What follows belongs to an exercise in optimizing a design on an open flow for small area, a short achievable clock period and few clock cycles per item; a production flow would make more cautious choices.
Where RTL was checked, it was by simulation tests only, not by an equivalence proof against the original.
Not every run is shown, and edits may drop behaviour that the tests do not exercise.
Function not checked in runs 2, 3, 5, 11 and 12: the RTL went through the layout flow alone.
Power is estimated from default activity; no workload was simulated.

==> run_1/cell_classes.png <==
Bar = 50 um. Fill, decap, tap and diode cells in gray.
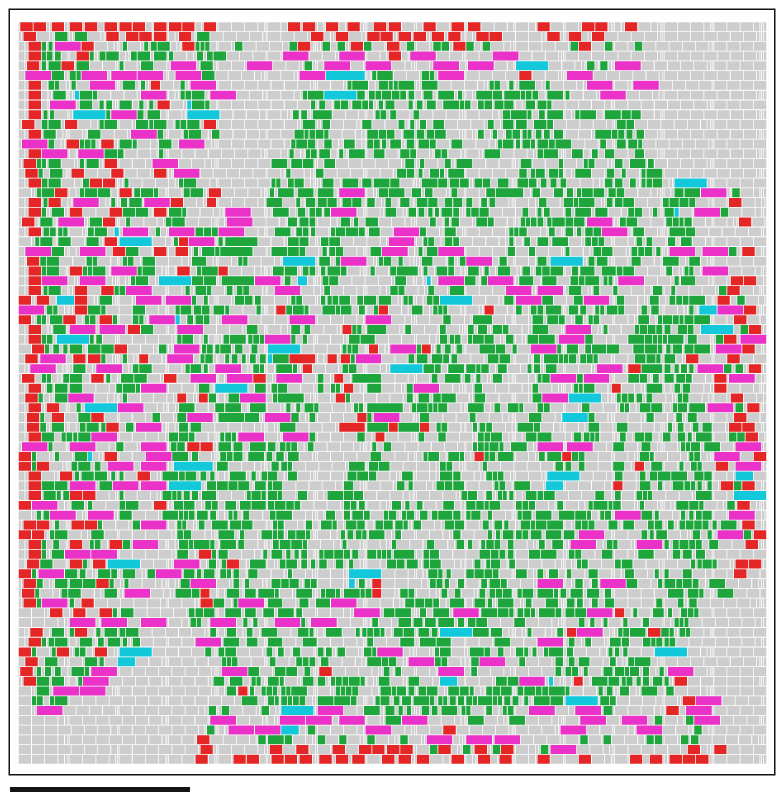
==> run_1/final_congestion.png <==
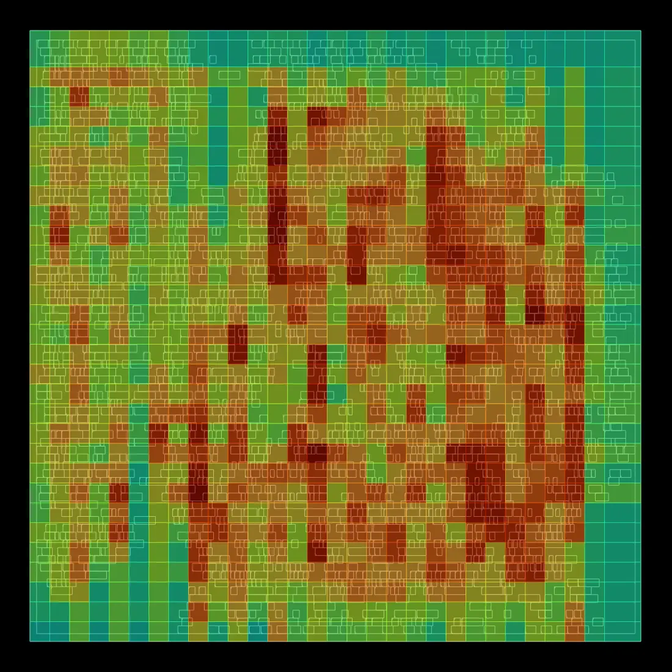
==> run_1/metal_stack.png <==
Two of the layers only.
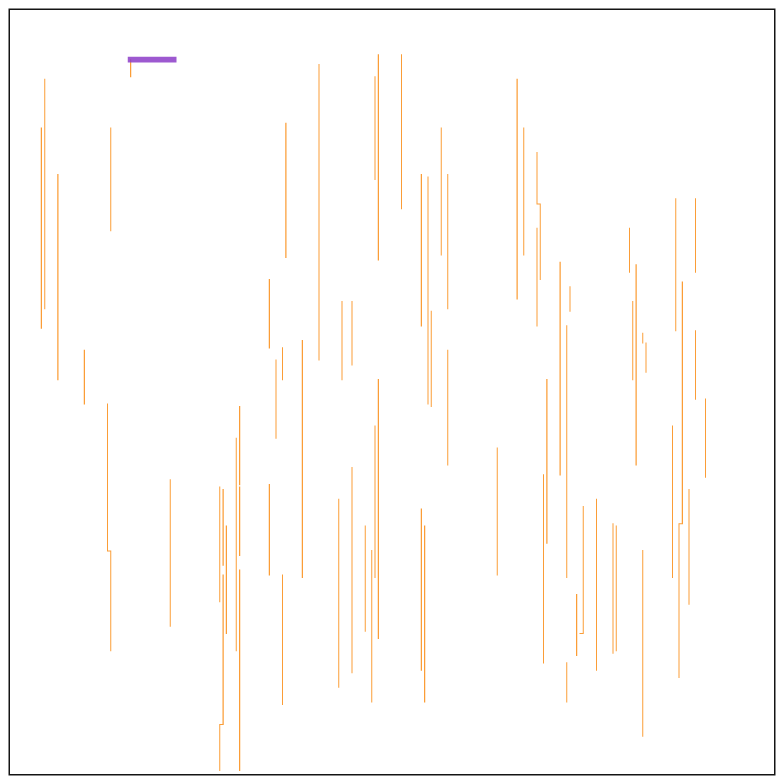
**design/flow/config.mk**
```make
export PLATFORM = sky130hd
export DESIGN_NAME = multiply_n_divide_top
export DESIGN_NICKNAME = multiply_n_divide_top
export VERILOG_FILES = /design/flow/design.v
export SDC_FILE = /design/flow/constraint.sdc
export NUM_CORES = 4
export LEC_CHECK = 0
export CAP_MARGIN = 20
export CORE_MARGIN = 2
export CORE_UTILIZATION = 40
export SLEW_MARGIN = 20
```
**design/flow/constraint.sdc**
```tcl
create_clock -name core_clock -period 4.5 [get_ports {clk}]
set_input_delay 0.9000 -clock core_clock [delete_from_list [all_inputs] [get_ports {clk}]]
set_output_delay 0.9000 -clock core_clock [all_outputs]
set_load 0.01 [all_outputs]
```
**design/flow/design.v**
```verilog
module alu(alu_out, multiply_top_in, divide_top_in, multiplicand_or_divider_in, sel);  
    input [64:0] multiply_top_in;  
    input [64:0] divide_top_in;  
    input [64:0] multiplicand_or_divider_in;  
    input sel;  
    output [64:0] alu_out;  
    wire [64:0] sum;  
    wire [64:0] diff;  
    assign sum = multiplicand_or_divider_in + multiply_top_in;
    assign diff = divide_top_in - multiplicand_or_divider_in;
    assign alu_out = sel ? sum : diff;
endmodule
module control(clk, reset, start, m_d, data_in, alu_sel, ready, wr, initial_wr, sh_right, sh_left);  
    input clk, reset, start, m_d;  
    input [1:0] data_in;  
    output ready, wr, initial_wr, sh_right, sh_left, alu_sel;  
    wire ready_check;
    wire wr_check;
    wire initial_wr_check;
    wire sh_right_check;
    wire sh_left_check;
    wire mul_wr;
    wire div_wr;
    reg [1:0] state;
    reg [9:0] counter;
    always @(posedge clk) begin
        if (reset) begin  
            state <= 2'd0;
            counter <= 10'd0;
        end
        else begin  
            case (state)  
                2'b00: begin  
                    if (start == 1) state <= 2'b01;  
                end
                2'b01: begin  
                    counter <= 0;  
                    state <= 2'b10;  
                end
                2'b10: begin  
                    if (counter == 63) state <= 2'b00;  
                    counter <= counter + 1;  
                end
            endcase
        end
    end
    assign alu_sel = m_d;  
    assign mul_wr = data_in[0] && m_d;  
    assign div_wr = !(data_in[1] || m_d);  
    assign wr_check = (state == 2'b10) && (mul_wr || div_wr);  
    assign wr = wr_check ? 1 : 0;  
    assign initial_wr_check = (state == 2'b01);  
    assign initial_wr = initial_wr_check ? 1 : 0;  
    assign sh_right_check = (state == 2'b10) && m_d;  
    assign sh_right = sh_right_check ? 1 : 0;  
    assign sh_left_check = (state == 2'b10) && (!m_d);  
    assign sh_left = sh_left_check ? 1 : 0;  
    assign ready_check = (state == 2'b00);  
    assign ready = ready_check ? 1 : 0;  
endmodule
module multiplicand_n_divider_register(clk, reset, data_in, data_out);
    input [63:0] data_in;  
    input clk, reset;  
    output [63:0] data_out;  
    reg [63:0] mul_div_reg;  
    always @(posedge clk) begin
        if (reset)  
            mul_div_reg <= 64'd0;  
        else 
            mul_div_reg <= data_in;  
    end
    assign data_out = mul_div_reg;
endmodule
module result_register(clk, reset, data_in, wr, initial_data_in, initial_wr, sh_right, sh_left, result);
    input [64:0] data_in;  
    input [63:0] initial_data_in;  
    input clk, reset, wr, initial_wr, sh_right, sh_left;  
    output [128:0] result;  
    reg [128:0] result_reg;  
    always @(posedge clk) begin
        if (reset)  
            result_reg <= 129'd0;  
        else begin
            if (initial_wr == 1)  
                result_reg <= {65'd0, initial_data_in};  
            else begin
                if (wr && sh_right)  
                    result_reg <= {1'd0, data_in, result_reg[63:1]}; 
                else if (wr && sh_left)  
                    result_reg <= {data_in, result_reg[62:0], 1'b1};
                else if (sh_right)  
                    result_reg <= {1'd0, result_reg[128:1]};
                else if (sh_left)  
                    result_reg <= {result_reg[127:0], 1'b0};
            end
        end
    end
    assign result = result_reg;
endmodule
module multiply_n_divide_top(clk, reset, a_in, b_in, m_d, start, result, ready);
    input [63:0] a_in, b_in;  
    input clk, reset, start, m_d;  
    output ready;  
    output [128:0] result;  
    wire [63:0] mul_div_reg_out;  
    wire [64:0] alu_out;  
    wire [128:0] res_reg_out;  
    wire control_wr;  
    wire control_initial_wr;  
    wire control_sh_right;  
    wire control_alu_sel;  
    wire control_sh_left;  
    multiplicand_n_divider_register mndr1(
        .clk(clk),
        .reset(reset),
        .data_in(b_in),
        .data_out(mul_div_reg_out)
    );
    alu alu1(
        .multiply_top_in(res_reg_out[128:64]),
        .divide_top_in(res_reg_out[127:63]),
        .multiplicand_or_divider_in({1'b0,mul_div_reg_out}),
        .sel(control_alu_sel),
        .alu_out(alu_out)
    );
    result_register resr1(
        .clk(clk),
        .reset(reset),
        .data_in(alu_out),
        .wr(control_wr),
        .initial_data_in(a_in),
        .initial_wr(control_initial_wr),
        .sh_right(control_sh_right),
        .sh_left(control_sh_left),
        .result(res_reg_out)
    );
    control cu1(
        .clk(clk),
        .reset(reset),
        .start(start),
        .m_d(m_d),
        .data_in({alu_out[64], res_reg_out[0]}),
        .alu_sel(control_alu_sel),
        .ready(ready),
        .wr(control_wr),
        .initial_wr(control_initial_wr),
        .sh_right(control_sh_right),
        .sh_left(control_sh_left)
    );
    assign result = res_reg_out;
endmodule
```
**design/flow/run.sh**
```bash
#!/bin/bash
# synth_recipe.tcl (not shown) runs the flow's synth.tcl, then flattens the netlist and writes it again
# the make line also repeats each setting of config.mk as NAME=value (left out here)
make -C /OpenROAD-flow-scripts/flow DESIGN_CONFIG=/design/flow/config.mk WORK_HOME=/design/flow/orfs CLKGATE_MAP_FILE= SYNTH_SCRIPT=/design/flow/synth_recipe.tcl finish
```
==> summary.md, run 1 <==
| Metric | Value |
|---|---|
| Setup crit end kind | flip-flop |
| Worst R2R Start | resr1.result_reg[64]$_SDFFE_PP0P_ |
| Count of non-CTS buffers in the layout | 296 |
| Clk pwr share | 21.6% |
| Max Fclk | 0.248 GHz |
| Period utilisation layout | 89.4% |
| Critical Path Start Type | flip-flop |
| Mean number of vias per cell | 5.84 |
| Invs w/o clock | 97 |
| R2R Setup Slk | 0.48 ns |
| Initial Utilization | 40.5% |
| Status | complete, no violations |
| CTS sink count | 205 |
| CTS Hold Bufs | 0 |
| Hold path start | cu1.counter[1]$_SDFFE_PP0N_ |
| Synth async-reset ratio | 0% |
| Sequential share of power | 23.9% |
| WP data required | 4.93 ns |
| 1st-pass router iterations | 5 |
| Placed cells | 3,023 |
| Sequential cell area fraction in the yosys report | 23.5% |
| I/O pin cnt | 262 |
| Max Root-Sink Buffers | 3 |
| Fin. Hold Viols | 0 |
| Vias in the first global route | 17,632 |
| Register bit count reported by yosys | 205 |
| Share of cells above drive strength 1 | 5.35% |
| Hold Path End | cu1.counter[1]$_SDFFE_PP0N_ |
| Worst skew pair latency | 0.59 ns |
| Fill cells | 4,262 |
| Multi-input combinational area share | 57.9% |
| Setup ws final | 0.475 ns |
| Leading cell types in the layout, fill and taps excluded | clkdlybuf4s50_1, nor2_1, dfxtp_1 |
| Number of setup buffers added after CTS | 0 |
| Reg area | 4100 sq um |
| DP HPWL | 47,600 um |
| Post-synth EDFFs | 0 |
| CP max FO | 16 |
| Total CTS buffers | 27 |
| Distinct cells, synth | 94 |
| Port buffer count | 261 |
Testbench counts for the RTL of run 1, summed over its fixed seeds: cycles 84,480, items 1,280.
Back to the opening pictures, cell_classes.png:
Key: cyan = clock drivers and dummy loads [cells 48]; magenta = flip-flops [cells 205]; red = other buffers and delay cells [cells 296]; green = all other logic [cells 1,937]
Final Util: 49.6%
Design Area, Final: 21,400 sq um
sequential cell area share: 19.2%
Site Rows: 76
CORE AREA: 43,100 sq um

Back to the opening pictures, final_congestion.png:
grt peak-use layer: met2
WL per Instance: 20.7 um
met1 usage: 34.7%
M3 GR Usage: 6.44%

Back to the opening pictures, metal_stack.png:
Key: orange = met4 [wire length 2,770 um]; purple = met5 [wire length 12.0 um]
via count: 17,920
Total GRT Usage: 27.4%
drt total wl: 63,500 um

==> run 1: power groups by stage <==
stage	registers [uW]	clock network, uW	logic (uW)
finish	2480	2240	5640
global placement	2500	0	5550
global route	2510	2360	6140
detailed placement	2510	0	5570
CTS	2470	2290	5600
floorplan	2470	0	3760
==> run 1: cell usage after synthesis (51+ instances only) <==
cell	count	area share [%]
nor2b_1	74	2.7
o21ai_0	178	5.1
nand2_1	193	4.2
a21oi_1	200	5.7
nor2_1	217	4.7
xnor2_1	73	3.7
mux2i_1	143	8.2
inv_1	96	2.1
clkbuf_1	111	2.4
xor2_1	51	2.6
dfxtp_1	205	24
ha_1	133	9.5
a21o_1	74	3.2
==> run 1: cell families (layout without fill, tap and decap cells) <==
family | after synthesis | in the layout | synth area share (%)
AND/OR/NAND/NOR | 698 | 698 | 18.7
buffers and inverters | 251 | 441 | 5.71
multiplexers | 151 | 151 | 8.79
flip-flops | 205 | 205 | 23.5
AO/OA/AOI/OAI | 731 | 731 | 27.1
XOR/XNOR | 125 | 125 | 6.39
adder cells (fa/ha/maj) | 135 | 135 | 9.78
## Run 2: what changed since run 1
==> design/flow/design.v (replaced) <==
module multiply_n_divide_top(clk, reset, a_in, b_in, m_d, start, result, ready);
    input [63:0] a_in, b_in;
    input clk, reset, start, m_d;
    output ready;
    output [128:0] result;
    function [6:0] len64;
        input [63:0] x;
        integer i;
        begin
            len64 = 7'd0;
            for (i = 0; i < 64; i = i + 1)
                if (x[i]) len64 = i + 1;
        end
    endfunction
    reg [63:0] H, L, Y;
    reg [6:0]  la, lb;
    reg [5:0]  idx;
    reg        mb, op_mul, swap, busy, setup, run;
    assign ready  = ~busy;
    assign result = {1'b0, H, L};
    wire        sw_n   = lb < la;                  
    wire [6:0]  m_n    = sw_n ? lb : la;
    wire [63:0] mlt_n  = sw_n ? b_in : a_in;       
    wire [63:0] mcd_n  = sw_n ? a_in : b_in;       
    wire [5:0]  mi_n   = m_n[5:0] - 6'd2;          
    wire        b_zero = (lb == 7'd0);
    wire        a_lt_b = (la < lb) & ~b_zero;
    wire [6:0]  k_n    = la - lb;
    wire [5:0]  kr_n   = k_n[5:0] | 6'd15;
    wire [5:0]  la1    = la[5:0] - 6'd1;
    wire        use_la = la1 <= kr_n;
    wire [5:0]  s0_n   = b_zero ? 6'd63 : (use_la ? la1 : kr_n);
    reg  [63:0] r0_n;
    reg         d0_n;
    always @* begin
        if (b_zero) begin
            r0_n = 64'd0;
            d0_n = a_in[63];
        end else if (a_lt_b) begin
            r0_n = a_in;
            d0_n = 1'b0;
        end else if (use_la) begin
            r0_n = 64'd0;
            d0_n = 1'b1;
        end else case (kr_n[5:4])
            2'd0: begin r0_n = {16'd0, a_in[63:16]}; d0_n = a_in[15]; end
            2'd1: begin r0_n = {32'd0, a_in[63:32]}; d0_n = a_in[31]; end
            default: begin r0_n = {48'd0, a_in[63:48]}; d0_n = a_in[47]; end
        endcase
    end
    wire run_n = m_d_r ? (m_n >= 7'd2) : ~a_lt_b;
    wire m_d_r = op_mul;
    wire [63:0] src = (op_mul & swap) ? b_in : a_in;
    wire [5:0]  idx_m1 = idx - 6'd1;
    wire [64:0] xa = op_mul ? {L, 1'b0} : {H, mb};
    wire [64:0] xb = op_mul ? {1'b0, Y & {64{mb}}} : {1'b1, ~Y};
    wire [66:0] s1 = {1'b0, xa, 1'b1} + {1'b0, xb, ~op_mul};
    wire [65:0] s  = s1[66:1];
    wire        co = s[65];
    wire [62:0] hp1  = H[62:0] + 63'd1;
    wire [62:0] hinc = co ? hp1 : H[62:0];
    always @(posedge clk) begin
        if (reset) begin
            busy  <= 1'b0;
            setup <= 1'b0;
            run   <= 1'b0;
        end else if (!busy) begin
            if (start) begin
                busy   <= 1'b1;
                setup  <= 1'b1;
                op_mul <= m_d;
                la     <= len64(a_in);
                lb     <= len64(b_in);
            end
        end else if (setup) begin
            setup <= 1'b0;
            run   <= run_n;
            if (!run_n) busy <= 1'b0;
            swap  <= sw_n;
            if (op_mul) begin
                Y   <= mcd_n;
                H   <= 64'd0;
                L   <= (m_n == 7'd0) ? 64'd0 : mcd_n;
                idx <= mi_n;
                mb  <= mlt_n[mi_n];
            end else begin
                Y   <= b_in;
                H   <= r0_n;
                L   <= 64'd0;
                idx <= s0_n;
                mb  <= d0_n;
            end
        end else begin
            if (op_mul) begin
                H <= {hinc, s[64]};
                L <= s[63:0];
            end else begin
                H <= co ? s[63:0] : xa[63:0];
                L <= {L[62:0], co};
            end
            idx <= idx_m1;
            mb  <= src[idx_m1];
            if (idx == 6'd0) begin
                busy <= 1'b0;
                run  <= 1'b0;
            end
        end
    end
endmodule
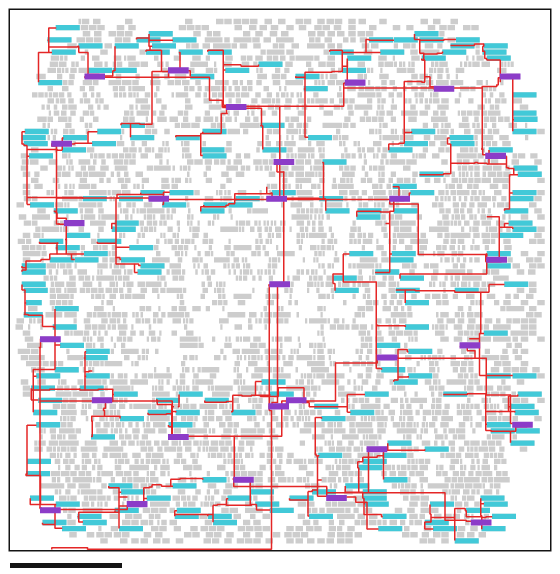
(run_2/clock_map.png)
Bar = 50 um.
Key: red = clock wires [length 4,030 um]; cyan = flip-flops [count 217]; purple = cells driving clock nets [count 29]
There are 30 routed clock nets.
worst skew pair latency: 0.60 ns
Clk power: 2350 uW
Clk pwr share: 25.9%
Worst Skew: 0.0124 ns

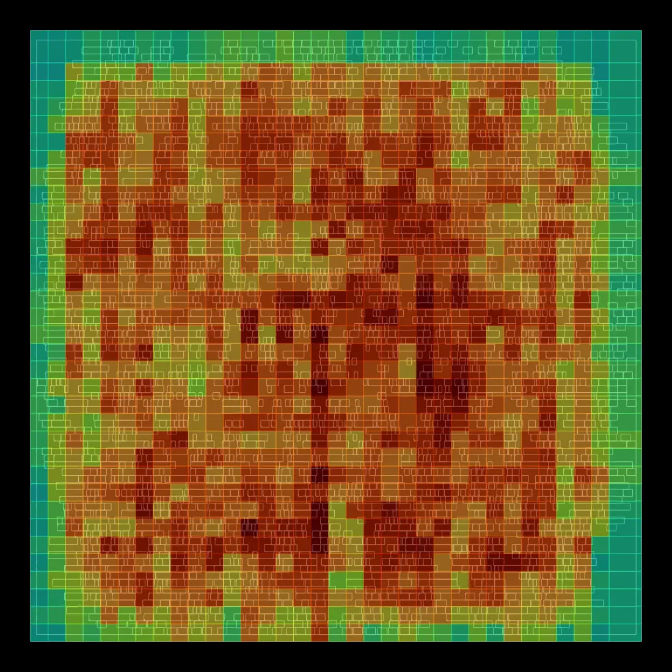
(run_2/final_congestion.png)
Final Util: 57.9%
Total GRT Usage: 40.4%
WL per Instance: 30.6 um
met1 usage: 54.8%
M3 GR Usage: 9.52%

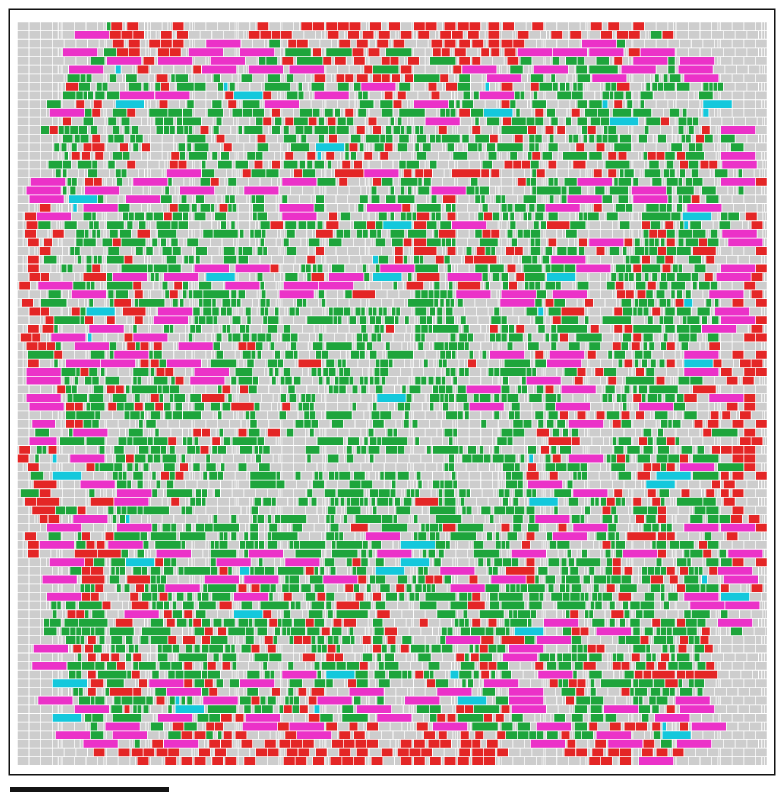
(run_2/cell_classes.png)
Bar = 50 um. Fill, decap, tap and diode cells in gray.
Key: green = all other logic [cells 2,157]; red = other buffers and delay cells [cells 806]; cyan = clock drivers and dummy loads [cells 53]; magenta = flip-flops [cells 217]
Site Rows: 86
Design Area, Final: 31,900 sq um
sequential cell area share: 20.4%
CORE AREA: 55,200 sq um

==> summary.md, run 2 <==
| Metric | Value |
|---|---|
| Mean number of vias per cell | 6.56 (was 5.84) |
| Max Root-Sink Buffers | 3 (unchanged) |
| Worst R2R Start | op_mul$_DFFE_PP_ (was resr1.result_reg[64]$_SDFFE_PP0P_) |
| Post-synth top cells | nand2_1, o21ai_0, edfxtp_1 (was nor2_1, dfxtp_1, a21oi_1) |
| Layout Check Fails | negative setup slack |
| Most numerous cell in the Yosys netlist | nand2_1 (was nor2_1) |
| Placed cells | 3,847 (was 3,023) |
| Max Fclk | 0.210 GHz (was 0.248 GHz) |
| Register bit count reported by yosys | 217 (was 205) |
| Setup crit end kind | flip-flop (unchanged) |
| WP data required | 4.80 ns (was 4.93 ns) |
| Status | complete, but fails checks (was complete, no violations) |
| Port buffer count | 260 (was 261) |
| DP HPWL | 88,400 um (was 47,600 um) |
| I/O pin cnt | 262 (unchanged) |
| CP max FO | 7 (was 16) |
| Simple-gate share of the synthesized area | 15.7% (was 18.7%) |
| Sequential cell area fraction in the yosys report | 29.1% (was 23.5%) |
| Synth async-reset ratio | 0% (unchanged) |
| CTS Hold Bufs | 0 (unchanged) |
| Largest family of logic cells by synthesized area | compound AO/OA/AOI/OAI gates (unchanged) |
| Distinct cells, synth | 91 (was 94) |
| Reg area | 6500 sq um (was 4100 sq um) |
| Setup ws final | -0.253 ns (was 0.475 ns) |
| Total CTS buffers | 29 (was 27) |
| Yosys top cell area share | 28.9% (was 23.5%) |
| Post-synthesis compound-gate area fraction | 23.4% (was 27.1%) |
| Fill cells | 4,942 (was 4,262) |
| Period utilisation layout | 106% (was 89.4%) |
| Vias in the first global route | 24,929 (was 17,632) |
| Drt total wl | 122,000 um (was 63,500 um) |
| Critical Path Start Type | flip-flop (unchanged) |
| Dominant cells by area after synthesis | edfxtp_1, mux4_2, mux2i_1, mux2_2, o21ai_0 (was dfxtp_1, ha_1, mux2i_1, a21oi_1, o21ai_0) |
| Number of setup buffers added after CTS | 30 (was 0) |
| Final Setup Violations | 36 (was 0) |
| R2R Setup Slk | -0.25 ns (was 0.48 ns) |
| Initial Utilization | 40.5% (about the same) |
| Hold path start | busy$_SDFF_PP0_ (was cu1.counter[1]$_SDFFE_PP0N_) |
[run 2: cell types whose count changed after synthesis, sizes merged, moves of 38 or more]
cell,delta
edfxtp,+215
dfxtp,-203
mux2,+101
nand2,+83
mux4,+66
nor2b,-56
ha,-55
o21ai,+55
o22ai,+54
clkbuf,+38
[run 2: power breakdown]
group          total, uW  internal (uW)  switching [uW]
registers           2530           2410             116
logic               4190           1830            2350
clock network       2350           1340            1020
total               9070           5580            3490
[run 2: area by class of cell]
cell class,count,area share [%]
clock inverter,22,0.572
antenna,2,0.0157
inverter,68,0.807
clock buffer,31,2.30
sequential,217,20.4
timing repair buffer,806,22.9
tap,748,2.93
multi-input combinational,2089,50.1
[run 2: logic make-up (layout without fill, tap and decap cells)]
| group | count (synthesis) | count (layout) |
|---|---|---|
| compound gates | 828 | 828 |
| other cells | 1 | 3 |
| mux | 314 | 314 |
| flops | 217 | 217 |
| buf+inv | 261 | 927 |
| fa+ha+maj | 79 | 79 |
| simple gates | 756 | 758 |
| xor+xnor | 109 | 109 |
[run 2: per-layer routing]
layer  vias up  track usage [%]  share of wire, %
li1      11121                -                 -
met1     12603             54.8                39
met2      1989             60.2                42
met3       413             9.52                13
met4         0             19.7               5.8
met5         -                0                 0
## Run 3: what changed since run 2
--- a/design/flow/config.mk
+++ b/design/flow/config.mk
@@ -5,6 +5,7 @@
 export SDC_FILE = /design/flow/constraint.sdc
 export NUM_CORES = 4
 export LEC_CHECK = 0
+export ABC_CLOCK_PERIOD_IN_PS = 2500
 export CAP_MARGIN = 20
 export CORE_MARGIN = 2
 export CORE_UTILIZATION = 40
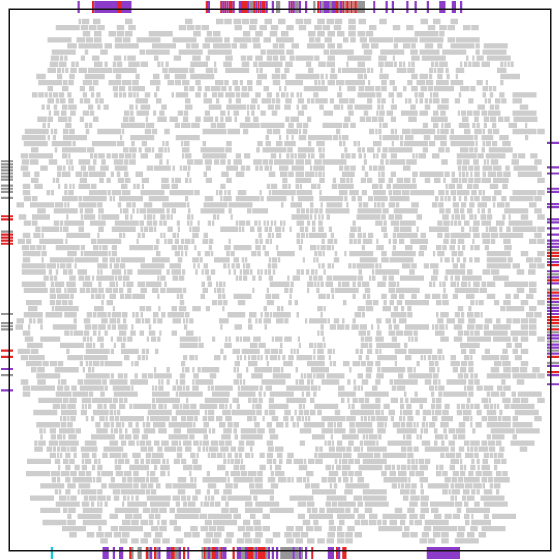
(run_3/pins.png)
Pins as bars across the die edge, other pins in gray.
Key: cyan = `clk` [pins 1, direction input, edge south]; purple = `result` [pins 129, direction output, edge 50 north, 46 south, 31 east, 2 west]; red = `a_in` [pins 64, direction input, edge 22 south, 22 north, 12 east, 8 west]
All pins by edge: 93 south, 89 north, 53 east, 27 west.
Die X: 240 um
Chip Height: 240 um
port buffer count: 260

==> summary.md, run 3 <==
| Metric | Value |
|---|---|
| WL per Instance | 30.6 um (unchanged) |
| Met1 usage | 54.8% (unchanged) |
| WP data required | 4.80 ns (about the same) |
| Internal power | 5580 uW (unchanged) |
| Final Setup Violations | 36 (unchanged) |
| Largest cell class | multi-input combinational cells (unchanged) |
| Sw Ratio | 38.4% (unchanged) |
| Net Switching | 3490 uW (unchanged) |
| Fin. Hold Viols | 0 (unchanged) |
| CORE AREA | 55,200 sq um (unchanged) |
| Post-synth EDFFs | 215 (unchanged) |
| M3 GR Usage | 9.52% (unchanged) |
| Layout Check Fails | negative setup slack (unchanged) |
| Period utilisation layout | 106% (unchanged) |
| Site Rows | 86 (unchanged) |
| Fill cells | 4,942 (unchanged) |
| Multi-input comb cells | 2,089 (unchanged) |
| Setup crit end kind | flip-flop (unchanged) |
| Status | complete, but fails checks (unchanged) |
| Total CTS buffers | 29 (unchanged) |
| Comb power frac | 46.2% (about the same) |
| Reg area | 6500 sq um (unchanged) |
| Critical Path Start Type | flip-flop (unchanged) |
| Worst skew pair latency | 0.60 ns (about the same) |
| Setup ws final | -0.253 ns (unchanged) |
| CTS sink count | 217 (unchanged) |
| Invs w/o clock | 68 (unchanged) |
| Most numerous cell in the Yosys netlist | nand2_1 (unchanged) |
| Sequential cell area share | 20.4% (unchanged) |
| Comb group | 4190 uW (about the same) |
| Pwr top | combinational cells (unchanged) |
| Register bit count reported by yosys | 217 (unchanged) |
| Mean number of vias per cell | 6.56 (unchanged) |
| Met2 GRT Util | 60.2% (unchanged) |
| Clk pwr share | 25.9% (about the same) |
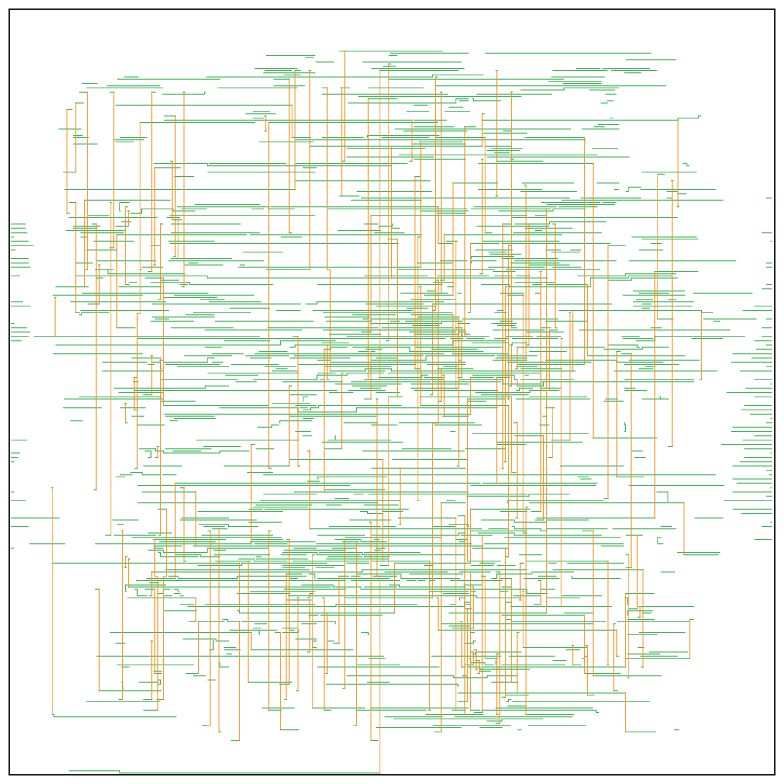
(run_3/metal_stack.png)
Two of the layers only.
Key: green = met3 [wire length 16,000 um]; orange = met4 [wire length 7,080 um]
via count: 26,126
drt total wl: 122,000 um

[run 3: metal layers]
| metal | share of wire, % | vias up |
|---|---|---|
| li1 | - | 11121 |
| met1 | 39 | 12603 |
| met2 | 42 | 1989 |
| met3 | 13 | 413 |
| met4 | 5.8 | 0 |
| met5 | 0 | - |
[run 3: kinds of logic (layout without fill, tap and decap cells)]
kind of cell	after synthesis	in the layout	share of synthesized area (%)
AO/OA/AOI/OAI	828	828	23.4
AND/OR/NAND/NOR	756	758	15.7
flip-flops	217	217	29.1
multiplexers	314	314	18.4
buffers and inverters	261	927	4.66
adder cells (fa/ha/maj)	79	79	4.46
XOR/XNOR	109	109	4.30
other	1	3	0.0168
[run 3: worst paths after layout]
| kind | startpoint | endpoint |
|---|---|---|
| worst max-delay path | op_mul$_DFFE_PP_ | H[35]$_DFFE_PP_ |
| worst max register to register | op_mul$_DFFE_PP_ | H[35]$_DFFE_PP_ |
| worst min register to register | busy$_SDFF_PP0_ | setup$_SDFFE_PP0P_ |
| worst min-delay path | busy$_SDFF_PP0_ | setup$_SDFFE_PP0P_ |
[run 3: repair_timing]
action	in CTS	in global routing
setup buffers	30	50
gates cloned	4	5
pin swaps	42	101
setup endpoints to repair	74	96
resized for setup	90	224
## Run 4: what changed since run 3
==> design/flow/design.v (replaced) <==
module multiply_n_divide_top(clk, reset, a_in, b_in, m_d, start, result, ready);
    input [63:0] a_in, b_in;
    input clk, reset, start, m_d;
    output ready;
    output [128:0] result;
    function [6:0] len64;
        input [63:0] x;
        integer i;
        begin
            len64 = 7'd0;
            for (i = 0; i < 64; i = i + 1)
                if (x[i]) len64 = i + 1;
        end
    endfunction
    reg [63:0] H, L, Y;
    reg [5:0]  idx;
    reg        mb, op_mul, swap, busy, run;
    assign ready  = ~busy;
    assign result = {1'b0, H, L};
    wire [6:0] la = len64(a_in);
    wire [6:0] lb = len64(b_in);
    wire        sw_n   = lb < la;                  
    wire [6:0]  m_n    = sw_n ? lb : la;
    wire [63:0] mlt_n  = sw_n ? b_in : a_in;       
    wire [63:0] mcd_n  = sw_n ? a_in : b_in;       
    wire [5:0]  mi_n   = m_n[5:0] - 6'd2;          
    wire        b_zero = (lb == 7'd0);
    wire        a_lt_b = la < lb;
    wire [6:0]  k_n    = la - lb;
    wire [5:0]  kr_n   = k_n[5:0] | 6'd15;
    wire [5:0]  la1    = la[5:0] - 6'd1;
    wire        use_la = la1 <= kr_n;
    wire [5:0]  s0_n   = b_zero ? 6'd63 : (use_la ? la1 : kr_n);
    reg  [63:0] r0_n;
    always @* begin
        if (b_zero || use_la) r0_n = 64'd0;
        else case (kr_n[5:4])
            2'd0: r0_n = {16'd0, a_in[63:16]};
            2'd1: r0_n = {32'd0, a_in[63:32]};
            default: r0_n = {48'd0, a_in[63:48]};
        endcase
    end
    wire [63:0] src = (op_mul & swap) ? b_in : a_in;
    wire [5:0]  idx_m1 = idx - 6'd1;
    wire [64:0] xa = op_mul ? {L, 1'b0} : {H, mb};
    wire [64:0] xb = op_mul ? {1'b0, Y & {64{mb}}} : {1'b1, ~Y};
    wire [65:0] s  = {1'b0, xa} + {1'b0, xb} + {65'd0, ~op_mul};
    wire        co = s[65];
    wire [62:0] hinc = H[62:0] + {62'd0, co};
    always @(posedge clk) begin
        if (reset) begin
            busy <= 1'b0;
            run  <= 1'b0;
        end else if (!busy) begin
            if (start) begin
                busy   <= 1'b1;
                op_mul <= m_d;
                swap   <= sw_n;
                if (m_d) begin
                    Y   <= mcd_n;
                    H   <= 64'd0;
                    L   <= (m_n == 7'd0) ? 64'd0 : mcd_n;
                    idx <= mi_n;
                    mb  <= mlt_n[mi_n];
                    run <= (m_n >= 7'd2);
                end else begin
                    Y   <= b_in;
                    L   <= 64'd0;
                    idx <= s0_n;
                    mb  <= a_in[s0_n];
                    if (a_lt_b && !b_zero) begin
                        H   <= a_in;
                        run <= 1'b0;
                    end else begin
                        H   <= r0_n;
                        run <= 1'b1;
                    end
                end
            end
        end else begin
            if (run) begin
                if (op_mul) begin
                    H <= {hinc, s[64]};
                    L <= s[63:0];
                end else begin
                    H <= co ? s[63:0] : xa[63:0];
                    L <= {L[62:0], co};
                end
                idx <= idx_m1;
                mb  <= src[idx_m1];
                if (idx == 6'd0) begin
                    busy <= 1'b0;
                    run  <= 1'b0;
                end
            end else
                busy <= 1'b0;
        end
    end
endmodule
--- a/design/flow/config.mk
+++ b/design/flow/config.mk
@@ -5,7 +5,6 @@
 export SDC_FILE = /design/flow/constraint.sdc
 export NUM_CORES = 4
 export LEC_CHECK = 0
-export ABC_CLOCK_PERIOD_IN_PS = 2500
 export CAP_MARGIN = 20
 export CORE_MARGIN = 2
 export CORE_UTILIZATION = 40
==> summary.md, run 4 <==
| Metric | Value |
|---|---|
| Status | complete, but fails checks (unchanged) |
| Layout Check Fails | negative setup slack (unchanged) |
| R2R Setup Slk | -2.05 ns (was -0.25 ns) |
| Grt peak-use layer | met2 (unchanged) |
| Mux cell area share after synthesis | 20.3% (was 18.4%) |
| Register bit count reported by yosys | 203 (was 217) |
| Post-synthesis compound-gate area fraction | 20.8% (was 23.4%) |
| Sequential share of power | 23.8% (was 27.9%) |
| Port buffer count | 260 (unchanged) |
| Worst Skew | 0.0264 ns (was 0.0124 ns) |
| Max Fclk | 0.153 GHz (was 0.210 GHz) |
| Clk pwr share | 22.8% (was 25.9%) |
| Routed length on met2 | 52,300 um (was 51,600 um) |
| Number of setup buffers added after CTS | 99 (was 30) |
| Setup ws final | -2.05 ns (was -0.253 ns) |
| Post_cts resized | 655 (was 90) |
| Share of cells above drive strength 1 | 40.9% (was 29.9%) |
| Synth Area in XOR/XNOR | 4.94% (was 4.30%) |
| Total CTS buffers | 26 (was 29) |
| Mean number of vias per cell | 6.19 (was 6.56) |
| Distinct cells, synth | 92 (was 91) |
| Critical Path Start Type | flip-flop (unchanged) |
| Post-Synth Adder-Cell Area | 4.53% (was 4.46%) |
| CTS sink count | 203 (was 217) |
| Post-synth top cells | nand2_1, o21ai_0, mux2i_1 (was nand2_1, o21ai_0, edfxtp_1) |
| Max Root-Sink Buffers | 3 (unchanged) |
| Final Setup Violations | 198 (was 36) |
| Placed cells | 4,314 (was 3,847) |
| Post-synth EDFFs | 201 (was 215) |
| I/O pin cnt | 262 (unchanged) |
| Vias in the first global route | 27,066 (was 24,929) |
| WP data required | 4.84 ns (was 4.80 ns) |
| Period utilisation layout | 146% (was 106%) |
| Worst skew pair latency | 0.60 ns (about the same) |
| Simple-gate share of the synthesized area | 18.0% (was 15.7%) |
| Largest family of logic cells by synthesized area | compound AO/OA/AOI/OAI gates (unchanged) |
| Area leader, netlist | edfxtp_1 (unchanged) |
| DP HPWL | 92,100 um (was 88,400 um) |
| Comb power frac | 53.4% (was 46.2%) |
| Design Area, Final | 36,400 sq um (was 31,900 sq um) |
Testbench counts for the RTL of run 4, summed over its fixed seeds: cycles 23,631, items 1,280.
[run 4: cell families after synthesis]
family	Yosys count
simple gates	882
compound gates	730
mux	389
buf+inv	269
flops	203
xor+xnor	128
fa+ha+maj	81
other cells	1
[run 4: cell type report]
cell class                 count  area (sq um)  area share (%)
multi-input combinational   2211         17700            48.6
timing repair buffer        1196         10600            29.0
sequential                   203          6080            16.7
tap                          756           946            2.60
clock buffer                  34           681            1.87
inverter                      65           263           0.721
clock inverter                13           179           0.491
antenna                        6          15.0          0.0412
[run 4: power groups by stage]
stage	Clock (uW)	Combinational (uW)	Sequential, uW
after floorplan	0	2360	2440
after global placement	0	4570	2380
after detailed placement	0	4610	2380
after CTS	2230	5080	2340
after global routing	2300	5510	2360
final	2240	5260	2350
[run 4: worst paths after layout]
path | from | to | depth (start not counted)
worst min register to register | run$_SDFFE_PP0P_ | run$_SDFFE_PP0P_ | 2
worst max register to register | op_mul$_DFFE_PP_ | H[59]$_DFFE_PP_ | 33
worst max-delay path | op_mul$_DFFE_PP_ | H[59]$_DFFE_PP_ | 33
worst min-delay path | run$_SDFFE_PP0P_ | run$_SDFFE_PP0P_ | 2
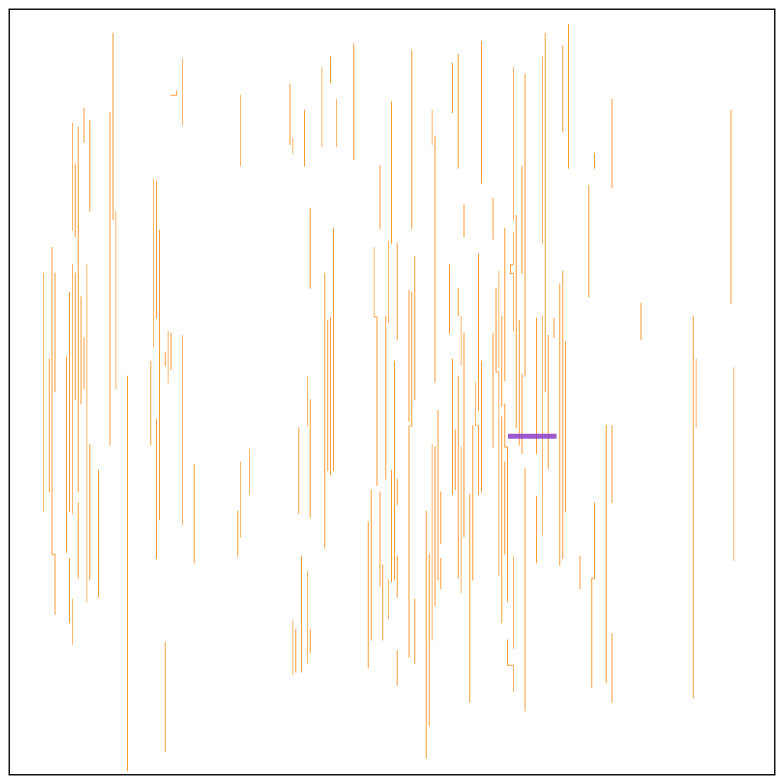
(run_4/metal_stack.png)
Two of the layers only.
Key: purple = met5 [wire length 13.8 um]; orange = met4 [wire length 6,440 um]
Total GRT Usage: 40.3%
WL per Instance: 27.5 um
drt total wl: 123,000 um
via count: 27,739

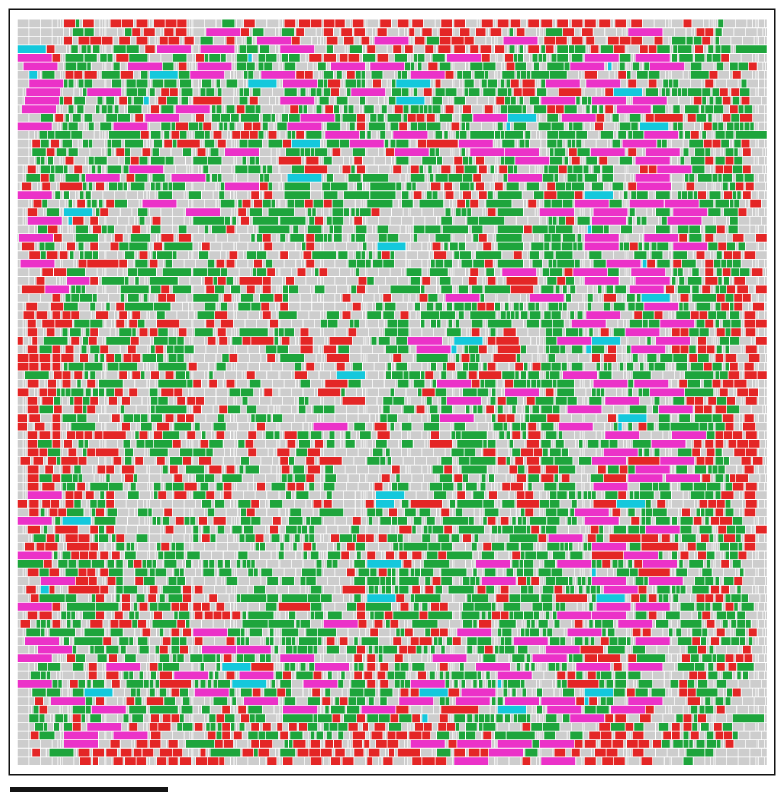
(run_4/cell_classes.png)
Bar = 50 um. Fill, decap, tap and diode cells in gray.
Key: cyan = clock drivers and dummy loads [cells 47]; red = other buffers and delay cells [cells 1,196]; magenta = flip-flops [cells 203]; green = all other logic [cells 2,276]
Site Rows: 87
sequential cell area share: 16.7%
CORE AREA: 56,300 sq um
Final Util: 64.8%

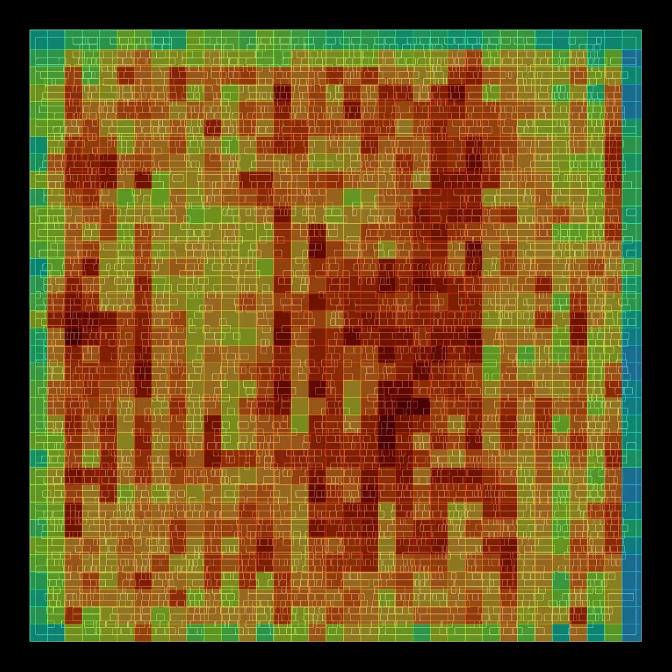
(run_4/final_congestion.png)
M3 GR Usage: 8.02%
met2 GRT Util: 59.8%
met1 usage: 56.3%

==> run_4/pins.png <==
Pins as bars across the die edge, other pins in gray.
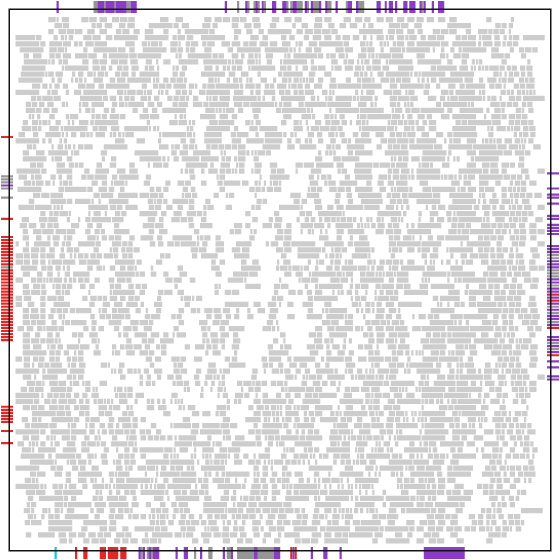

## Run 5: what changed since run 4
==> design/flow/design.v (replaced) <==
module multiply_n_divide_top(clk, reset, a_in, b_in, m_d, start, result, ready);
    input [63:0] a_in, b_in;
    input clk, reset, start, m_d;
    output ready;
    output [128:0] result;
    function [6:0] len64;
        input [63:0] x;
        integer i;
        begin
            len64 = 7'd0;
            for (i = 0; i < 64; i = i + 1)
                if (x[i]) len64 = i + 1;
        end
    endfunction
    reg [63:0] H, L, Y;                            
    reg [5:0]  idx;
    reg        mb, g, op_mul, busy, setup;
    assign ready  = ~busy;
    assign result = {1'b0, H, L};
    wire [6:0] la = len64(a_in);
    wire [6:0] lb = len64(b_in);
    wire       sw_i    = lb < la;                  
    wire [6:0] m_i     = sw_i ? lb : la;
    wire [6:0] k_i     = la - lb;
    wire [5:0] kr_i    = k_i[5:0] | 6'd15;
    wire [5:0] la1_i   = la[5:0] - 6'd1;
    wire       bz_i    = (lb == 7'd0);
    wire       use_la  = la1_i <= kr_i;
    reg        sw_r, m0_r, m1_r, alb_r, d0_r;
    reg [5:0]  mi_r, s0_r;
    reg [1:0]  kq_r;
    always @(posedge clk) begin
        sw_r  <= sw_i;
        m0_r  <= (m_i == 7'd0);
        m1_r  <= (m_i == 7'd1);
        mi_r  <= m_i[5:0] - 6'd2;                  
        alb_r <= (la < lb) & ~bz_i;                
        s0_r  <= bz_i ? 6'd63 : (use_la ? la1_i : kr_i);
        kq_r  <= bz_i ? 2'd3 : k_i[5:4];
        d0_r  <= bz_i ? a_in[63] : (use_la ? 1'b1 : a_in[kr_i]);
    end
    wire        ysel = op_mul & sw_r;
    wire [63:0] ydin = ysel ? a_in : b_in;         
    wire [63:0] src  = ysel ? b_in : a_in;         
    reg  [63:0] r0;
    always @* begin
        case (kq_r)
            2'd0: r0 = {16'd0, a_in[63:16]};
            2'd1: r0 = {32'd0, a_in[63:32]};
            2'd2: r0 = {48'd0, a_in[63:48]};
            default: r0 = 64'd0;
        endcase
    end
    wire run_n = op_mul ? ~(m0_r | m1_r) : ~alb_r;
    wire       last   = (idx == 6'd0);
    wire [5:0] idx_nx = setup ? mi_r : idx - 6'd1;
    wire       mb_nx  = (setup & ~op_mul) ? d0_r : src[idx_nx];
    wire [64:0] xa = {L, mb & ~op_mul};
    wire [64:0] xb = {~op_mul, Y & {64{g}}};
    wire [66:0] s1 = {1'b0, xa, 1'b1} + {1'b0, xb, ~op_mul};
    wire [65:0] s  = s1[66:1];
    wire        co = s[65];                        
    wire [63:0] rem = (co | op_mul) ? s[63:0] : xa[63:0];
    wire [62:0] hp1 = H[62:0] + 63'd1;
    wire [62:0] hsh = (co & op_mul) ? hp1 : H[62:0];
    always @(posedge clk) begin
        Y <= op_mul ? ydin : ~b_in;
        if (reset) begin
            busy  <= 1'b0;
            setup <= 1'b0;
        end else if (!busy) begin
            if (start) begin
                busy   <= 1'b1;
                setup  <= 1'b1;
                op_mul <= m_d;
            end
        end else begin
            setup <= 1'b0;
            if (setup ? !run_n : last) busy <= 1'b0;
            idx <= setup & ~op_mul ? s0_r : idx_nx;
            mb  <= mb_nx;
            g   <= mb_nx | ~op_mul;
            if (setup) begin
                H <= (alb_r & ~op_mul) ? a_in : 64'd0;
                L <= op_mul ? (m0_r ? 64'd0 : ydin) : r0;
            end else if (op_mul | !last) begin
                H <= {hsh, op_mul ? s[64] : co};
                L <= rem;
            end else begin
                H <= rem;
                L <= {H[62:0], co};
            end
        end
    end
endmodule
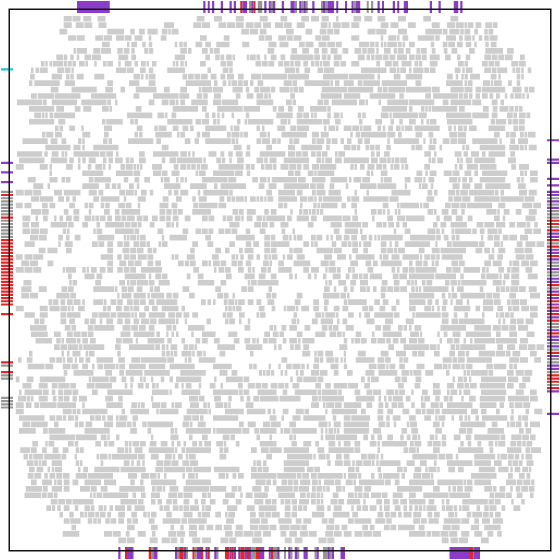
(run_5/pins.png)
Pins as bars across the die edge, other pins in gray.
Key: purple = `result` [pins 129, direction output, edge 53 north, 42 south, 31 east, 3 west]; cyan = `clk` [pins 1, direction input, edge west]; red = `a_in` [pins 64, direction input, edge 26 west, 18 south, 18 east, 2 north]
All pins by edge: 76 south, 69 east, 67 north, 50 west.
Die X: 228 um
Chip Height: 228 um

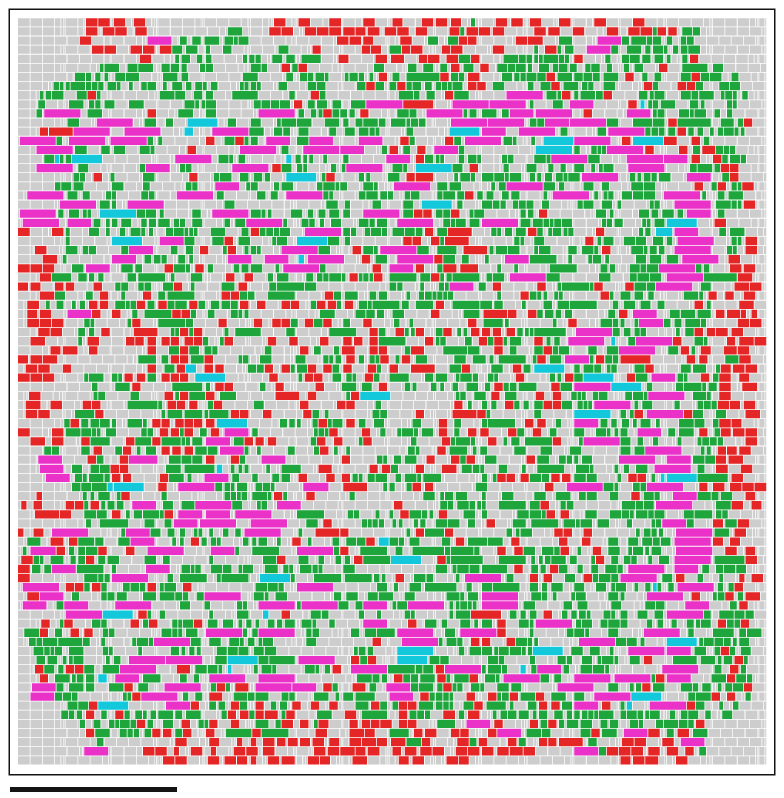
(run_5/cell_classes.png)
Bar = 50 um. Fill, decap, tap and diode cells in gray.
Key: magenta = flip-flops [cells 222]; cyan = clock drivers and dummy loads [cells 50]; green = all other logic [cells 2,019]; red = other buffers and delay cells [cells 802]
Design Area, Final: 29,000 sq um
CORE AREA: 49,900 sq um
Final Util: 58.1%

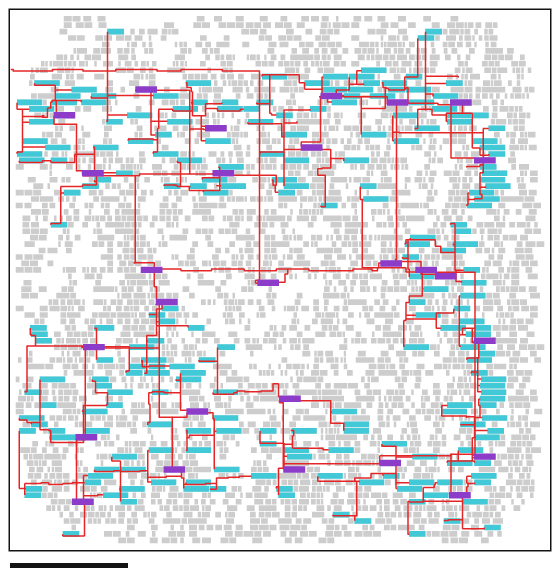
(run_5/clock_map.png)
Bar = 50 um.
worst skew pair latency: 0.58 ns
Clk power: 2390 uW
Clk pwr share: 26.4%
Worst Skew: 0.0183 ns

==> summary.md, run 5 <==
| Metric | Value |
|---|---|
| Post-synth top cells | a21oi_1, nand2_1, nor2_1 (was nand2_1, o21ai_0, mux2i_1) |
| Most numerous cell in the Yosys netlist | a21oi_1 (was nand2_1) |
| Worst R2R Start | g$_DFFE_PP_ (was op_mul$_DFFE_PP_) |
| Met1 usage | 52.5% (was 56.3%) |
| Total GRT Usage | 37.7% (was 40.3%) |
| Post-synthesis compound-gate area fraction | 25.5% (was 20.8%) |
| Max Fclk | 0.220 GHz (was 0.153 GHz) |
| Layout Check Fails | negative setup slack (unchanged) |
| M1 WL | 42,100 um (was 51,000 um) |
| Total CTS buffers | 27 (was 26) |
| WL met3 | 12,000 um (was 13,700 um) |
| Mux cell area share after synthesis | 11.2% (was 20.3%) |
| Vias in the first global route | 22,621 (was 27,066) |
| Register bit count reported by yosys | 222 (was 203) |
| Largest family of logic cells by synthesized area | compound AO/OA/AOI/OAI gates (unchanged) |
| Crit path to | s0_r[4]$_SDFF_PP1_ (was H[59]$_DFFE_PP_) |
| Comb power frac | 44.9% (was 53.4%) |
| Max Root-Sink Buffers | 3 (unchanged) |
| WL per Instance | 27.6 um (was 27.5 um) |
| Yosys top cell area share | 20.5% (was 26.6%) |
| Setup ws final | -0.0532 ns (was -2.05 ns) |
| Site Rows | 82 (was 87) |
| Grt peak-use layer | met2 (unchanged) |
| Routed length on met2 | 44,400 um (was 52,300 um) |
| Fin. Hold Viols | 0 (unchanged) |
| Placed cells | 3,671 (was 4,314) |
| Drt total wl | 104,000 um (was 123,000 um) |
| Post-synth EDFFs | 137 (was 201) |
| CTS sink count | 222 (was 203) |
| Distinct cells, synth | 86 (was 92) |
| Setup crit start | a_in[10] (was op_mul$_DFFE_PP_) |
| Worst-case reg-to-reg path depth | 18 (was 33) |
| Leading cell types in the layout, fill and taps excluded | buf_4, a21oi_1, nand2_1 (was buf_4, nand2_1, mux2i_1) |
| Met2 GRT Util | 57.1% (was 59.8%) |
| Area leader, netlist | edfxtp_1 (unchanged) |
| I/O pin cnt | 262 (unchanged) |
| Initial Utilization | 40.3% (was 40.4%) |
| Period utilisation layout | 101% (was 146%) |
| Dominant cells by area after synthesis | edfxtp_1, dfxtp_1, mux2i_1, a21oi_1, ha_1 (was edfxtp_1, mux2i_1, mux2_2, nand2_1, o21ai_0) |
| Internal power | 5650 uW (was 6010 uW) |
| CP max FO | 5 (was 4) |
| 1st-pass router iterations | 8 (was 7) |
| Sequential share of power | 28.7% (was 23.8%) |
| WP depth | 21 (was 33) |
| WP data required | 4.95 ns (was 4.84 ns) |
| M3 GR Usage | 6.74% (was 8.02%) |
| Synth async-reset ratio | 0% (unchanged) |
| Post-Synth Adder-Cell Area | 5.02% (was 4.53%) |
| Final Setup Violations | 5 (was 198) |
| Share of cells above drive strength 1 | 26.7% (was 40.9%) |
| Sw Ratio | 37.5% (was 39.0%) |
| Max layer used | met5 (unchanged) |
| Status | complete, but fails checks (unchanged) |
| Synth Area in XOR/XNOR | 5.06% (was 4.94%) |
| Sequential cell area fraction in the yosys report | 29.0% (was 26.8%) |
-- run 5: layout make-up --
type	count	area [sq um]	area share (%)
inverter	68	258	0.889
antenna	2	5.00	0.0173
timing repair buffer	802	6910	23.8
clock inverter	17	221	0.764
tap	672	841	2.90
clock buffer	33	708	2.44
multi-input combinational	1951	14200	49.1
sequential	222	5820	20.1
-- run 5: worst reg2reg max path, cell delays in order (launching register included) --
cell and delay [ns]:
edfxtp_1 0.43, buf_12 0.19, buf_12 0.16, and2_1 0.14, ha_1 0.35, nand4_1 0.22
nor2b_2 0.22, nor2_2 0.13, a2111oi_4 0.43, o21ai_4 0.15, a2111oi_4 0.33, buf_4 0.18
buf_8 0.17, nor3_4 0.10, buf_4 0.18, clkbuf_16 0.17, a21oi_2 0.22, a21oi_1 0.10
a221o_1 0.34
-- run 5: timing repair --
item,CTS,global route
hold buffers,0,0
endpoints found under the setup margin,107,113
cloned,0,3
resized for setup,204,135
buffers inserted,24,18
pin swaps,63,43
-- run 5: power by group through the flow --
stage               Clock, uW  Sequential, uW  Combinational (uW)
finish                   2390            2600                4060
global route             2460            2620                4270
CTS                      2390            2590                3800
detailed placement          0            2630                3710
global placement            0            2630                3680
floorplan                   0            2590                2000
## Run 6: what changed since run 5
--- a/design/flow/design.v
+++ b/design/flow/design.v
@@ -17,28 +17,25 @@
     reg        mb, g, op_mul, busy, setup;
     assign ready  = ~busy;
     assign result = {1'b0, H, L};
-    wire [6:0] la = len64(a_in);
-    wire [6:0] lb = len64(b_in);
-    wire       sw_i    = lb < la;                  
-    wire [6:0] m_i     = sw_i ? lb : la;
+    reg  [6:0] la, lb;
+    always @(posedge clk) begin
+        la <= len64(a_in);
+        lb <= len64(b_in);
+    end
+    wire       sw_r    = lb < la;                  
+    wire [6:0] m_i     = sw_r ? lb : la;
+    wire       m0_r    = (m_i == 7'd0);
+    wire       m1_r    = (m_i == 7'd1);
+    wire [5:0] mi_r    = m_i[5:0] - 6'd2;          
     wire [6:0] k_i     = la - lb;
     wire [5:0] kr_i    = k_i[5:0] | 6'd15;
     wire [5:0] la1_i   = la[5:0] - 6'd1;
     wire       bz_i    = (lb == 7'd0);
     wire       use_la  = la1_i <= kr_i;
-    reg        sw_r, m0_r, m1_r, alb_r, d0_r;
-    reg [5:0]  mi_r, s0_r;
-    reg [1:0]  kq_r;
-    always @(posedge clk) begin
-        sw_r  <= sw_i;
-        m0_r  <= (m_i == 7'd0);
-        m1_r  <= (m_i == 7'd1);
-        mi_r  <= m_i[5:0] - 6'd2;                  
-        alb_r <= (la < lb) & ~bz_i;                
-        s0_r  <= bz_i ? 6'd63 : (use_la ? la1_i : kr_i);
-        kq_r  <= bz_i ? 2'd3 : k_i[5:4];
-        d0_r  <= bz_i ? a_in[63] : (use_la ? 1'b1 : a_in[kr_i]);
-    end
+    wire       alb_r   = (la < lb) & ~bz_i;        
+    wire [5:0] s0_r    = bz_i ? 6'd63 : (use_la ? la1_i : kr_i);
+    wire [1:0] kq_r    = bz_i ? 2'd3 : k_i[5:4];
+    wire       d0_r    = bz_i ? a_in[63] : (use_la ? 1'b1 : a_in[kr_i]);
     wire        ysel = op_mul & sw_r;
     wire [63:0] ydin = ysel ? a_in : b_in;         
     wire [63:0] src  = ysel ? b_in : a_in;         
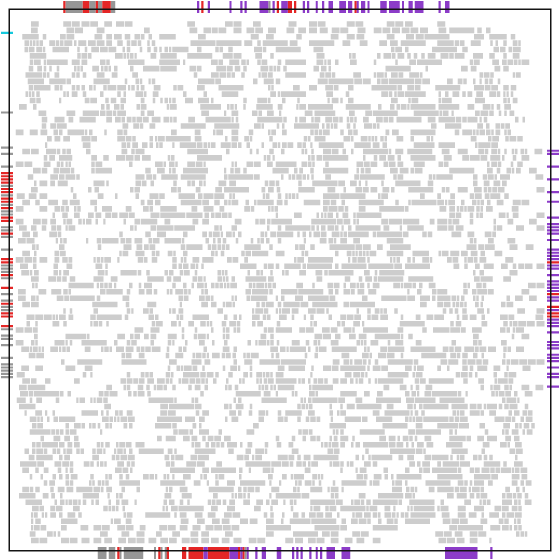
(run_6/pins.png)
Pins as bars across the die edge, other pins in gray.
Die X: 230 um
Chip Height: 230 um

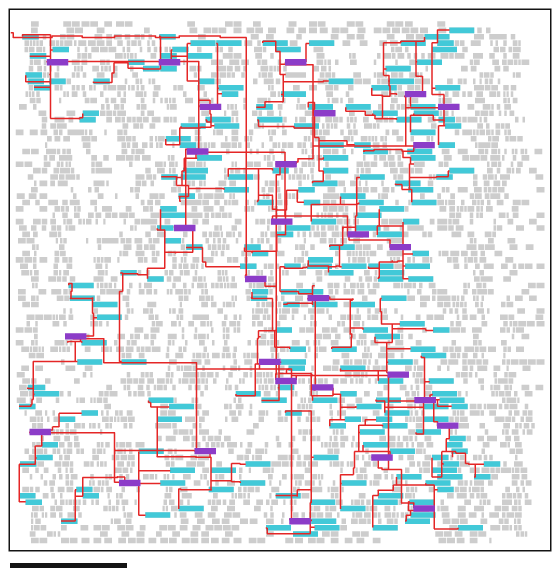
(run_6/clock_map.png)
Bar = 50 um.
Clk pwr share: 26.6%
worst skew pair latency: 0.59 ns
Clk power: 2290 uW
Worst Skew: 0.0235 ns

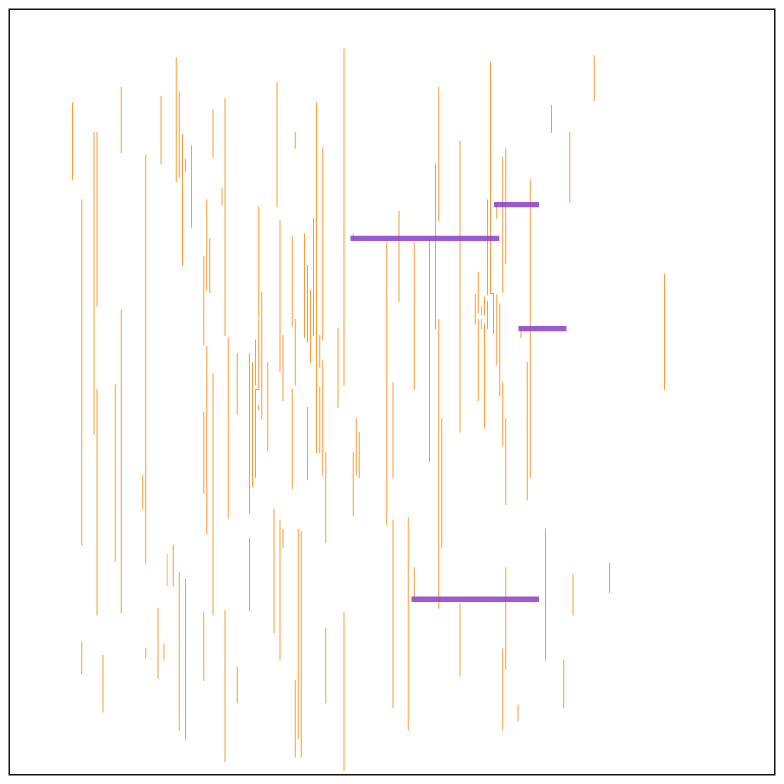
(run_6/metal_stack.png)
Two of the layers only.
Total GRT Usage: 39.4%
via count: 24,270
drt total wl: 109,000 um

==> summary.md, run 6 <==
| Metric | Value |
|---|---|
| CTS Hold Bufs | 0 (unchanged) |
| CP max FO | 45 (was 5) |
| Port buffer count | 260 (unchanged) |
| Count of non-CTS buffers in the layout | 426 (was 802) |
| Distinct cells, synth | 82 (was 86) |
| Largest cell class | multi-input combinational cells (unchanged) |
| Final Util | 50.7% (was 58.1%) |
| Synth Area in XOR/XNOR | 5.38% (was 5.06%) |
| CLK BUF | 46 (was 33) |
| Post-synth EDFFs | 137 (unchanged) |
| Post-synth top cells | nand2_1, nor2_1, a21oi_1 (was a21oi_1, nand2_1, nor2_1) |
| 1st-pass router iterations | 7 (was 8) |
| Period utilisation layout | 96.8% (was 101%) |
| DP HPWL | 83,100 um (was 78,700 um) |
| Sequential cells | 217 (was 222) |
| Register bit count reported by yosys | 217 (was 222) |
| Worst R2R Start | g$_DFFE_PP_ (unchanged) |
| Leading cell types in the layout, fill and taps excluded | nand2_1, nor2_1, clkdlybuf4s50_1 (was buf_4, a21oi_1, nand2_1) |
| Crit path to | L[45]$_DFFE_PP_ (was s0_r[4]$_SDFF_PP1_) |
| Fill cells | 4,931 (was 4,619) |
| Most numerous cell in the Yosys netlist | nand2_1 (was a21oi_1) |
| Simple-gate share of the synthesized area | 22.9% (was 19.1%) |
| WP data required | 4.82 ns (was 4.95 ns) |
| Multi-input combinational area share | 53.9% (was 49.1%) |
| Post-synthesis compound-gate area fraction | 28.2% (was 25.5%) |
| Design Area, Final | 25,500 sq um (was 29,000 sq um) |
| Multi-input comb cells | 2,182 (was 1,951) |
| Area leader, netlist | edfxtp_1 (unchanged) |
| Fin. Hold Viols | 0 (unchanged) |
| Placed cells | 3,577 (was 3,671) |
| Ant diodes | 1 (was 2) |
| Reg area | 5720 sq um (was 5820 sq um) |
| Status | complete, no violations (was complete, but fails checks) |
| Site Rows | 82 (unchanged) |
| Synth async-reset ratio | 0% (unchanged) |
| Mean number of vias per cell | 6.68 (was 6.32) |
| Yosys top cell area share | 20.1% (was 20.5%) |
| Vias in the first global route | 22,218 (was 22,621) |
| Area of the multi-input gates | 13,800 sq um (was 14,200 sq um) |
| Setup crit start | g$_DFFE_PP_ (was a_in[10]) |
| Share of cells above drive strength 1 | 8.99% (was 26.7%) |
| WL per Instance | 30.1 um (was 27.6 um) |
| Hold Path End | setup$_SDFFE_PP0P_ (unchanged) |
| Max Fclk | 0.230 GHz (was 0.220 GHz) |
| I/O pin cnt | 262 (unchanged) |
Testbench counts for the RTL of run 6, summed over its fixed seeds: cycles 24,540, items 1,280.
==> run 6: cell count changes after synthesis, moves of 33 or more <==
cell / delta
mux2i_1: -57
mux4_2: -33
nand2_1: +67
nand3_1: +41
nor2_1: +59
nor3_1: +74
o211ai_1: +52
o21ai_1: +63
o22ai_1: -57
==> run 6: critical path: cells and delay by family, from the launching register on <==
family          cells  cell delay, ns
compound gates      7            1.73
simple gates        3            0.64
buf+inv             3            0.59
flops               1            0.45
fa+ha+maj           1            0.32
mux                 1            0.31
==> run 6: routing by layer <==
layer | share of wire (%) | vias up | track usage, %
met1 | 41 | 11499 | 57.2
met4 | 3.8 | 8 | 13.0
met3 | 15 | 283 | 11.1
met2 | 40 | 1941 | 55.5
li1 | - | 10539 | -
met5 | 0.095 | - | 0
==> run 6: what timing repair did <==
action,in CTS,in global routing
hold endpoints to repair,0,0
setup endpoints to repair,0,19
resized for setup,0,8
setup buffers,0,1
==> run 6: power by group <==
| part | leakage [uW] | total [uW] | switching (uW) | internal (uW) |
|---|---|---|---|---|
| sequential | 0.00195 | 2580 | 215 | 2370 |
| combinational | 0.00721 | 3750 | 2310 | 1440 |
| clock | 0.000439 | 2290 | 978 | 1310 |
| total | 0.00960 | 8630 | 3500 | 5120 |
==> run_6/cell_classes.png <==
Bar = 50 um. Fill, decap, tap and diode cells in gray.
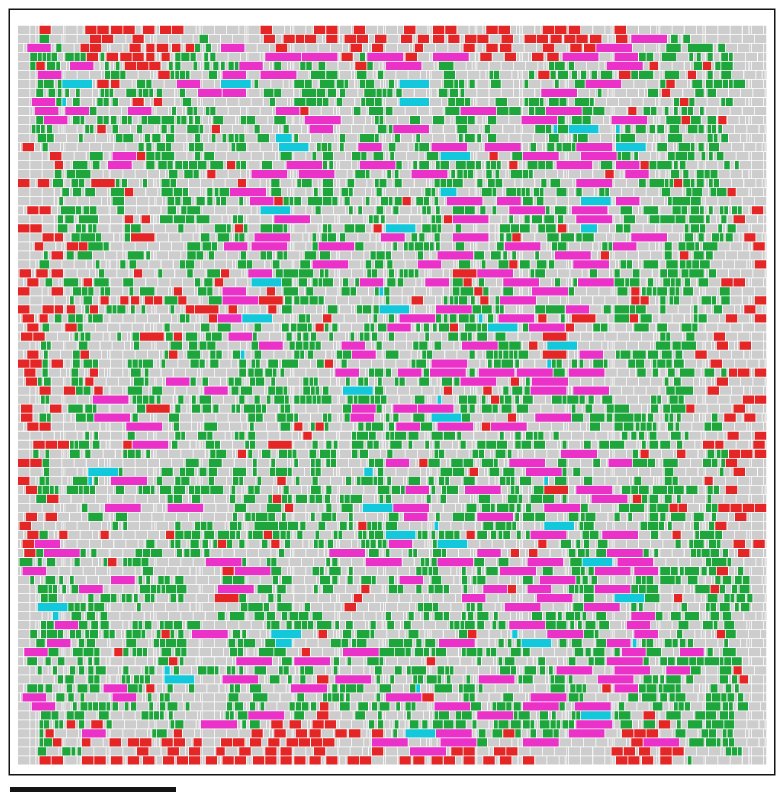

## Run 7: what changed since run 6
==> design/flow/flow/run.sh (new file) <==
#!/bin/bash
set -e
export BUFFER_PORTS_ARGS="-buffer_cell sky130_fd_sc_hd__buf_1"
echo 'export BUFFER_PORTS_ARGS = -buffer_cell sky130_fd_sc_hd__buf_1' >> config.mk
bash standard.sh finish > standard_sh.log 2>&1
==> design/flow/standard.sh (new file) <==
#!/bin/bash
# synth_recipe.tcl (not shown) runs the flow's synth.tcl, then flattens the netlist and writes it again
# the make line also repeats each setting of config.mk as NAME=value (left out here)
make -C /OpenROAD-flow-scripts/flow DESIGN_CONFIG=/design/flow/config.mk WORK_HOME=/design/flow/orfs CLKGATE_MAP_FILE= SYNTH_SCRIPT=/design/flow/synth_recipe.tcl "${@:-finish}"
--- a/design/flow/config.mk
+++ b/design/flow/config.mk
@@ -7,5 +7,7 @@
 export LEC_CHECK = 0
 export CAP_MARGIN = 20
 export CORE_MARGIN = 2
-export CORE_UTILIZATION = 40
+export CORE_UTILIZATION = 60
+export SETUP_SLACK_MARGIN = 0.1
 export SLEW_MARGIN = 20
+export BUFFER_PORTS_ARGS = -buffer_cell sky130_fd_sc_hd__buf_1
removed: design/flow/run.sh
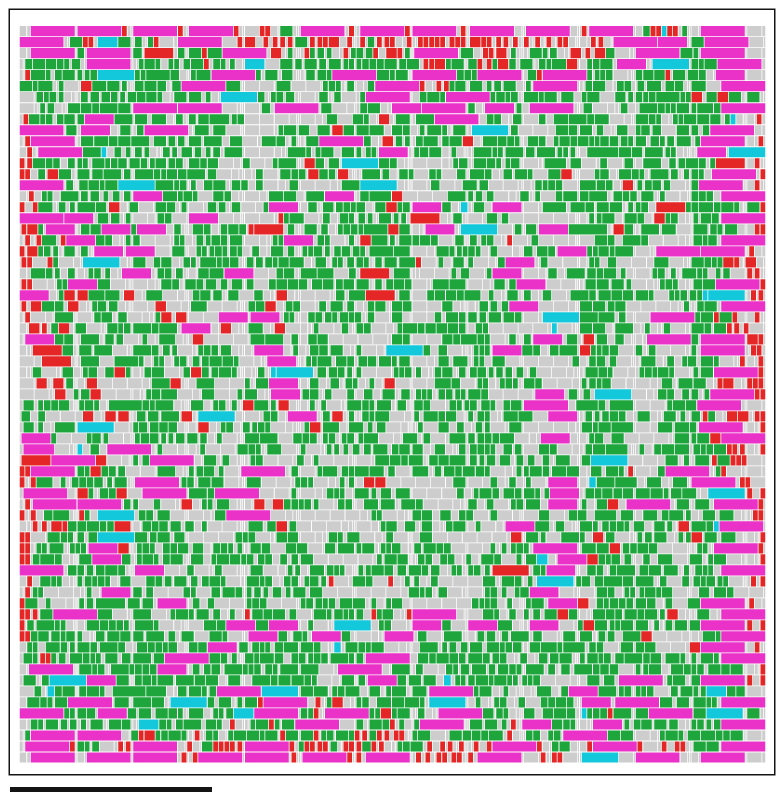
(run_7/cell_classes.png)
Bar = 50 um. Fill, decap, tap and diode cells in gray.
Final Util: 69.4%
CORE AREA: 33,600 sq um
sequential cell area share: 24.5%
Site Rows: 67
Design Area, Final: 23,300 sq um

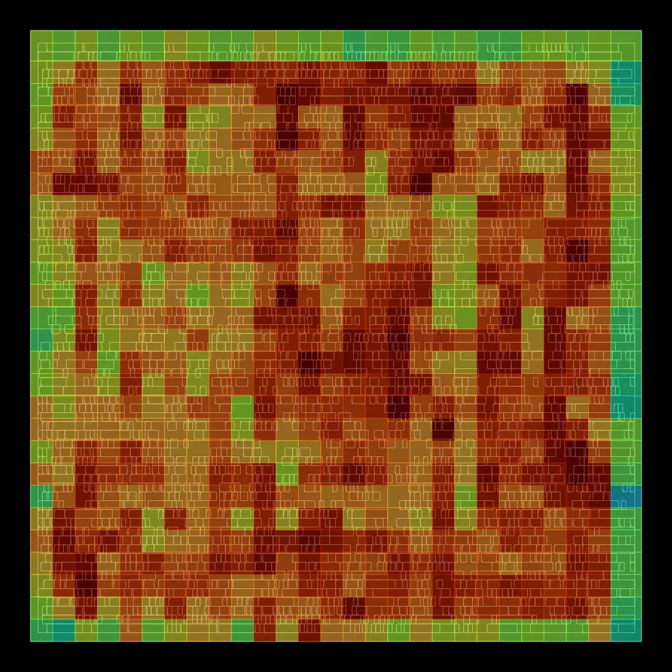
(run_7/final_congestion.png)
met2 GRT Util: 70.5%
M3 GR Usage: 16.4%
met1 usage: 62.6%
Total GRT Usage: 48.4%
WL per Instance: 27.1 um

==> summary.md, run 7 <==
| Metric | Value |
|---|---|
| Initial Utilization | 61.0% (was 40.7%) |
| Sequential cell area fraction in the yosys report | 27.9% (unchanged) |
| Grt peak-use layer | met2 (was met1) |
| Worst skew pair latency | 0.58 ns (was 0.59 ns) |
| Mean number of vias per cell | 7.28 (was 6.68) |
| Area leader, netlist | edfxtp_1 (unchanged) |
| Net Switching | 3250 uW (was 3500 uW) |
| Max Fclk | 0.230 GHz (about the same) |
| I/O pin cnt | 262 (unchanged) |
| Port buffer count | 260 (unchanged) |
| Clk pwr share | 27.1% (was 26.6%) |
| Worst R2R Start | g$_DFFE_PP_ (unchanged) |
| Simple-gate share of the synthesized area | 22.9% (unchanged) |
| Fin. Hold Viols | 0 (unchanged) |
| Register bit count reported by yosys | 217 (unchanged) |
| Hold Path End | op_mul$_DFFE_PP_ (was setup$_SDFFE_PP0P_) |
| Crit path buffers/inverters | 2 (was 3) |
| Vias in the first global route | 22,292 (was 22,218) |
| Total CTS buffers | 27 (was 29) |
| WP depth | 14 (was 15) |
| Max Root-Sink Buffers | 3 (unchanged) |
| Post-Synth Adder-Cell Area | 4.86% (unchanged) |
| Pwr top | combinational cells (unchanged) |
| Chip Height | 189 um (was 230 um) |
| 1st-pass router iterations | 8 (was 7) |
| Post-synthesis compound-gate area fraction | 28.2% (unchanged) |
| Largest family of logic cells by synthesized area | compound AO/OA/AOI/OAI gates (unchanged) |
| CP max FO | 17 (was 45) |
| Leading cell types in the layout, fill and taps excluded | nand2_1, nor2_1, buf_1 (was nand2_1, nor2_1, clkdlybuf4s50_1) |
| Sequential power | 2510 uW (was 2580 uW) |
| Comb group | 3390 uW (was 3750 uW) |
| Comb power frac | 41.9% (was 43.5%) |
| Hold path start | m_d (was busy$_SDFF_PP0_) |
| CTS Hold Bufs | 0 (unchanged) |
| Setup crit end kind | flip-flop (unchanged) |
| Status | complete, no violations (unchanged) |
| Post-synth EDFFs | 137 (unchanged) |
| Clk power | 2190 uW (was 2290 uW) |
| Most numerous cell in the Yosys netlist | nand2_1 (unchanged) |
| Die X | 189 um (was 230 um) |
| Sequential share of power | 31.0% (was 30.0%) |
| Top delay family on crit path | compound AO/OA/AOI/OAI gates (unchanged) |
| WP data required | 4.78 ns (was 4.82 ns) |
| Crit path to | L[57]$_DFFE_PP_ (was L[45]$_DFFE_PP_) |
| Synth Area in XOR/XNOR | 5.38% (unchanged) |
| Period utilisation layout | 96.6% (was 96.8%) |
| R2r endpoint | L[57]$_DFFE_PP_ (was L[45]$_DFFE_PP_) |
| CTS sink count | 217 (unchanged) |
| Mux cell area share after synthesis | 5.15% (unchanged) |
| Share of cells above drive strength 1 | 8.16% (was 8.99%) |
| Yosys top cell area share | 20.1% (unchanged) |
| DP HPWL | 63,900 um (was 83,100 um) |
| R2R Setup Slk | 0.15 ns (about the same) |
| Hold Crit Depth | 1 (was 2) |
| Worst-case reg-to-reg path depth | 14 (was 15) |
| Setup crit start | g$_DFFE_PP_ (unchanged) |
| Critical-path top delay cell | a221o_1 (was edfxtp_1) |
| Dominant cells by area after synthesis | edfxtp_1, dfxtp_1, a21oi_1, nand2_1, nor2_1 (unchanged) |
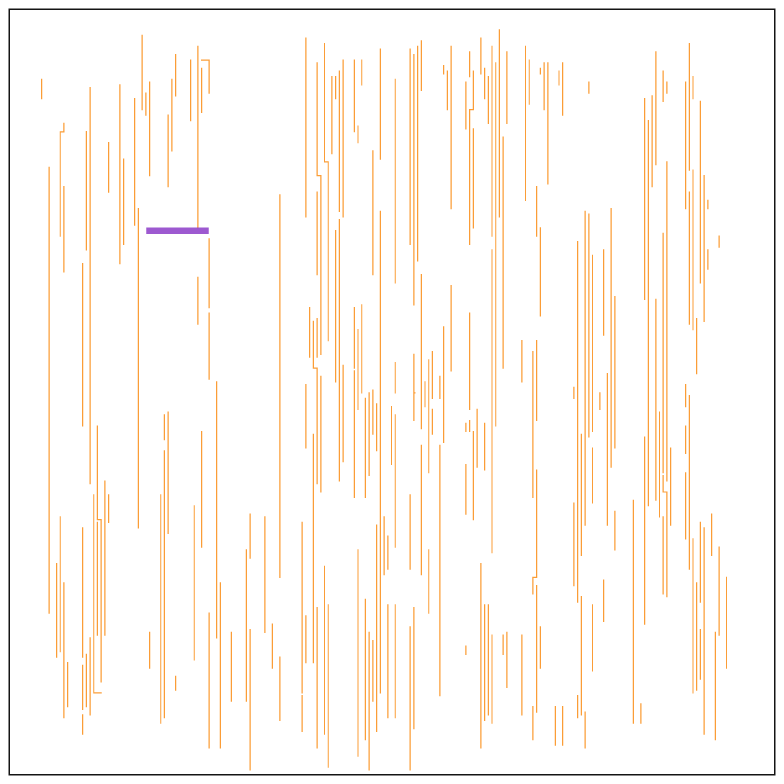
(run_7/metal_stack.png)
Two of the layers only.
via count: 24,437
drt total wl: 90,800 um

## run 7: cell types whose count changed in the layout (fill, tap and decap cells not counted), moves of 5 or more
cell,delta
buf_4,-50
buf_1,+260
ha_1,-5
clkdlybuf4s50_1,-260
ha_2,+5
## run 7: area by class of cell
cell class | instances | area, sq um
diodes | 4 | 10.0
clock buffers | 42 | 825
clock inverters | 7 | 36.3
fillers | 2801 | 10300
inverters | 81 | 307
multi-input cells | 2182 | 13900
flip-flops and latches | 217 | 5720
well taps | 448 | 561
repair buffers | 375 | 1990
## run 7: per-stage QoR
stage                     hold WS [ns]  cells  total power [uW]  instance area (sq um)  utilization (%)
after floorplan                  0.482   2692              4690                  20500                -
after global placement           0.504   3289              5640                  22100             65.9
after detailed placement         0.510   3289              5700                  22200             65.9
after CTS                        0.487   3341              7860                  23100             68.6
after global routing             0.521   3353              8350                  23300             69.4
final                            0.494   3356              8090                  23300             69.4
## run 7: layer usage
layer / up-vias / share of wire [%]
met2: 2293 / 41
met1: 11146 / 35
li1: 10463 / -
met4: 2 / 7.2
met3: 533 / 17
met5: - / 0.014
## run 7: timing repair
action	CTS	global route
pin swaps	1	8
setup endpoints to repair	29	100
gates cloned	0	1
resized for setup	3	33
setup buffers	3	10
## Run 8: what changed since run 7
--- a/design/flow/config.mk
+++ b/design/flow/config.mk
@@ -8,6 +8,6 @@
 export CAP_MARGIN = 20
 export CORE_MARGIN = 2
 export CORE_UTILIZATION = 60
-export SETUP_SLACK_MARGIN = 0.1
+export SETUP_SLACK_MARGIN = 0.4
 export SLEW_MARGIN = 20
 export BUFFER_PORTS_ARGS = -buffer_cell sky130_fd_sc_hd__buf_1
==> summary.md, run 8 <==
| Metric | Value |
|---|---|
| Clk tree area frac | 3.64% (was 3.69%) |
| Overall Power | 8660 uW (was 8090 uW) |
| Total CTS buffers | 28 (was 27) |
| Crit path to | L[42]$_DFFE_PP_ (was L[57]$_DFFE_PP_) |
| CP max FO | 25 (was 17) |
| Sequential cell area fraction in the yosys report | 27.9% (unchanged) |
| 1st-pass router iterations | 9 (was 8) |
| Status | complete, no violations (unchanged) |
| Sequential cell area share | 23.0% (was 24.5%) |
| Post-synth EDFFs | 137 (unchanged) |
| Share of cells above drive strength 1 | 13.1% (was 8.16%) |
| Setup crit end kind | flip-flop (unchanged) |
| Sw Ratio | 40.1% (was 40.2%) |
| Invs w/o clock | 81 (unchanged) |
| Hold Path End | op_mul$_DFFE_PP_ (unchanged) |
| Multi-input combinational area share | 59.2% (was 59.5%) |
| Hold Crit Depth | 1 (unchanged) |
| Ant diodes | 5 (was 4) |
| Comb power frac | 43.9% (was 41.9%) |
| Yosys top cell area share | 20.1% (unchanged) |
| CTS sink count | 217 (unchanged) |
| CORE AREA | 33,600 sq um (unchanged) |
| Most numerous cell in the Yosys netlist | nand2_1 (unchanged) |
| M1 WL | 33,500 um (was 32,200 um) |
| Max Root-Sink Buffers | 3 (unchanged) |
| Setup crit start | g$_DFFE_PP_ (unchanged) |
| Vias in the first global route | 22,799 (was 22,292) |
| Max layer used | met5 (unchanged) |
| Top delay family on crit path | compound AO/OA/AOI/OAI gates (unchanged) |
| Synth async-reset ratio | 0% (unchanged) |
| Multi-input comb cells | 2,182 (unchanged) |
| Met1 usage | 65.4% (was 62.6%) |
| Internal power | 5190 uW (was 4840 uW) |
| Critical-path top delay cell | fa_2 (was a221o_1) |
| Register bit count reported by yosys | 217 (unchanged) |
| Sequential share of power | 29.2% (was 31.0%) |
| Fill cells | 2,578 (was 2,801) |
| Area of the multi-input gates | 14,800 sq um (was 13,900 sq um) |
| Simple-gate share of the synthesized area | 22.9% (unchanged) |
| Die X | 189 um (unchanged) |
| Largest cell class | multi-input combinational cells (unchanged) |
| Tap Cells | 448 (unchanged) |
run 8: changes by cell type in the layout (fill, tap and decap cells not counted), moves of 10 or more:
cell     before  now
buf_6         1   11
and2_1       77   67
ha_1         73   47
a21oi_2       1   14
buf_4       103  117
a21oi_1     228  215
and2_4        0   10
ha_4          0   21
run 8: power by group through the flow:
stage / registers (uW) / clock network, uW / logic [uW]
after global routing: 2540 / 2360 / 3990
final: 2530 / 2330 / 3800
after CTS: 2510 / 2290 / 3320
after floorplan: 2530 / 0 / 2160
after detailed placement: 2550 / 0 / 3180
after global placement: 2540 / 0 / 3110
run 8: metrics by stage:
stage | instances | setup TNS [ns] | area [sq um] | setup WS (ns) | hold WS (ns)
final | 3404 | 0 | 24900 | 0.286 | 0.477
after global routing | 3401 | 0 | 24900 | 0.188 | 0.507
after CTS | 3368 | 0 | 23800 | 0.366 | 0.477
after detailed placement | 3296 | -0.0681 | 22300 | -0.0542 | 0.501
after global placement | 3296 | 0 | 22300 | 0.0275 | 0.495
after floorplan | 2692 | 0 | 20500 | 0.413 | 0.482
run 8: repair_timing:
item	CTS	global route
gates cloned	4	7
setup endpoints to repair	120	115
hold buffers	0	0
buffers inserted	16	24
pin swaps	24	35
resized for setup	74	137
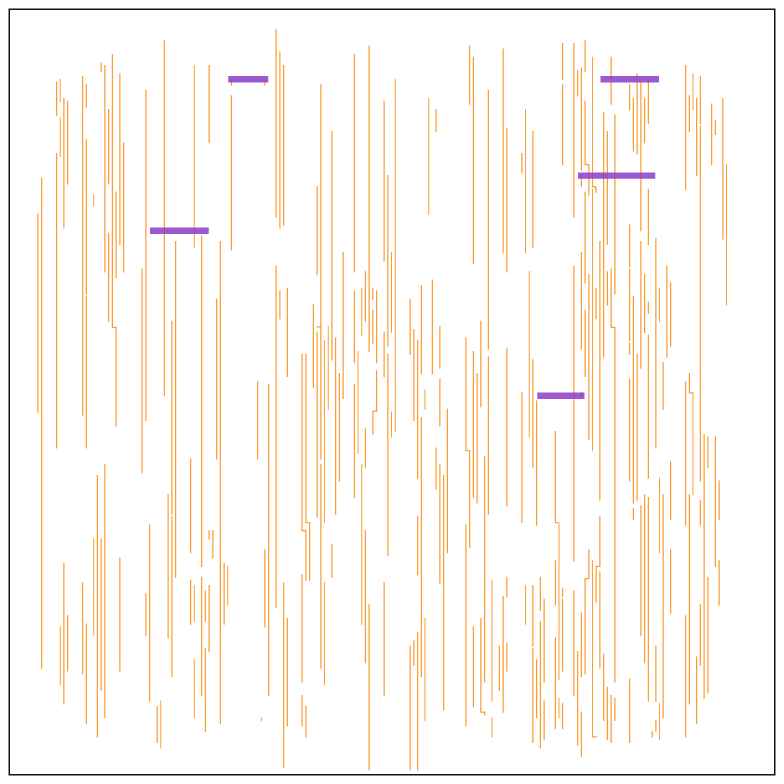
(run_8/metal_stack.png)
Two of the layers only.
WL per Instance: 28.3 um
via count: 25,166
drt total wl: 96,400 um
Total GRT Usage: 50.4%

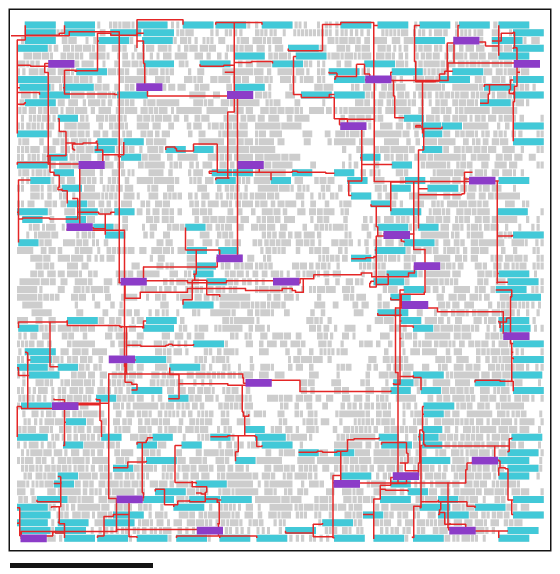
(run_8/clock_map.png)
Bar = 50 um.
Key: purple = cells driving clock nets [count 28]; red = clock wires [length 3,640 um]; cyan = flip-flops [count 217]
There are 29 routed clock nets. Position of the flops: all over the die.
Clk pwr share: 26.9%
Clk power: 2330 uW
worst skew pair latency: 0.60 ns
Worst Skew: 0.0263 ns

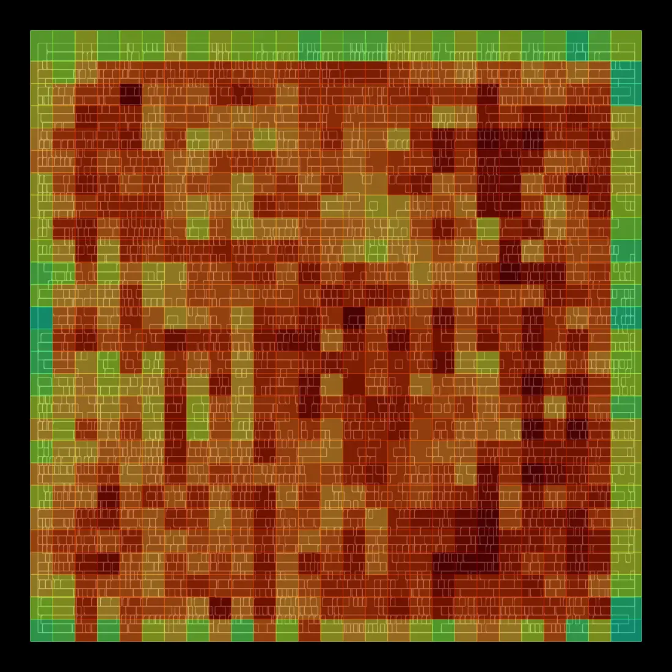
(run_8/final_congestion.png)
Final Util: 74.1%
M3 GR Usage: 17.0%
met2 GRT Util: 72.4%

## Run 9: what changed since run 8
--- a/design/flow/config.mk
+++ b/design/flow/config.mk
@@ -7,7 +7,7 @@
 export LEC_CHECK = 0
 export CAP_MARGIN = 20
 export CORE_MARGIN = 2
-export CORE_UTILIZATION = 60
-export SETUP_SLACK_MARGIN = 0.4
+export CORE_UTILIZATION = 40
+export SETUP_SLACK_MARGIN = 0.1
 export SLEW_MARGIN = 20
 export BUFFER_PORTS_ARGS = -buffer_cell sky130_fd_sc_hd__buf_1
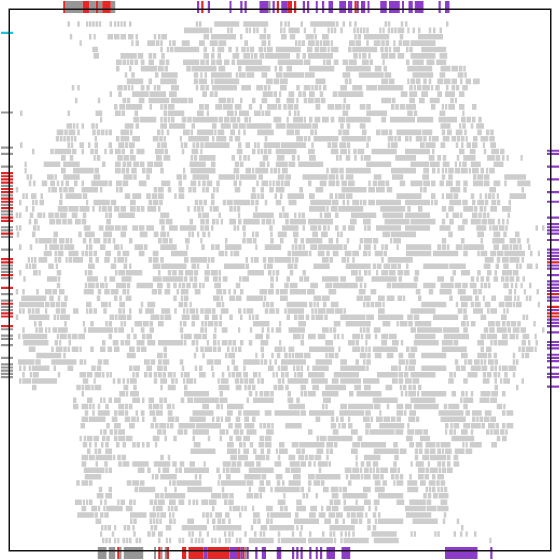
(run_9/pins.png)
Pins as bars across the die edge, other pins in gray.
Key: cyan = `clk` [pins 1, direction input, edge west]; red = `a_in` [pins 64, direction input, edge 24 south, 20 west, 15 north, 5 east]; purple = `result` [pins 129, direction output, edge 46 north, 43 south, 40 east]

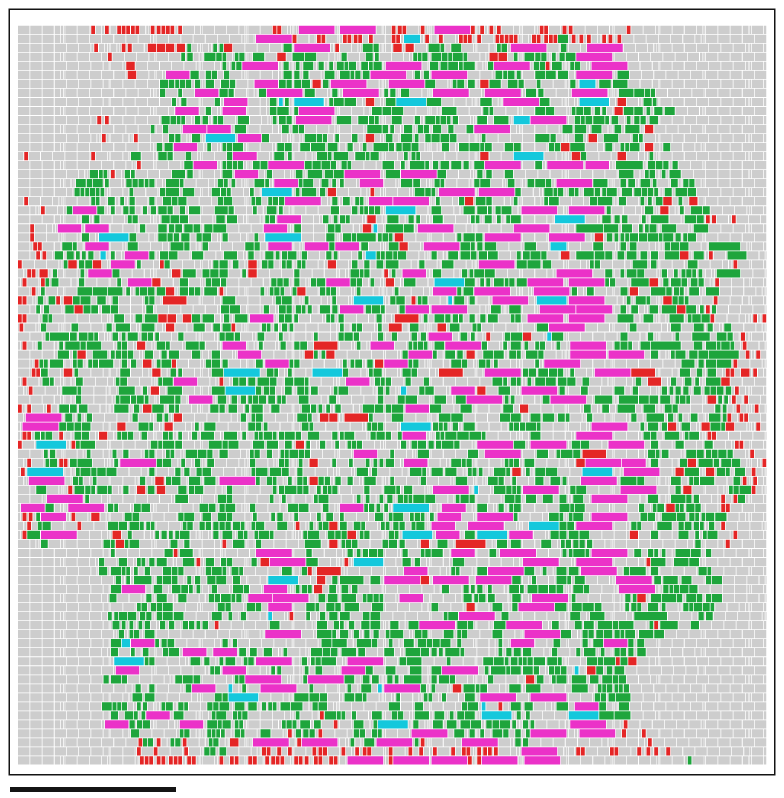
(run_9/cell_classes.png)
Bar = 50 um. Fill, decap, tap and diode cells in gray.
Key: cyan = clock drivers and dummy loads [cells 49]; red = other buffers and delay cells [cells 388]; green = all other logic [cells 2,263]; magenta = flip-flops [cells 217]
Final Util: 47.3%
CORE AREA: 50,400 sq um

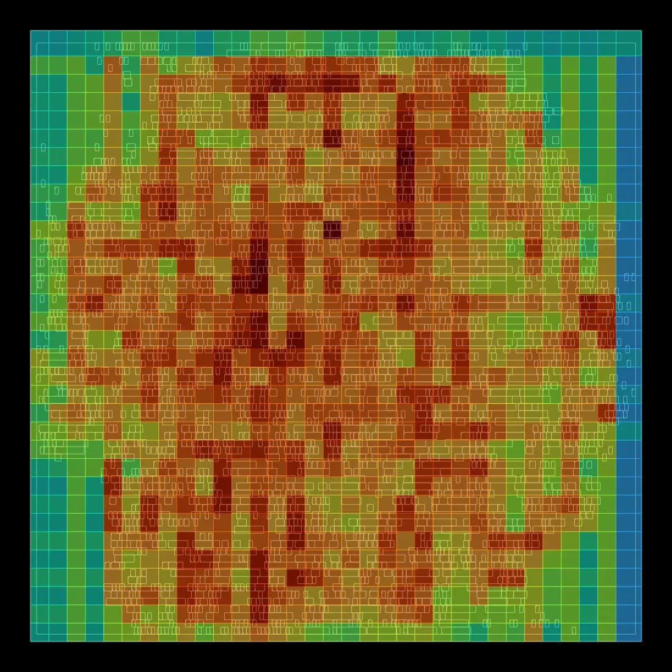
(run_9/final_congestion.png)
met2 GRT Util: 49.6%
WL per Instance: 27.8 um

==> summary.md, run 9 <==
| Metric | Value |
|---|---|
| WP data required | 4.80 ns (was 4.83 ns) |
| Max layer used | met5 (unchanged) |
| Overall Power | 8410 uW (was 8660 uW) |
| Synth async-reset ratio | 0% (unchanged) |
| Sw Ratio | 40.3% (was 40.1%) |
| Synth Area in XOR/XNOR | 5.38% (unchanged) |
| Vias in the first global route | 21,265 (was 22,799) |
| Sequential cell area fraction in the yosys report | 27.9% (unchanged) |
| Top delay family on crit path | compound AO/OA/AOI/OAI gates (unchanged) |
| Most numerous cell in the Yosys netlist | nand2_1 (unchanged) |
| Post-synth top cells | nand2_1, nor2_1, a21oi_1 (unchanged) |
| Internal power | 5020 uW (was 5190 uW) |
| Site Rows | 82 (was 67) |
| Hold Crit Depth | 1 (unchanged) |
| Worst R2R Start | g$_DFFE_PP_ (unchanged) |
| Worst Skew | 0.0383 ns (was 0.0263 ns) |
| Mux cell area share after synthesis | 5.15% (unchanged) |
| Setup crit start | g$_DFFE_PP_ (unchanged) |
| Crit path to | L[47]$_DFFE_PP_ (was L[42]$_DFFE_PP_) |
| Post-synthesis compound-gate area fraction | 28.2% (unchanged) |
| Grt peak-use layer | met1 (was met2) |
| Worst skew pair latency | 0.59 ns (was 0.60 ns) |
| R2R Setup Slk | 0.16 ns (was 0.29 ns) |
| Placement-stage cell area | 22,500 sq um (was 22,300 sq um) |
| Post-synth EDFFs | 137 (unchanged) |
| Via count | 23,887 (was 25,166) |
| Worst slack at placement | -0.00299 ns (was -0.0542 ns) |
| CP max FO | 46 (was 25) |
| WP depth | 14 (was 18) |
| Total GRT Usage | 35.8% (was 50.4%) |
| Hold path start | m_d (unchanged) |
| Max Fclk | 0.230 GHz (was 0.237 GHz) |
| CTS sink count | 217 (unchanged) |
| Area of the multi-input gates | 13,900 sq um (was 14,800 sq um) |
| I/O pin cnt | 262 (unchanged) |
| Sequential share of power | 30.6% (was 29.2%) |
| DP HPWL | 74,700 um (was 64,900 um) |
| Port buffer count | 260 (unchanged) |
| Met1 usage | 52.4% (was 65.4%) |
| Chip Height | 230 um (was 189 um) |
| Max Root-Sink Buffers | 3 (unchanged) |
| Initial Utilization | 40.7% (was 61.0%) |
| Hold Path End | op_mul$_DFFE_PP_ (unchanged) |
| Design Area, Final | 23,800 sq um (was 24,900 sq um) |
| Total CTS buffers | 27 (was 28) |
| Area leader, netlist | edfxtp_1 (unchanged) |
| Min Hold Slack | 0.496 ns (was 0.477 ns) |
| Mean number of vias per cell | 6.64 (was 7.39) |
| Share of cells above drive strength 1 | 8.91% (was 13.1%) |
| Setup ws final | 0.161 ns (was 0.286 ns) |
| Simple-gate share of the synthesized area | 22.9% (unchanged) |
| Period utilisation layout | 96.4% (was 93.7%) |
| Setup crit end kind | flip-flop (unchanged) |
| Status | complete, no violations (unchanged) |
| Distinct cells, synth | 82 (unchanged) |
| WL met3 | 14,800 um (was 16,500 um) |
| Dominant cells by area after synthesis | edfxtp_1, dfxtp_1, a21oi_1, nand2_1, nor2_1 (unchanged) |
| Yosys top cell area share | 20.1% (unchanged) |
| 1st-pass router iterations | 7 (was 9) |
| CTS Hold Bufs | 0 (unchanged) |
run 9: cell counts after synthesis:
Identical to the previous run, type by type.
run 9: power by group through the flow:
stage	clock network (uW)	registers [uW]	logic (uW)
after floorplan	0	2530	2150
after global placement	0	2600	3230
after detailed placement	0	2590	3260
after CTS	2330	2550	3290
after global routing	2400	2580	3720
final	2340	2570	3490
run 9: worst reg2reg max path, stage by stage, from the launching register on:
cell      delay [ns]
edfxtp_1        0.44
buf_12          0.19
and2_1          0.21
ha_2            0.42
nand4_1         0.20
or4_4           0.50
a211oi_4        0.22
a221oi_4        0.06
buf_4           0.17
o21a_2          0.24
o21ai_4         0.42
buf_12          0.24
mux2i_4         0.28
a21oi_1         0.12
a221o_1         0.34
run 9: area by class of cell:
type / count / area share (%)
clock buffers: 36 / 3.15
inverters: 81 / 1.28
repair buffers: 388 / 8.66
flip-flops and latches: 217 / 24.0
multi-input cells: 2182 / 58.6
well taps: 672 / 3.53
diodes: 10 / 0.105
clock inverters: 13 / 0.694
run 9: through the flow:
step	utilization, %	setup TNS (ns)	instances
detailed placement	44.7	-0.00299	3529
global route	47.2	0	3595
finish	47.3	0	3599
CTS	46.6	0	3579
floorplan	-	0	2692
global placement	44.7	0	3529
## Run 10: what changed since run 9
--- a/design/flow/config.mk
+++ b/design/flow/config.mk
@@ -8,6 +8,6 @@
 export CAP_MARGIN = 20
 export CORE_MARGIN = 2
 export CORE_UTILIZATION = 40
-export SETUP_SLACK_MARGIN = 0.1
+export SETUP_SLACK_MARGIN = 0.2
 export SLEW_MARGIN = 20
 export BUFFER_PORTS_ARGS = -buffer_cell sky130_fd_sc_hd__buf_1
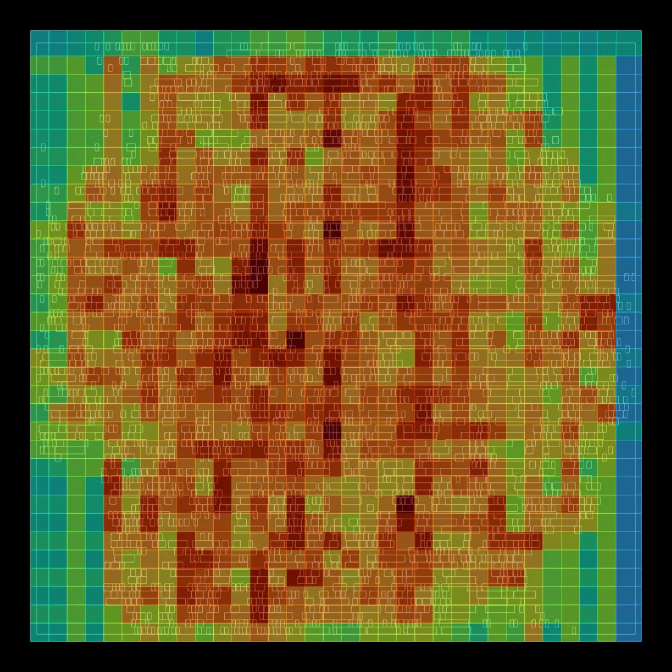
(run_10/final_congestion.png)
grt peak-use layer: met1
WL per Instance: 28.1 um
Final Util: 47.9%
met2 GRT Util: 50.1%
M3 GR Usage: 11.0%

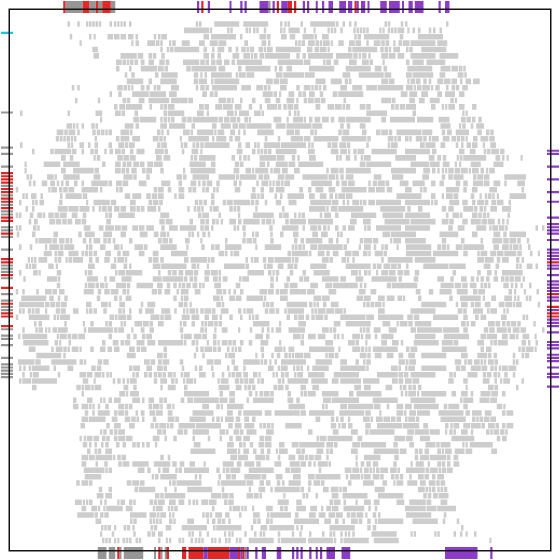
(run_10/pins.png)
Pins as bars across the die edge, other pins in gray.
Key: purple = `result` [pins 129, direction output, edge 46 north, 43 south, 40 east]; cyan = `clk` [pins 1, direction input, edge west]; red = `a_in` [pins 64, direction input, edge 24 south, 20 west, 15 north, 5 east]

==> summary.md, run 10 <==
| Metric | Value |
|---|---|
| Area leader, netlist | edfxtp_1 (unchanged) |
| Count of non-CTS buffers in the layout | 395 (was 388) |
| Initial Utilization | 40.7% (unchanged) |
| Post-Synth Adder-Cell Area | 4.86% (unchanged) |
| Distinct cells, synth | 82 (unchanged) |
| CLK BUF | 36 (unchanged) |
| Final Setup Violations | 0 (unchanged) |
| R2R Setup Slk | 0.29 ns (was 0.16 ns) |
| Setup crit start | g$_DFFE_PP_ (unchanged) |
| Post-synth EDFFs | 137 (unchanged) |
| Tap Cells | 672 (unchanged) |
| WP data required | 4.76 ns (was 4.80 ns) |
| Net Switching | 3440 uW (was 3390 uW) |
| Port buffer count | 260 (unchanged) |
| Reg area | 5720 sq um (unchanged) |
| Post-synthesis compound-gate area fraction | 28.2% (unchanged) |
| Invs w/o clock | 81 (unchanged) |
| Min Hold Slack | 0.499 ns (was 0.496 ns) |
| CP max FO | 23 (was 46) |
| Routed length on met2 | 40,400 um (was 39,900 um) |
| Area of the multi-input gates | 14,100 sq um (was 13,900 sq um) |
| Site Rows | 82 (unchanged) |
| Dominant cells by area after synthesis | edfxtp_1, dfxtp_1, a21oi_1, nand2_1, nor2_1 (unchanged) |
| Multi-input combinational area share | 58.6% (about the same) |
| Status | complete, no violations (unchanged) |
| Chip Height | 230 um (unchanged) |
| Top delay family on crit path | buffers and inverters (was compound AO/OA/AOI/OAI gates) |
| Critical-path top delay cell | or4_4 (unchanged) |
| Internal power | 5080 uW (was 5020 uW) |
| Layout Cells excl Fill | 3,604 (was 3,599) |
| Sequential cells | 217 (unchanged) |
| Worst-case reg-to-reg path depth | 17 (was 14) |
| NonClk Buf Share | 9.15% (was 8.66%) |
| Worst slack at placement | -0.00299 ns (unchanged) |
| Mean number of vias per cell | 6.64 (about the same) |
| Synth async-reset ratio | 0% (unchanged) |
| Vias in the first global route | 21,312 (was 21,265) |
| Comb power frac | 42.3% (was 41.5%) |
| Max layer used | met5 (unchanged) |
| Post-synth top cells | nand2_1, nor2_1, a21oi_1 (unchanged) |
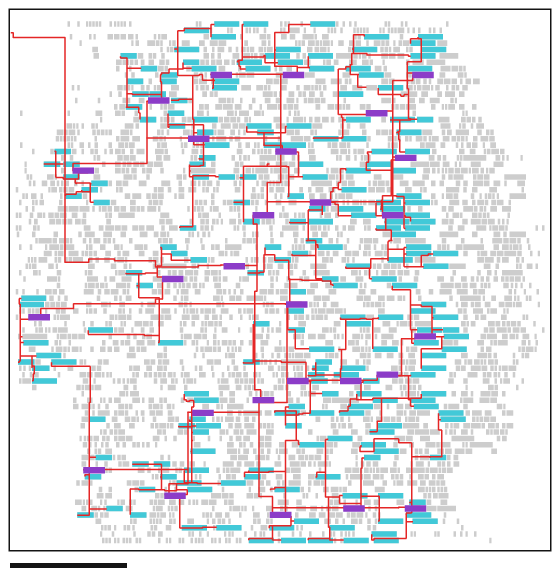
(run_10/clock_map.png)
Bar = 50 um.
Key: purple = cells driving clock nets [count 27]; cyan = flip-flops [count 217]; red = clock wires [length 3,590 um]
There are 28 routed clock nets.
Clk power: 2340 uW
Clk pwr share: 27.5%

run 10: repair_timing:
| item | in CTS | in global routing |
|---|---|---|
| gates resized for setup | 19 | 68 |
| cloned | 2 | 2 |
| endpoints found under the setup margin | 68 | 104 |
| pin swaps | 3 | 9 |
| buffers inserted | 6 | 9 |
run 10: how the worst max path moves through the flow:
| stage | slack [ns] | endpoint | depth (start not counted) |
|---|---|---|---|
| 4_1_cts | 0.19 | L[47]$_DFFE_PP_ | 14 |
| 3_5_place_dp | -0.003 | L[13]$_DFFE_PP_ | 16 |
| 2_1_floorplan | 0.31 | mb$_DFFE_PP_ | 20 |
| 3_3_place_gp | 0.02 | L[13]$_DFFE_PP_ | 16 |
| 5_1_grt | 0.17 | L[55]$_DFFE_PP_ | 17 |
| 6_report | 0.29 | H[60]$_DFFE_PP_ | 17 |
run 10: power by group through the flow:
| stage | sequential, uW | clock, uW | combinational (uW) |
|---|---|---|---|
| global route | 2580 | 2400 | 3820 |
| CTS | 2550 | 2330 | 3330 |
| global placement | 2600 | 0 | 3230 |
| finish | 2570 | 2340 | 3600 |
| detailed placement | 2590 | 0 | 3260 |
| floorplan | 2530 | 0 | 2150 |
==> run_10/cell_classes.png <==
Bar = 50 um. Fill, decap, tap and diode cells in gray.
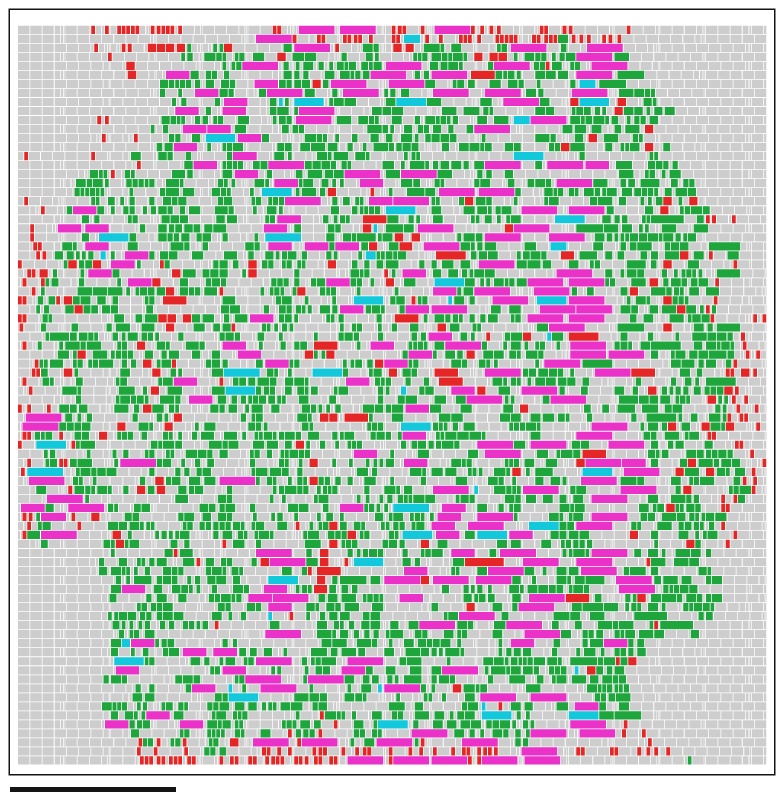

## Run 11: what changed since run 10
--- a/design/flow/design.v
+++ b/design/flow/design.v
@@ -14,7 +14,7 @@
     endfunction
     reg [63:0] H, L, Y;                            
     reg [5:0]  idx;
-    reg        mb, g, op_mul, busy, setup;
+    reg        mb, op_mul, busy, setup;
     assign ready  = ~busy;
     assign result = {1'b0, H, L};
     reg  [6:0] la, lb;
@@ -53,7 +53,7 @@
     wire [5:0] idx_nx = setup ? mi_r : idx - 6'd1;
     wire       mb_nx  = (setup & ~op_mul) ? d0_r : src[idx_nx];
     wire [64:0] xa = {L, mb & ~op_mul};
-    wire [64:0] xb = {~op_mul, Y & {64{g}}};
+    wire [64:0] xb = {~op_mul, Y};
     wire [66:0] s1 = {1'b0, xa, 1'b1} + {1'b0, xb, ~op_mul};
     wire [65:0] s  = s1[66:1];
     wire        co = s[65];                        
@@ -61,7 +61,7 @@
     wire [62:0] hp1 = H[62:0] + 63'd1;
     wire [62:0] hsh = (co & op_mul) ? hp1 : H[62:0];
     always @(posedge clk) begin
-        Y <= op_mul ? ydin : ~b_in;
+        Y <= op_mul ? (ydin & {64{mb_nx}}) : ~b_in;
         if (reset) begin
             busy  <= 1'b0;
             setup <= 1'b0;
@@ -76,7 +76,6 @@
             if (setup ? !run_n : last) busy <= 1'b0;
             idx <= setup & ~op_mul ? s0_r : idx_nx;
             mb  <= mb_nx;
-            g   <= mb_nx | ~op_mul;
             if (setup) begin
                 H <= (alb_r & ~op_mul) ? a_in : 64'd0;
                 L <= op_mul ? (m0_r ? 64'd0 : ydin) : r0;
--- a/design/flow/config.mk
+++ b/design/flow/config.mk
@@ -7,7 +7,7 @@
 export LEC_CHECK = 0
 export CAP_MARGIN = 20
 export CORE_MARGIN = 2
-export CORE_UTILIZATION = 40
-export SETUP_SLACK_MARGIN = 0.2
+export CORE_UTILIZATION = 60
+export SETUP_SLACK_MARGIN = 0.4
 export SLEW_MARGIN = 20
 export BUFFER_PORTS_ARGS = -buffer_cell sky130_fd_sc_hd__buf_1
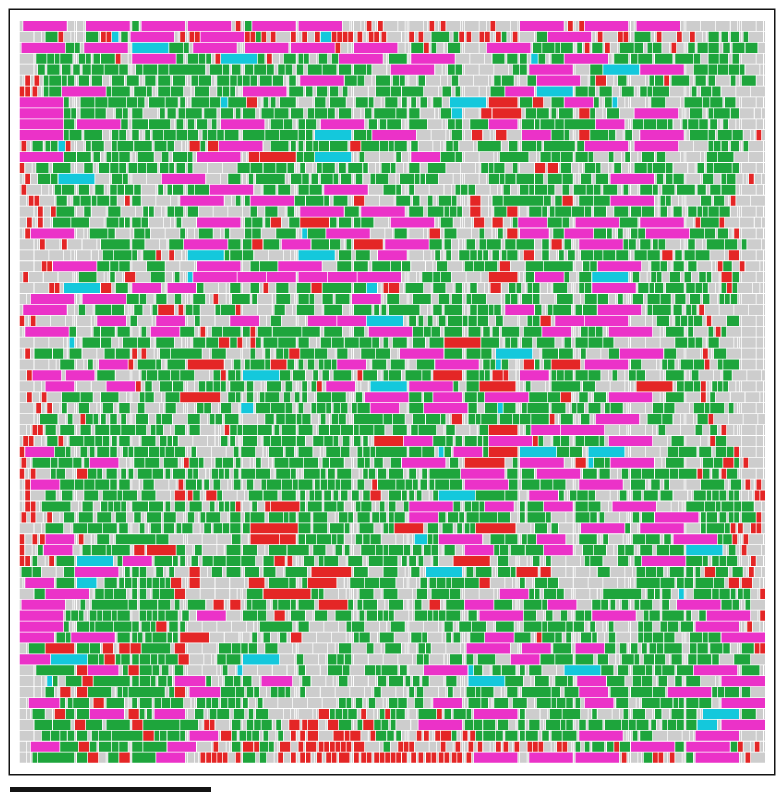
(run_11/cell_classes.png)
Bar = 50 um. Fill, decap, tap and diode cells in gray.
Key: magenta = flip-flops [cells 216]; green = all other logic [cells 2,124]; red = other buffers and delay cells [cells 397]; cyan = clock drivers and dummy loads [cells 50]
Final Util: 71.4%
Site Rows: 68

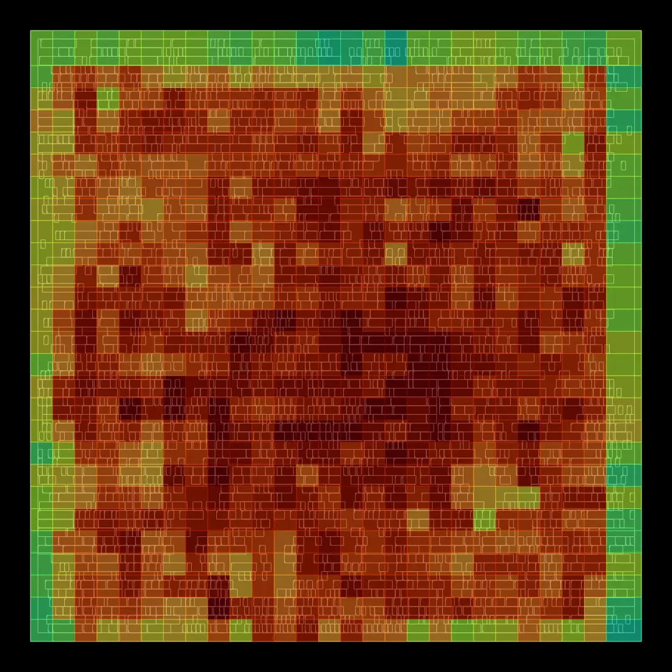
(run_11/final_congestion.png)
WL per Instance: 30.9 um
met1 usage: 62.7%
met2 GRT Util: 75.7%

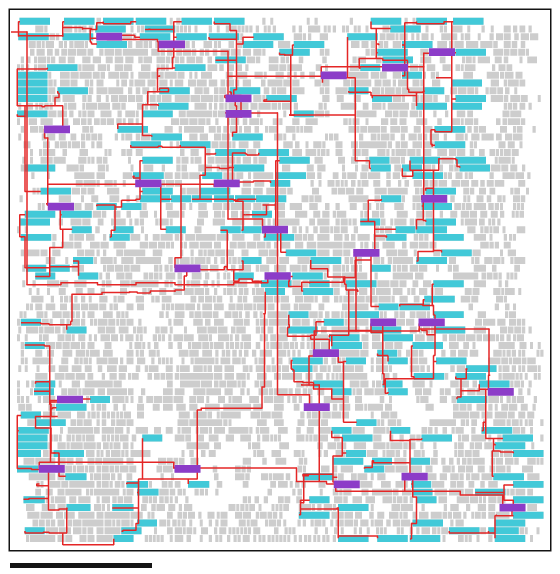
(run_11/clock_map.png)
Bar = 50 um.
Worst Skew: 0.0173 ns
Clk power: 2110 uW

==> summary.md, run 11 <==
| Metric | Value |
|---|---|
| Status | complete, no violations (unchanged) |
| Die X | 190 um (was 230 um) |
| Post-Synth Adder-Cell Area | 4.84% (was 4.86%) |
| Design Area, Final | 24,600 sq um (was 24,200 sq um) |
| Internal power | 5760 uW (was 5080 uW) |
| Yosys top cell area share | 19.6% (was 20.1%) |
| CTS sink count | 216 (was 217) |
| Most numerous cell in the Yosys netlist | nor2_1 (was nand2_1) |
| 1st-pass router iterations | 11 (was 7) |
| Sequential share of power | 26.5% (was 30.2%) |
| Max Fclk | 0.229 GHz (was 0.238 GHz) |
| Fin Setup TNS | 0 ns (unchanged) |
| Mean number of vias per cell | 7.54 (was 6.64) |
| CTS Hold Bufs | 0 (unchanged) |
| Total GRT Usage | 52.4% (was 36.0%) |
| Port buffer count | 260 (unchanged) |
| Mux cell area share after synthesis | 10.2% (was 5.15%) |
| Synth Area in XOR/XNOR | 5.30% (was 5.38%) |
| WP data required | 4.93 ns (was 4.76 ns) |
| Initial Utilization | 60.6% (was 40.7%) |
| Drt total wl | 101,000 um (about the same) |
| Post-synth EDFFs | 136 (was 137) |
| Dominant cells by area after synthesis | edfxtp_1, mux2i_1, dfxtp_1, a21oi_1, ha_1 (was edfxtp_1, dfxtp_1, a21oi_1, nand2_1, nor2_1) |
| Leading cell types in the layout, fill and taps excluded | buf_1, nor2_1, nand2_1 (was nand2_1, buf_1, nor2_1) |
| I/O pin cnt | 262 (unchanged) |
| Period utilisation layout | 97.0% (was 93.5%) |
| CORE AREA | 34,400 sq um (was 50,400 sq um) |
| Sequential cell area fraction in the yosys report | 27.3% (was 27.9%) |
| Min Hold Slack | 0.534 ns (was 0.499 ns) |
| Via count | 24,527 (was 23,942) |
| Setup crit end kind | flip-flop (unchanged) |
| Clk pwr share | 20.8% (was 27.5%) |
| Number of setup buffers added after CTS | 23 (was 6) |
| Critical-path top delay cell | dfxtp_1 (was or4_4) |
| R2R Setup Slk | 0.13 ns (was 0.29 ns) |
| Post_cts resized | 56 (was 19) |
| Fin. Hold Viols | 0 (unchanged) |
| Simple-gate share of the synthesized area | 17.3% (was 22.9%) |
| Final Setup Violations | 0 (unchanged) |
| Largest family of logic cells by synthesized area | compound AO/OA/AOI/OAI gates (unchanged) |
| Chip Height | 190 um (was 230 um) |
| Total CTS buffers | 27 (unchanged) |
| Net Switching | 4360 uW (was 3440 uW) |
| Share of cells above drive strength 1 | 13.5% (was 9.95%) |
| Placed cells | 3,146 (was 3,529) |
| CP max FO | 6 (was 23) |
| Vias in the first global route | 22,677 (was 21,312) |
run 11: cell type report:
cell class	count	area, sq um
Antenna cell	11	27.5
Clock buffer	37	733
Clock inverter	13	75.1
Fill cell	2739	9820
Inverter	67	254
Multi-Input combinational cell	2057	14700
Sequential cell	216	5700
Tap cell	455	569
Timing Repair Buffer	397	2490
run 11: power groups by stage:
stage	combinational, uW	clock (uW)	sequential (uW)
after global routing	5550	2130	2690
after detailed placement	4320	0	2700
after floorplan	3070	0	2630
after global placement	4250	0	2700
after CTS	4710	2060	2660
final	5320	2110	2680
run 11: metal layers:
layer	vias up	global-route usage (%)	wire length, um
li1	10079	-	-
met1	11200	62.7	32600
met2	2457	75.7	40200
met3	779	18.8	16800
met4	12	42.2	10900
met5	-	0.687	102
run 11: path summary, 6_finish.rpt:
path               startpoint  cells after the start                  to
max          la[0]$_SDFF_PP0_                     22       Y[45]$_DFF_P_
min           busy$_SDFF_PP0_                      2  setup$_SDFFE_PP0P_
max reg2reg  la[0]$_SDFF_PP0_                     22       Y[45]$_DFF_P_
min reg2reg   busy$_SDFF_PP0_                      2  setup$_SDFFE_PP0P_
## Run 12: what changed since run 11
--- a/design/flow/config.mk
+++ b/design/flow/config.mk
@@ -7,7 +7,7 @@
 export LEC_CHECK = 0
 export CAP_MARGIN = 20
 export CORE_MARGIN = 2
-export CORE_UTILIZATION = 60
-export SETUP_SLACK_MARGIN = 0.4
+export CORE_UTILIZATION = 40
+export SETUP_SLACK_MARGIN = 0.1
 export SLEW_MARGIN = 20
 export BUFFER_PORTS_ARGS = -buffer_cell sky130_fd_sc_hd__buf_1
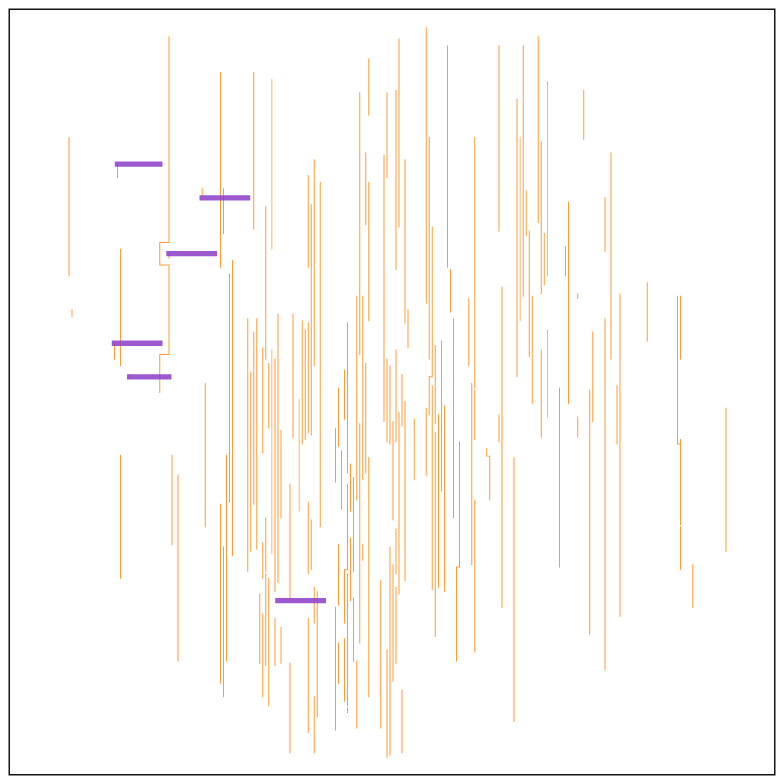
(run_12/metal_stack.png)
Two of the layers only.
Key: orange = met4 [wire length 6,340 um]; purple = met5 [wire length 80.0 um]
via count: 23,183
Total GRT Usage: 36.9%

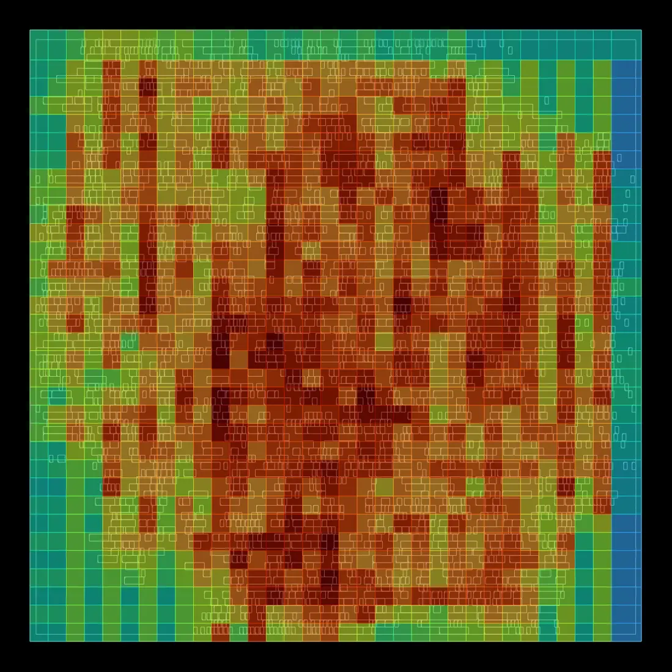
(run_12/final_congestion.png)
met2 GRT Util: 57.5%
Final Util: 47.2%
grt peak-use layer: met2
WL per Instance: 29.7 um
met1 usage: 47.7%

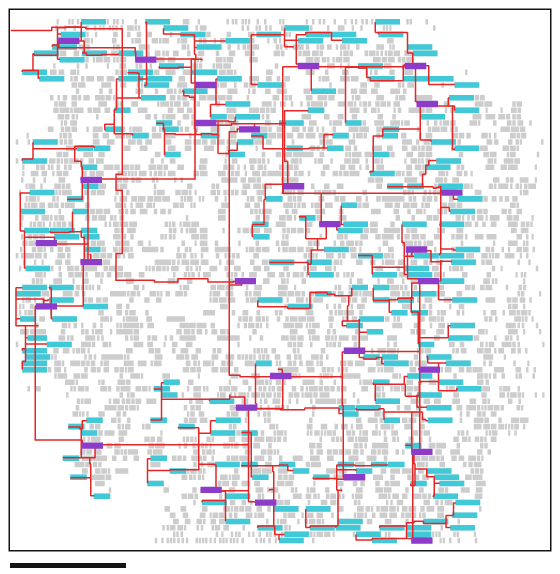
(run_12/clock_map.png)
Bar = 50 um.
Key: purple = cells driving clock nets [count 28]; red = clock wires [length 3,840 um]; cyan = flip-flops [count 216]
There are 29 routed clock nets.
Clk power: 2210 uW
worst skew pair latency: 0.58 ns
Clk pwr share: 22.7%

==> summary.md, run 12 <==
| Metric | Value |
|---|---|
| Synth async-reset ratio | 0% (unchanged) |
| CTS Hold Bufs | 0 (unchanged) |
| Max Root-Sink Buffers | 3 (unchanged) |
| Invs w/o clock | 67 (unchanged) |
| Port buffer count | 260 (unchanged) |
| 1st-pass router iterations | 8 (was 11) |
| Sequential share of power | 27.2% (was 26.5%) |
| Worst slack at placement | 0.0299 ns (was 0.0729 ns) |
| Fin. Hold Viols | 0 (unchanged) |
| CORE AREA | 51,400 sq um (was 34,400 sq um) |
| Chip Height | 232 um (was 190 um) |
| Most numerous cell in the Yosys netlist | nor2_1 (unchanged) |
| Setup ws final | 0.171 ns (was 0.134 ns) |
| Status | complete, no violations (unchanged) |
| Post-synthesis compound-gate area fraction | 29.8% (unchanged) |
| Leading cell types in the layout, fill and taps excluded | buf_1, nor2_1, nand2_1 (unchanged) |
| Reg area | 5690 sq um (was 5700 sq um) |
| Synth Area in XOR/XNOR | 5.30% (unchanged) |
| Fill cells | 5,158 (was 2,739) |
| CTS sink count | 216 (unchanged) |
| Overall Power | 9750 uW (was 10,100 uW) |
| Critical Path Start Type | flip-flop (unchanged) |
| Comb group | 4890 uW (was 5320 uW) |
| Mean number of vias per cell | 6.65 (was 7.54) |
| Internal power | 5650 uW (was 5760 uW) |
| Simple-gate share of the synthesized area | 17.3% (unchanged) |
| I/O pin cnt | 262 (unchanged) |
| Placed cells | 3,417 (was 3,146) |
| CP max FO | 8 (was 6) |
| Layout Cells excl Fill | 3,484 (was 3,253) |
| Vias in the first global route | 21,873 (was 22,677) |
| Setup crit end kind | flip-flop (unchanged) |
| Sw Ratio | 42.1% (was 43.1%) |
| Tap Cells | 680 (was 455) |
| Net Switching | 4110 uW (was 4360 uW) |
| Post-synth EDFFs | 136 (unchanged) |
## run 12: cell counts after synthesis
Identical to the previous run, type by type.
## run 12: critical path: stages (launching register included)
cell and delay, ns:
edfxtp_1 0.41, nor2b_1 0.18, fa_1 0.40, a21o_1 0.17
a21oi_1 0.26, o21ai_1 0.20, and3_1 0.28, o21ai_2 0.30
a21oi_1 0.20, o21ai_1 0.38, buf_4 0.31, a2111oi_2 0.10
buf_4 0.25, nand2_1 0.10, xor2_1 0.37, o21ai_0 0.13
## run 12: worst paths after layout
| kind | from | to | slack [ns] | cells past startpoint |
|---|---|---|---|---|
| worst min register to register | busy$_SDFF_PP0_ | setup$_SDFFE_PP0P_ | 0.51 | 2 |
| worst max-delay path | mb$_DFFE_PP_ | H[39]$_DFFE_PP_ | 0.17 | 15 |
| worst min-delay path | m_d | op_mul$_DFFE_PP_ | 0.51 | 1 |
| worst max register to register | mb$_DFFE_PP_ | H[39]$_DFFE_PP_ | 0.17 | 15 |
## run 12: layer usage
metal | GRT usage, % | vias to the layer above | wire, um
met4 | 19.6 | 12 | 6340
met3 | 7.80 | 359 | 11300
met5 | 0 | - | 80
met1 | 47.7 | 11162 | 40200
li1 | - | 10086 | -
met2 | 57.5 | 1564 | 45600
## Run 13: what changed since run 12
--- a/design/flow/design.v
+++ b/design/flow/design.v
@@ -18,36 +18,47 @@
     assign ready  = ~busy;
     assign result = {1'b0, H, L};
     reg  [6:0] la, lb;
+    reg  [7:0] kd;                                 
     always @(posedge clk) begin
         la <= len64(a_in);
         lb <= len64(b_in);
+        kd <= {1'b0, len64(a_in)} - {1'b0, len64(b_in)};
     end
     wire       sw_r    = lb < la;                  
     wire [6:0] m_i     = sw_r ? lb : la;
     wire       m0_r    = (m_i == 7'd0);
     wire       m1_r    = (m_i == 7'd1);
     wire [5:0] mi_r    = m_i[5:0] - 6'd2;          
-    wire [6:0] k_i     = la - lb;
-    wire [5:0] kr_i    = k_i[5:0] | 6'd15;
+    wire [5:0] kr_i    = kd[5:0] | 6'd7;
     wire [5:0] la1_i   = la[5:0] - 6'd1;
     wire       bz_i    = (lb == 7'd0);
     wire       use_la  = la1_i <= kr_i;
-    wire       alb_r   = (la < lb) & ~bz_i;        
+    wire       alb_r   = kd[7] & ~bz_i;            
     wire [5:0] s0_r    = bz_i ? 6'd63 : (use_la ? la1_i : kr_i);
-    wire [1:0] kq_r    = bz_i ? 2'd3 : k_i[5:4];
-    wire       d0_r    = bz_i ? a_in[63] : (use_la ? 1'b1 : a_in[kr_i]);
+    reg  [63:0] r0;
+    reg         d0_r;
+    always @* begin
+        case (kd[5:3])
+            3'd0: begin r0 = {8'd0,  a_in[63:8]};  d0_r = a_in[7];  end
+            3'd1: begin r0 = {16'd0, a_in[63:16]}; d0_r = a_in[15]; end
+            3'd2: begin r0 = {24'd0, a_in[63:24]}; d0_r = a_in[23]; end
+            3'd3: begin r0 = {32'd0, a_in[63:32]}; d0_r = a_in[31]; end
+            3'd4: begin r0 = {40'd0, a_in[63:40]}; d0_r = a_in[39]; end
+            3'd5: begin r0 = {48'd0, a_in[63:48]}; d0_r = a_in[47]; end
+            3'd6: begin r0 = {56'd0, a_in[63:56]}; d0_r = a_in[55]; end
+            default: begin r0 = 64'd0; d0_r = a_in[63]; end
+        endcase
+        if (bz_i) begin
+            r0 = 64'd0;
+            d0_r = a_in[63];
+        end else if (use_la) begin
+            r0 = 64'd0;
+            d0_r = 1'b1;
+        end
+    end
     wire        ysel = op_mul & sw_r;
     wire [63:0] ydin = ysel ? a_in : b_in;         
     wire [63:0] src  = ysel ? b_in : a_in;         
-    reg  [63:0] r0;
-    always @* begin
-        case (kq_r)
-            2'd0: r0 = {16'd0, a_in[63:16]};
-            2'd1: r0 = {32'd0, a_in[63:32]};
-            2'd2: r0 = {48'd0, a_in[63:48]};
-            default: r0 = 64'd0;
-        endcase
-    end
     wire run_n = op_mul ? ~(m0_r | m1_r) : ~alb_r;
     wire       last   = (idx == 6'd0);
     wire [5:0] idx_nx = setup ? mi_r : idx - 6'd1;
--- a/design/flow/config.mk
+++ b/design/flow/config.mk
@@ -7,7 +7,7 @@
 export LEC_CHECK = 0
 export CAP_MARGIN = 20
 export CORE_MARGIN = 2
-export CORE_UTILIZATION = 40
-export SETUP_SLACK_MARGIN = 0.1
+export CORE_UTILIZATION = 60
+export SETUP_SLACK_MARGIN = 0.4
 export SLEW_MARGIN = 20
 export BUFFER_PORTS_ARGS = -buffer_cell sky130_fd_sc_hd__buf_1
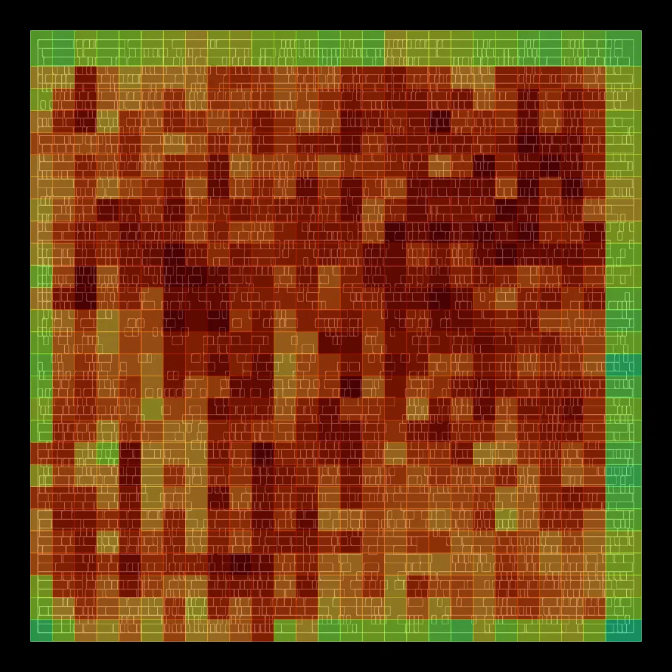
(run_13/final_congestion.png)
met2 GRT Util: 76.8%
Total GRT Usage: 55.5%
met1 usage: 70.2%
Final Util: 74.0%
WL per Instance: 30.9 um

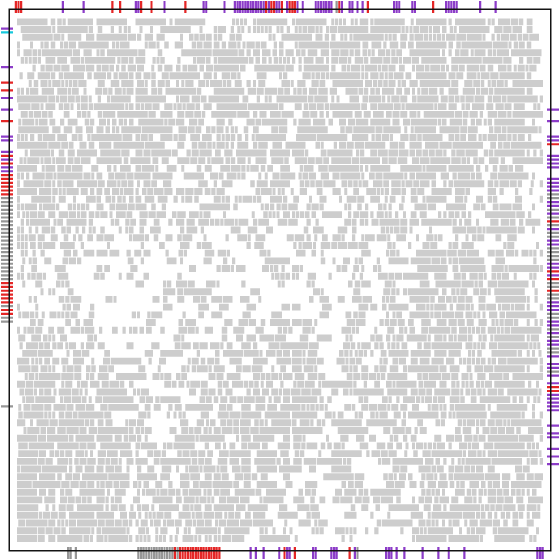
(run_13/pins.png)
Pins as bars across the die edge, other pins in gray.
Die X: 191 um
Chip Height: 191 um

==> summary.md, run 13 <==
| Metric | Value |
|---|---|
| Status | complete, no violations (unchanged) |
| Distinct cells, synth | 87 (was 85) |
| 1st-pass router iterations | 13 (was 8) |
| Mux cell area share after synthesis | 10.4% (was 10.2%) |
| Worst slack at placement | -0.257 ns (was 0.0299 ns) |
| Period utilisation layout | 95.6% (was 96.2%) |
| Clk power | 2150 uW (was 2210 uW) |
| Setup ws final | 0.199 ns (was 0.171 ns) |
| Ant diodes | 4 (was 5) |
| DP HPWL | 77,200 um (was 76,800 um) |
| Simple-gate share of the synthesized area | 17.0% (was 17.3%) |
| Min Hold Slack | 0.510 ns (was 0.513 ns) |
| Max Fclk | 0.232 GHz (was 0.231 GHz) |
| Via count | 25,906 (was 23,183) |
Testbench counts for the RTL of run 13, summed over its fixed seeds: cycles 23,523, items 1,280.
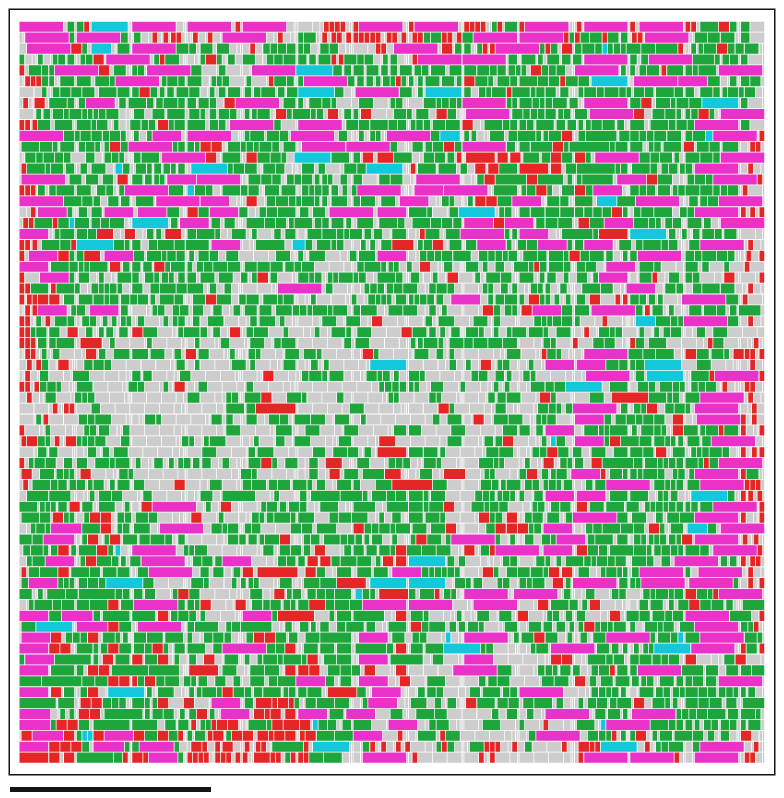
(run_13/cell_classes.png)
Bar = 50 um. Fill, decap, tap and diode cells in gray.
Key: magenta = flip-flops [cells 220]; cyan = clock drivers and dummy loads [cells 48]; red = other buffers and delay cells [cells 523]; green = all other logic [cells 2,207]
CORE AREA: 34,400 sq um
Design Area, Final: 25,400 sq um

-- run 13: cell count changes after synthesis, moves of 9 or more --
cell       change
nand3_1       -15
o21a_1        -16
a22oi_1       +14
o22ai_1       +88
o221ai_1      -37
nor2_1        -15
nand2_1       +55
o21ai_0       +98
a2111oi_0      -9
o22ai_2       -49
and3_1        +13
-- run 13: routing by layer --
layer	vias up	wire length (um)
li1	10564	-
met1	11797	36000
met2	2762	41100
met3	779	19800
met4	4	10200
met5	-	27
-- run 13: path summary, 6_finish.rpt --
check | startpoint | endpoint | cells past startpoint
worst max-delay path | la[5]$_DFF_P_ | mb$_DFFE_PP_ | 21
worst max register to register | la[5]$_DFF_P_ | mb$_DFFE_PP_ | 21
worst min register to register | busy$_SDFF_PP0_ | setup$_SDFFE_PP0P_ | 2
worst min-delay path | busy$_SDFF_PP0_ | setup$_SDFFE_PP0P_ | 2

Setup slack of run 13, layout unchanged: 0.199 ns with ideal ports, 0.199 ns with driving cells assumed (clock clkbuf_16, inputs buf_2), -0.114 ns with port delays also shifted by the 0.621 ns mid clock arrival.
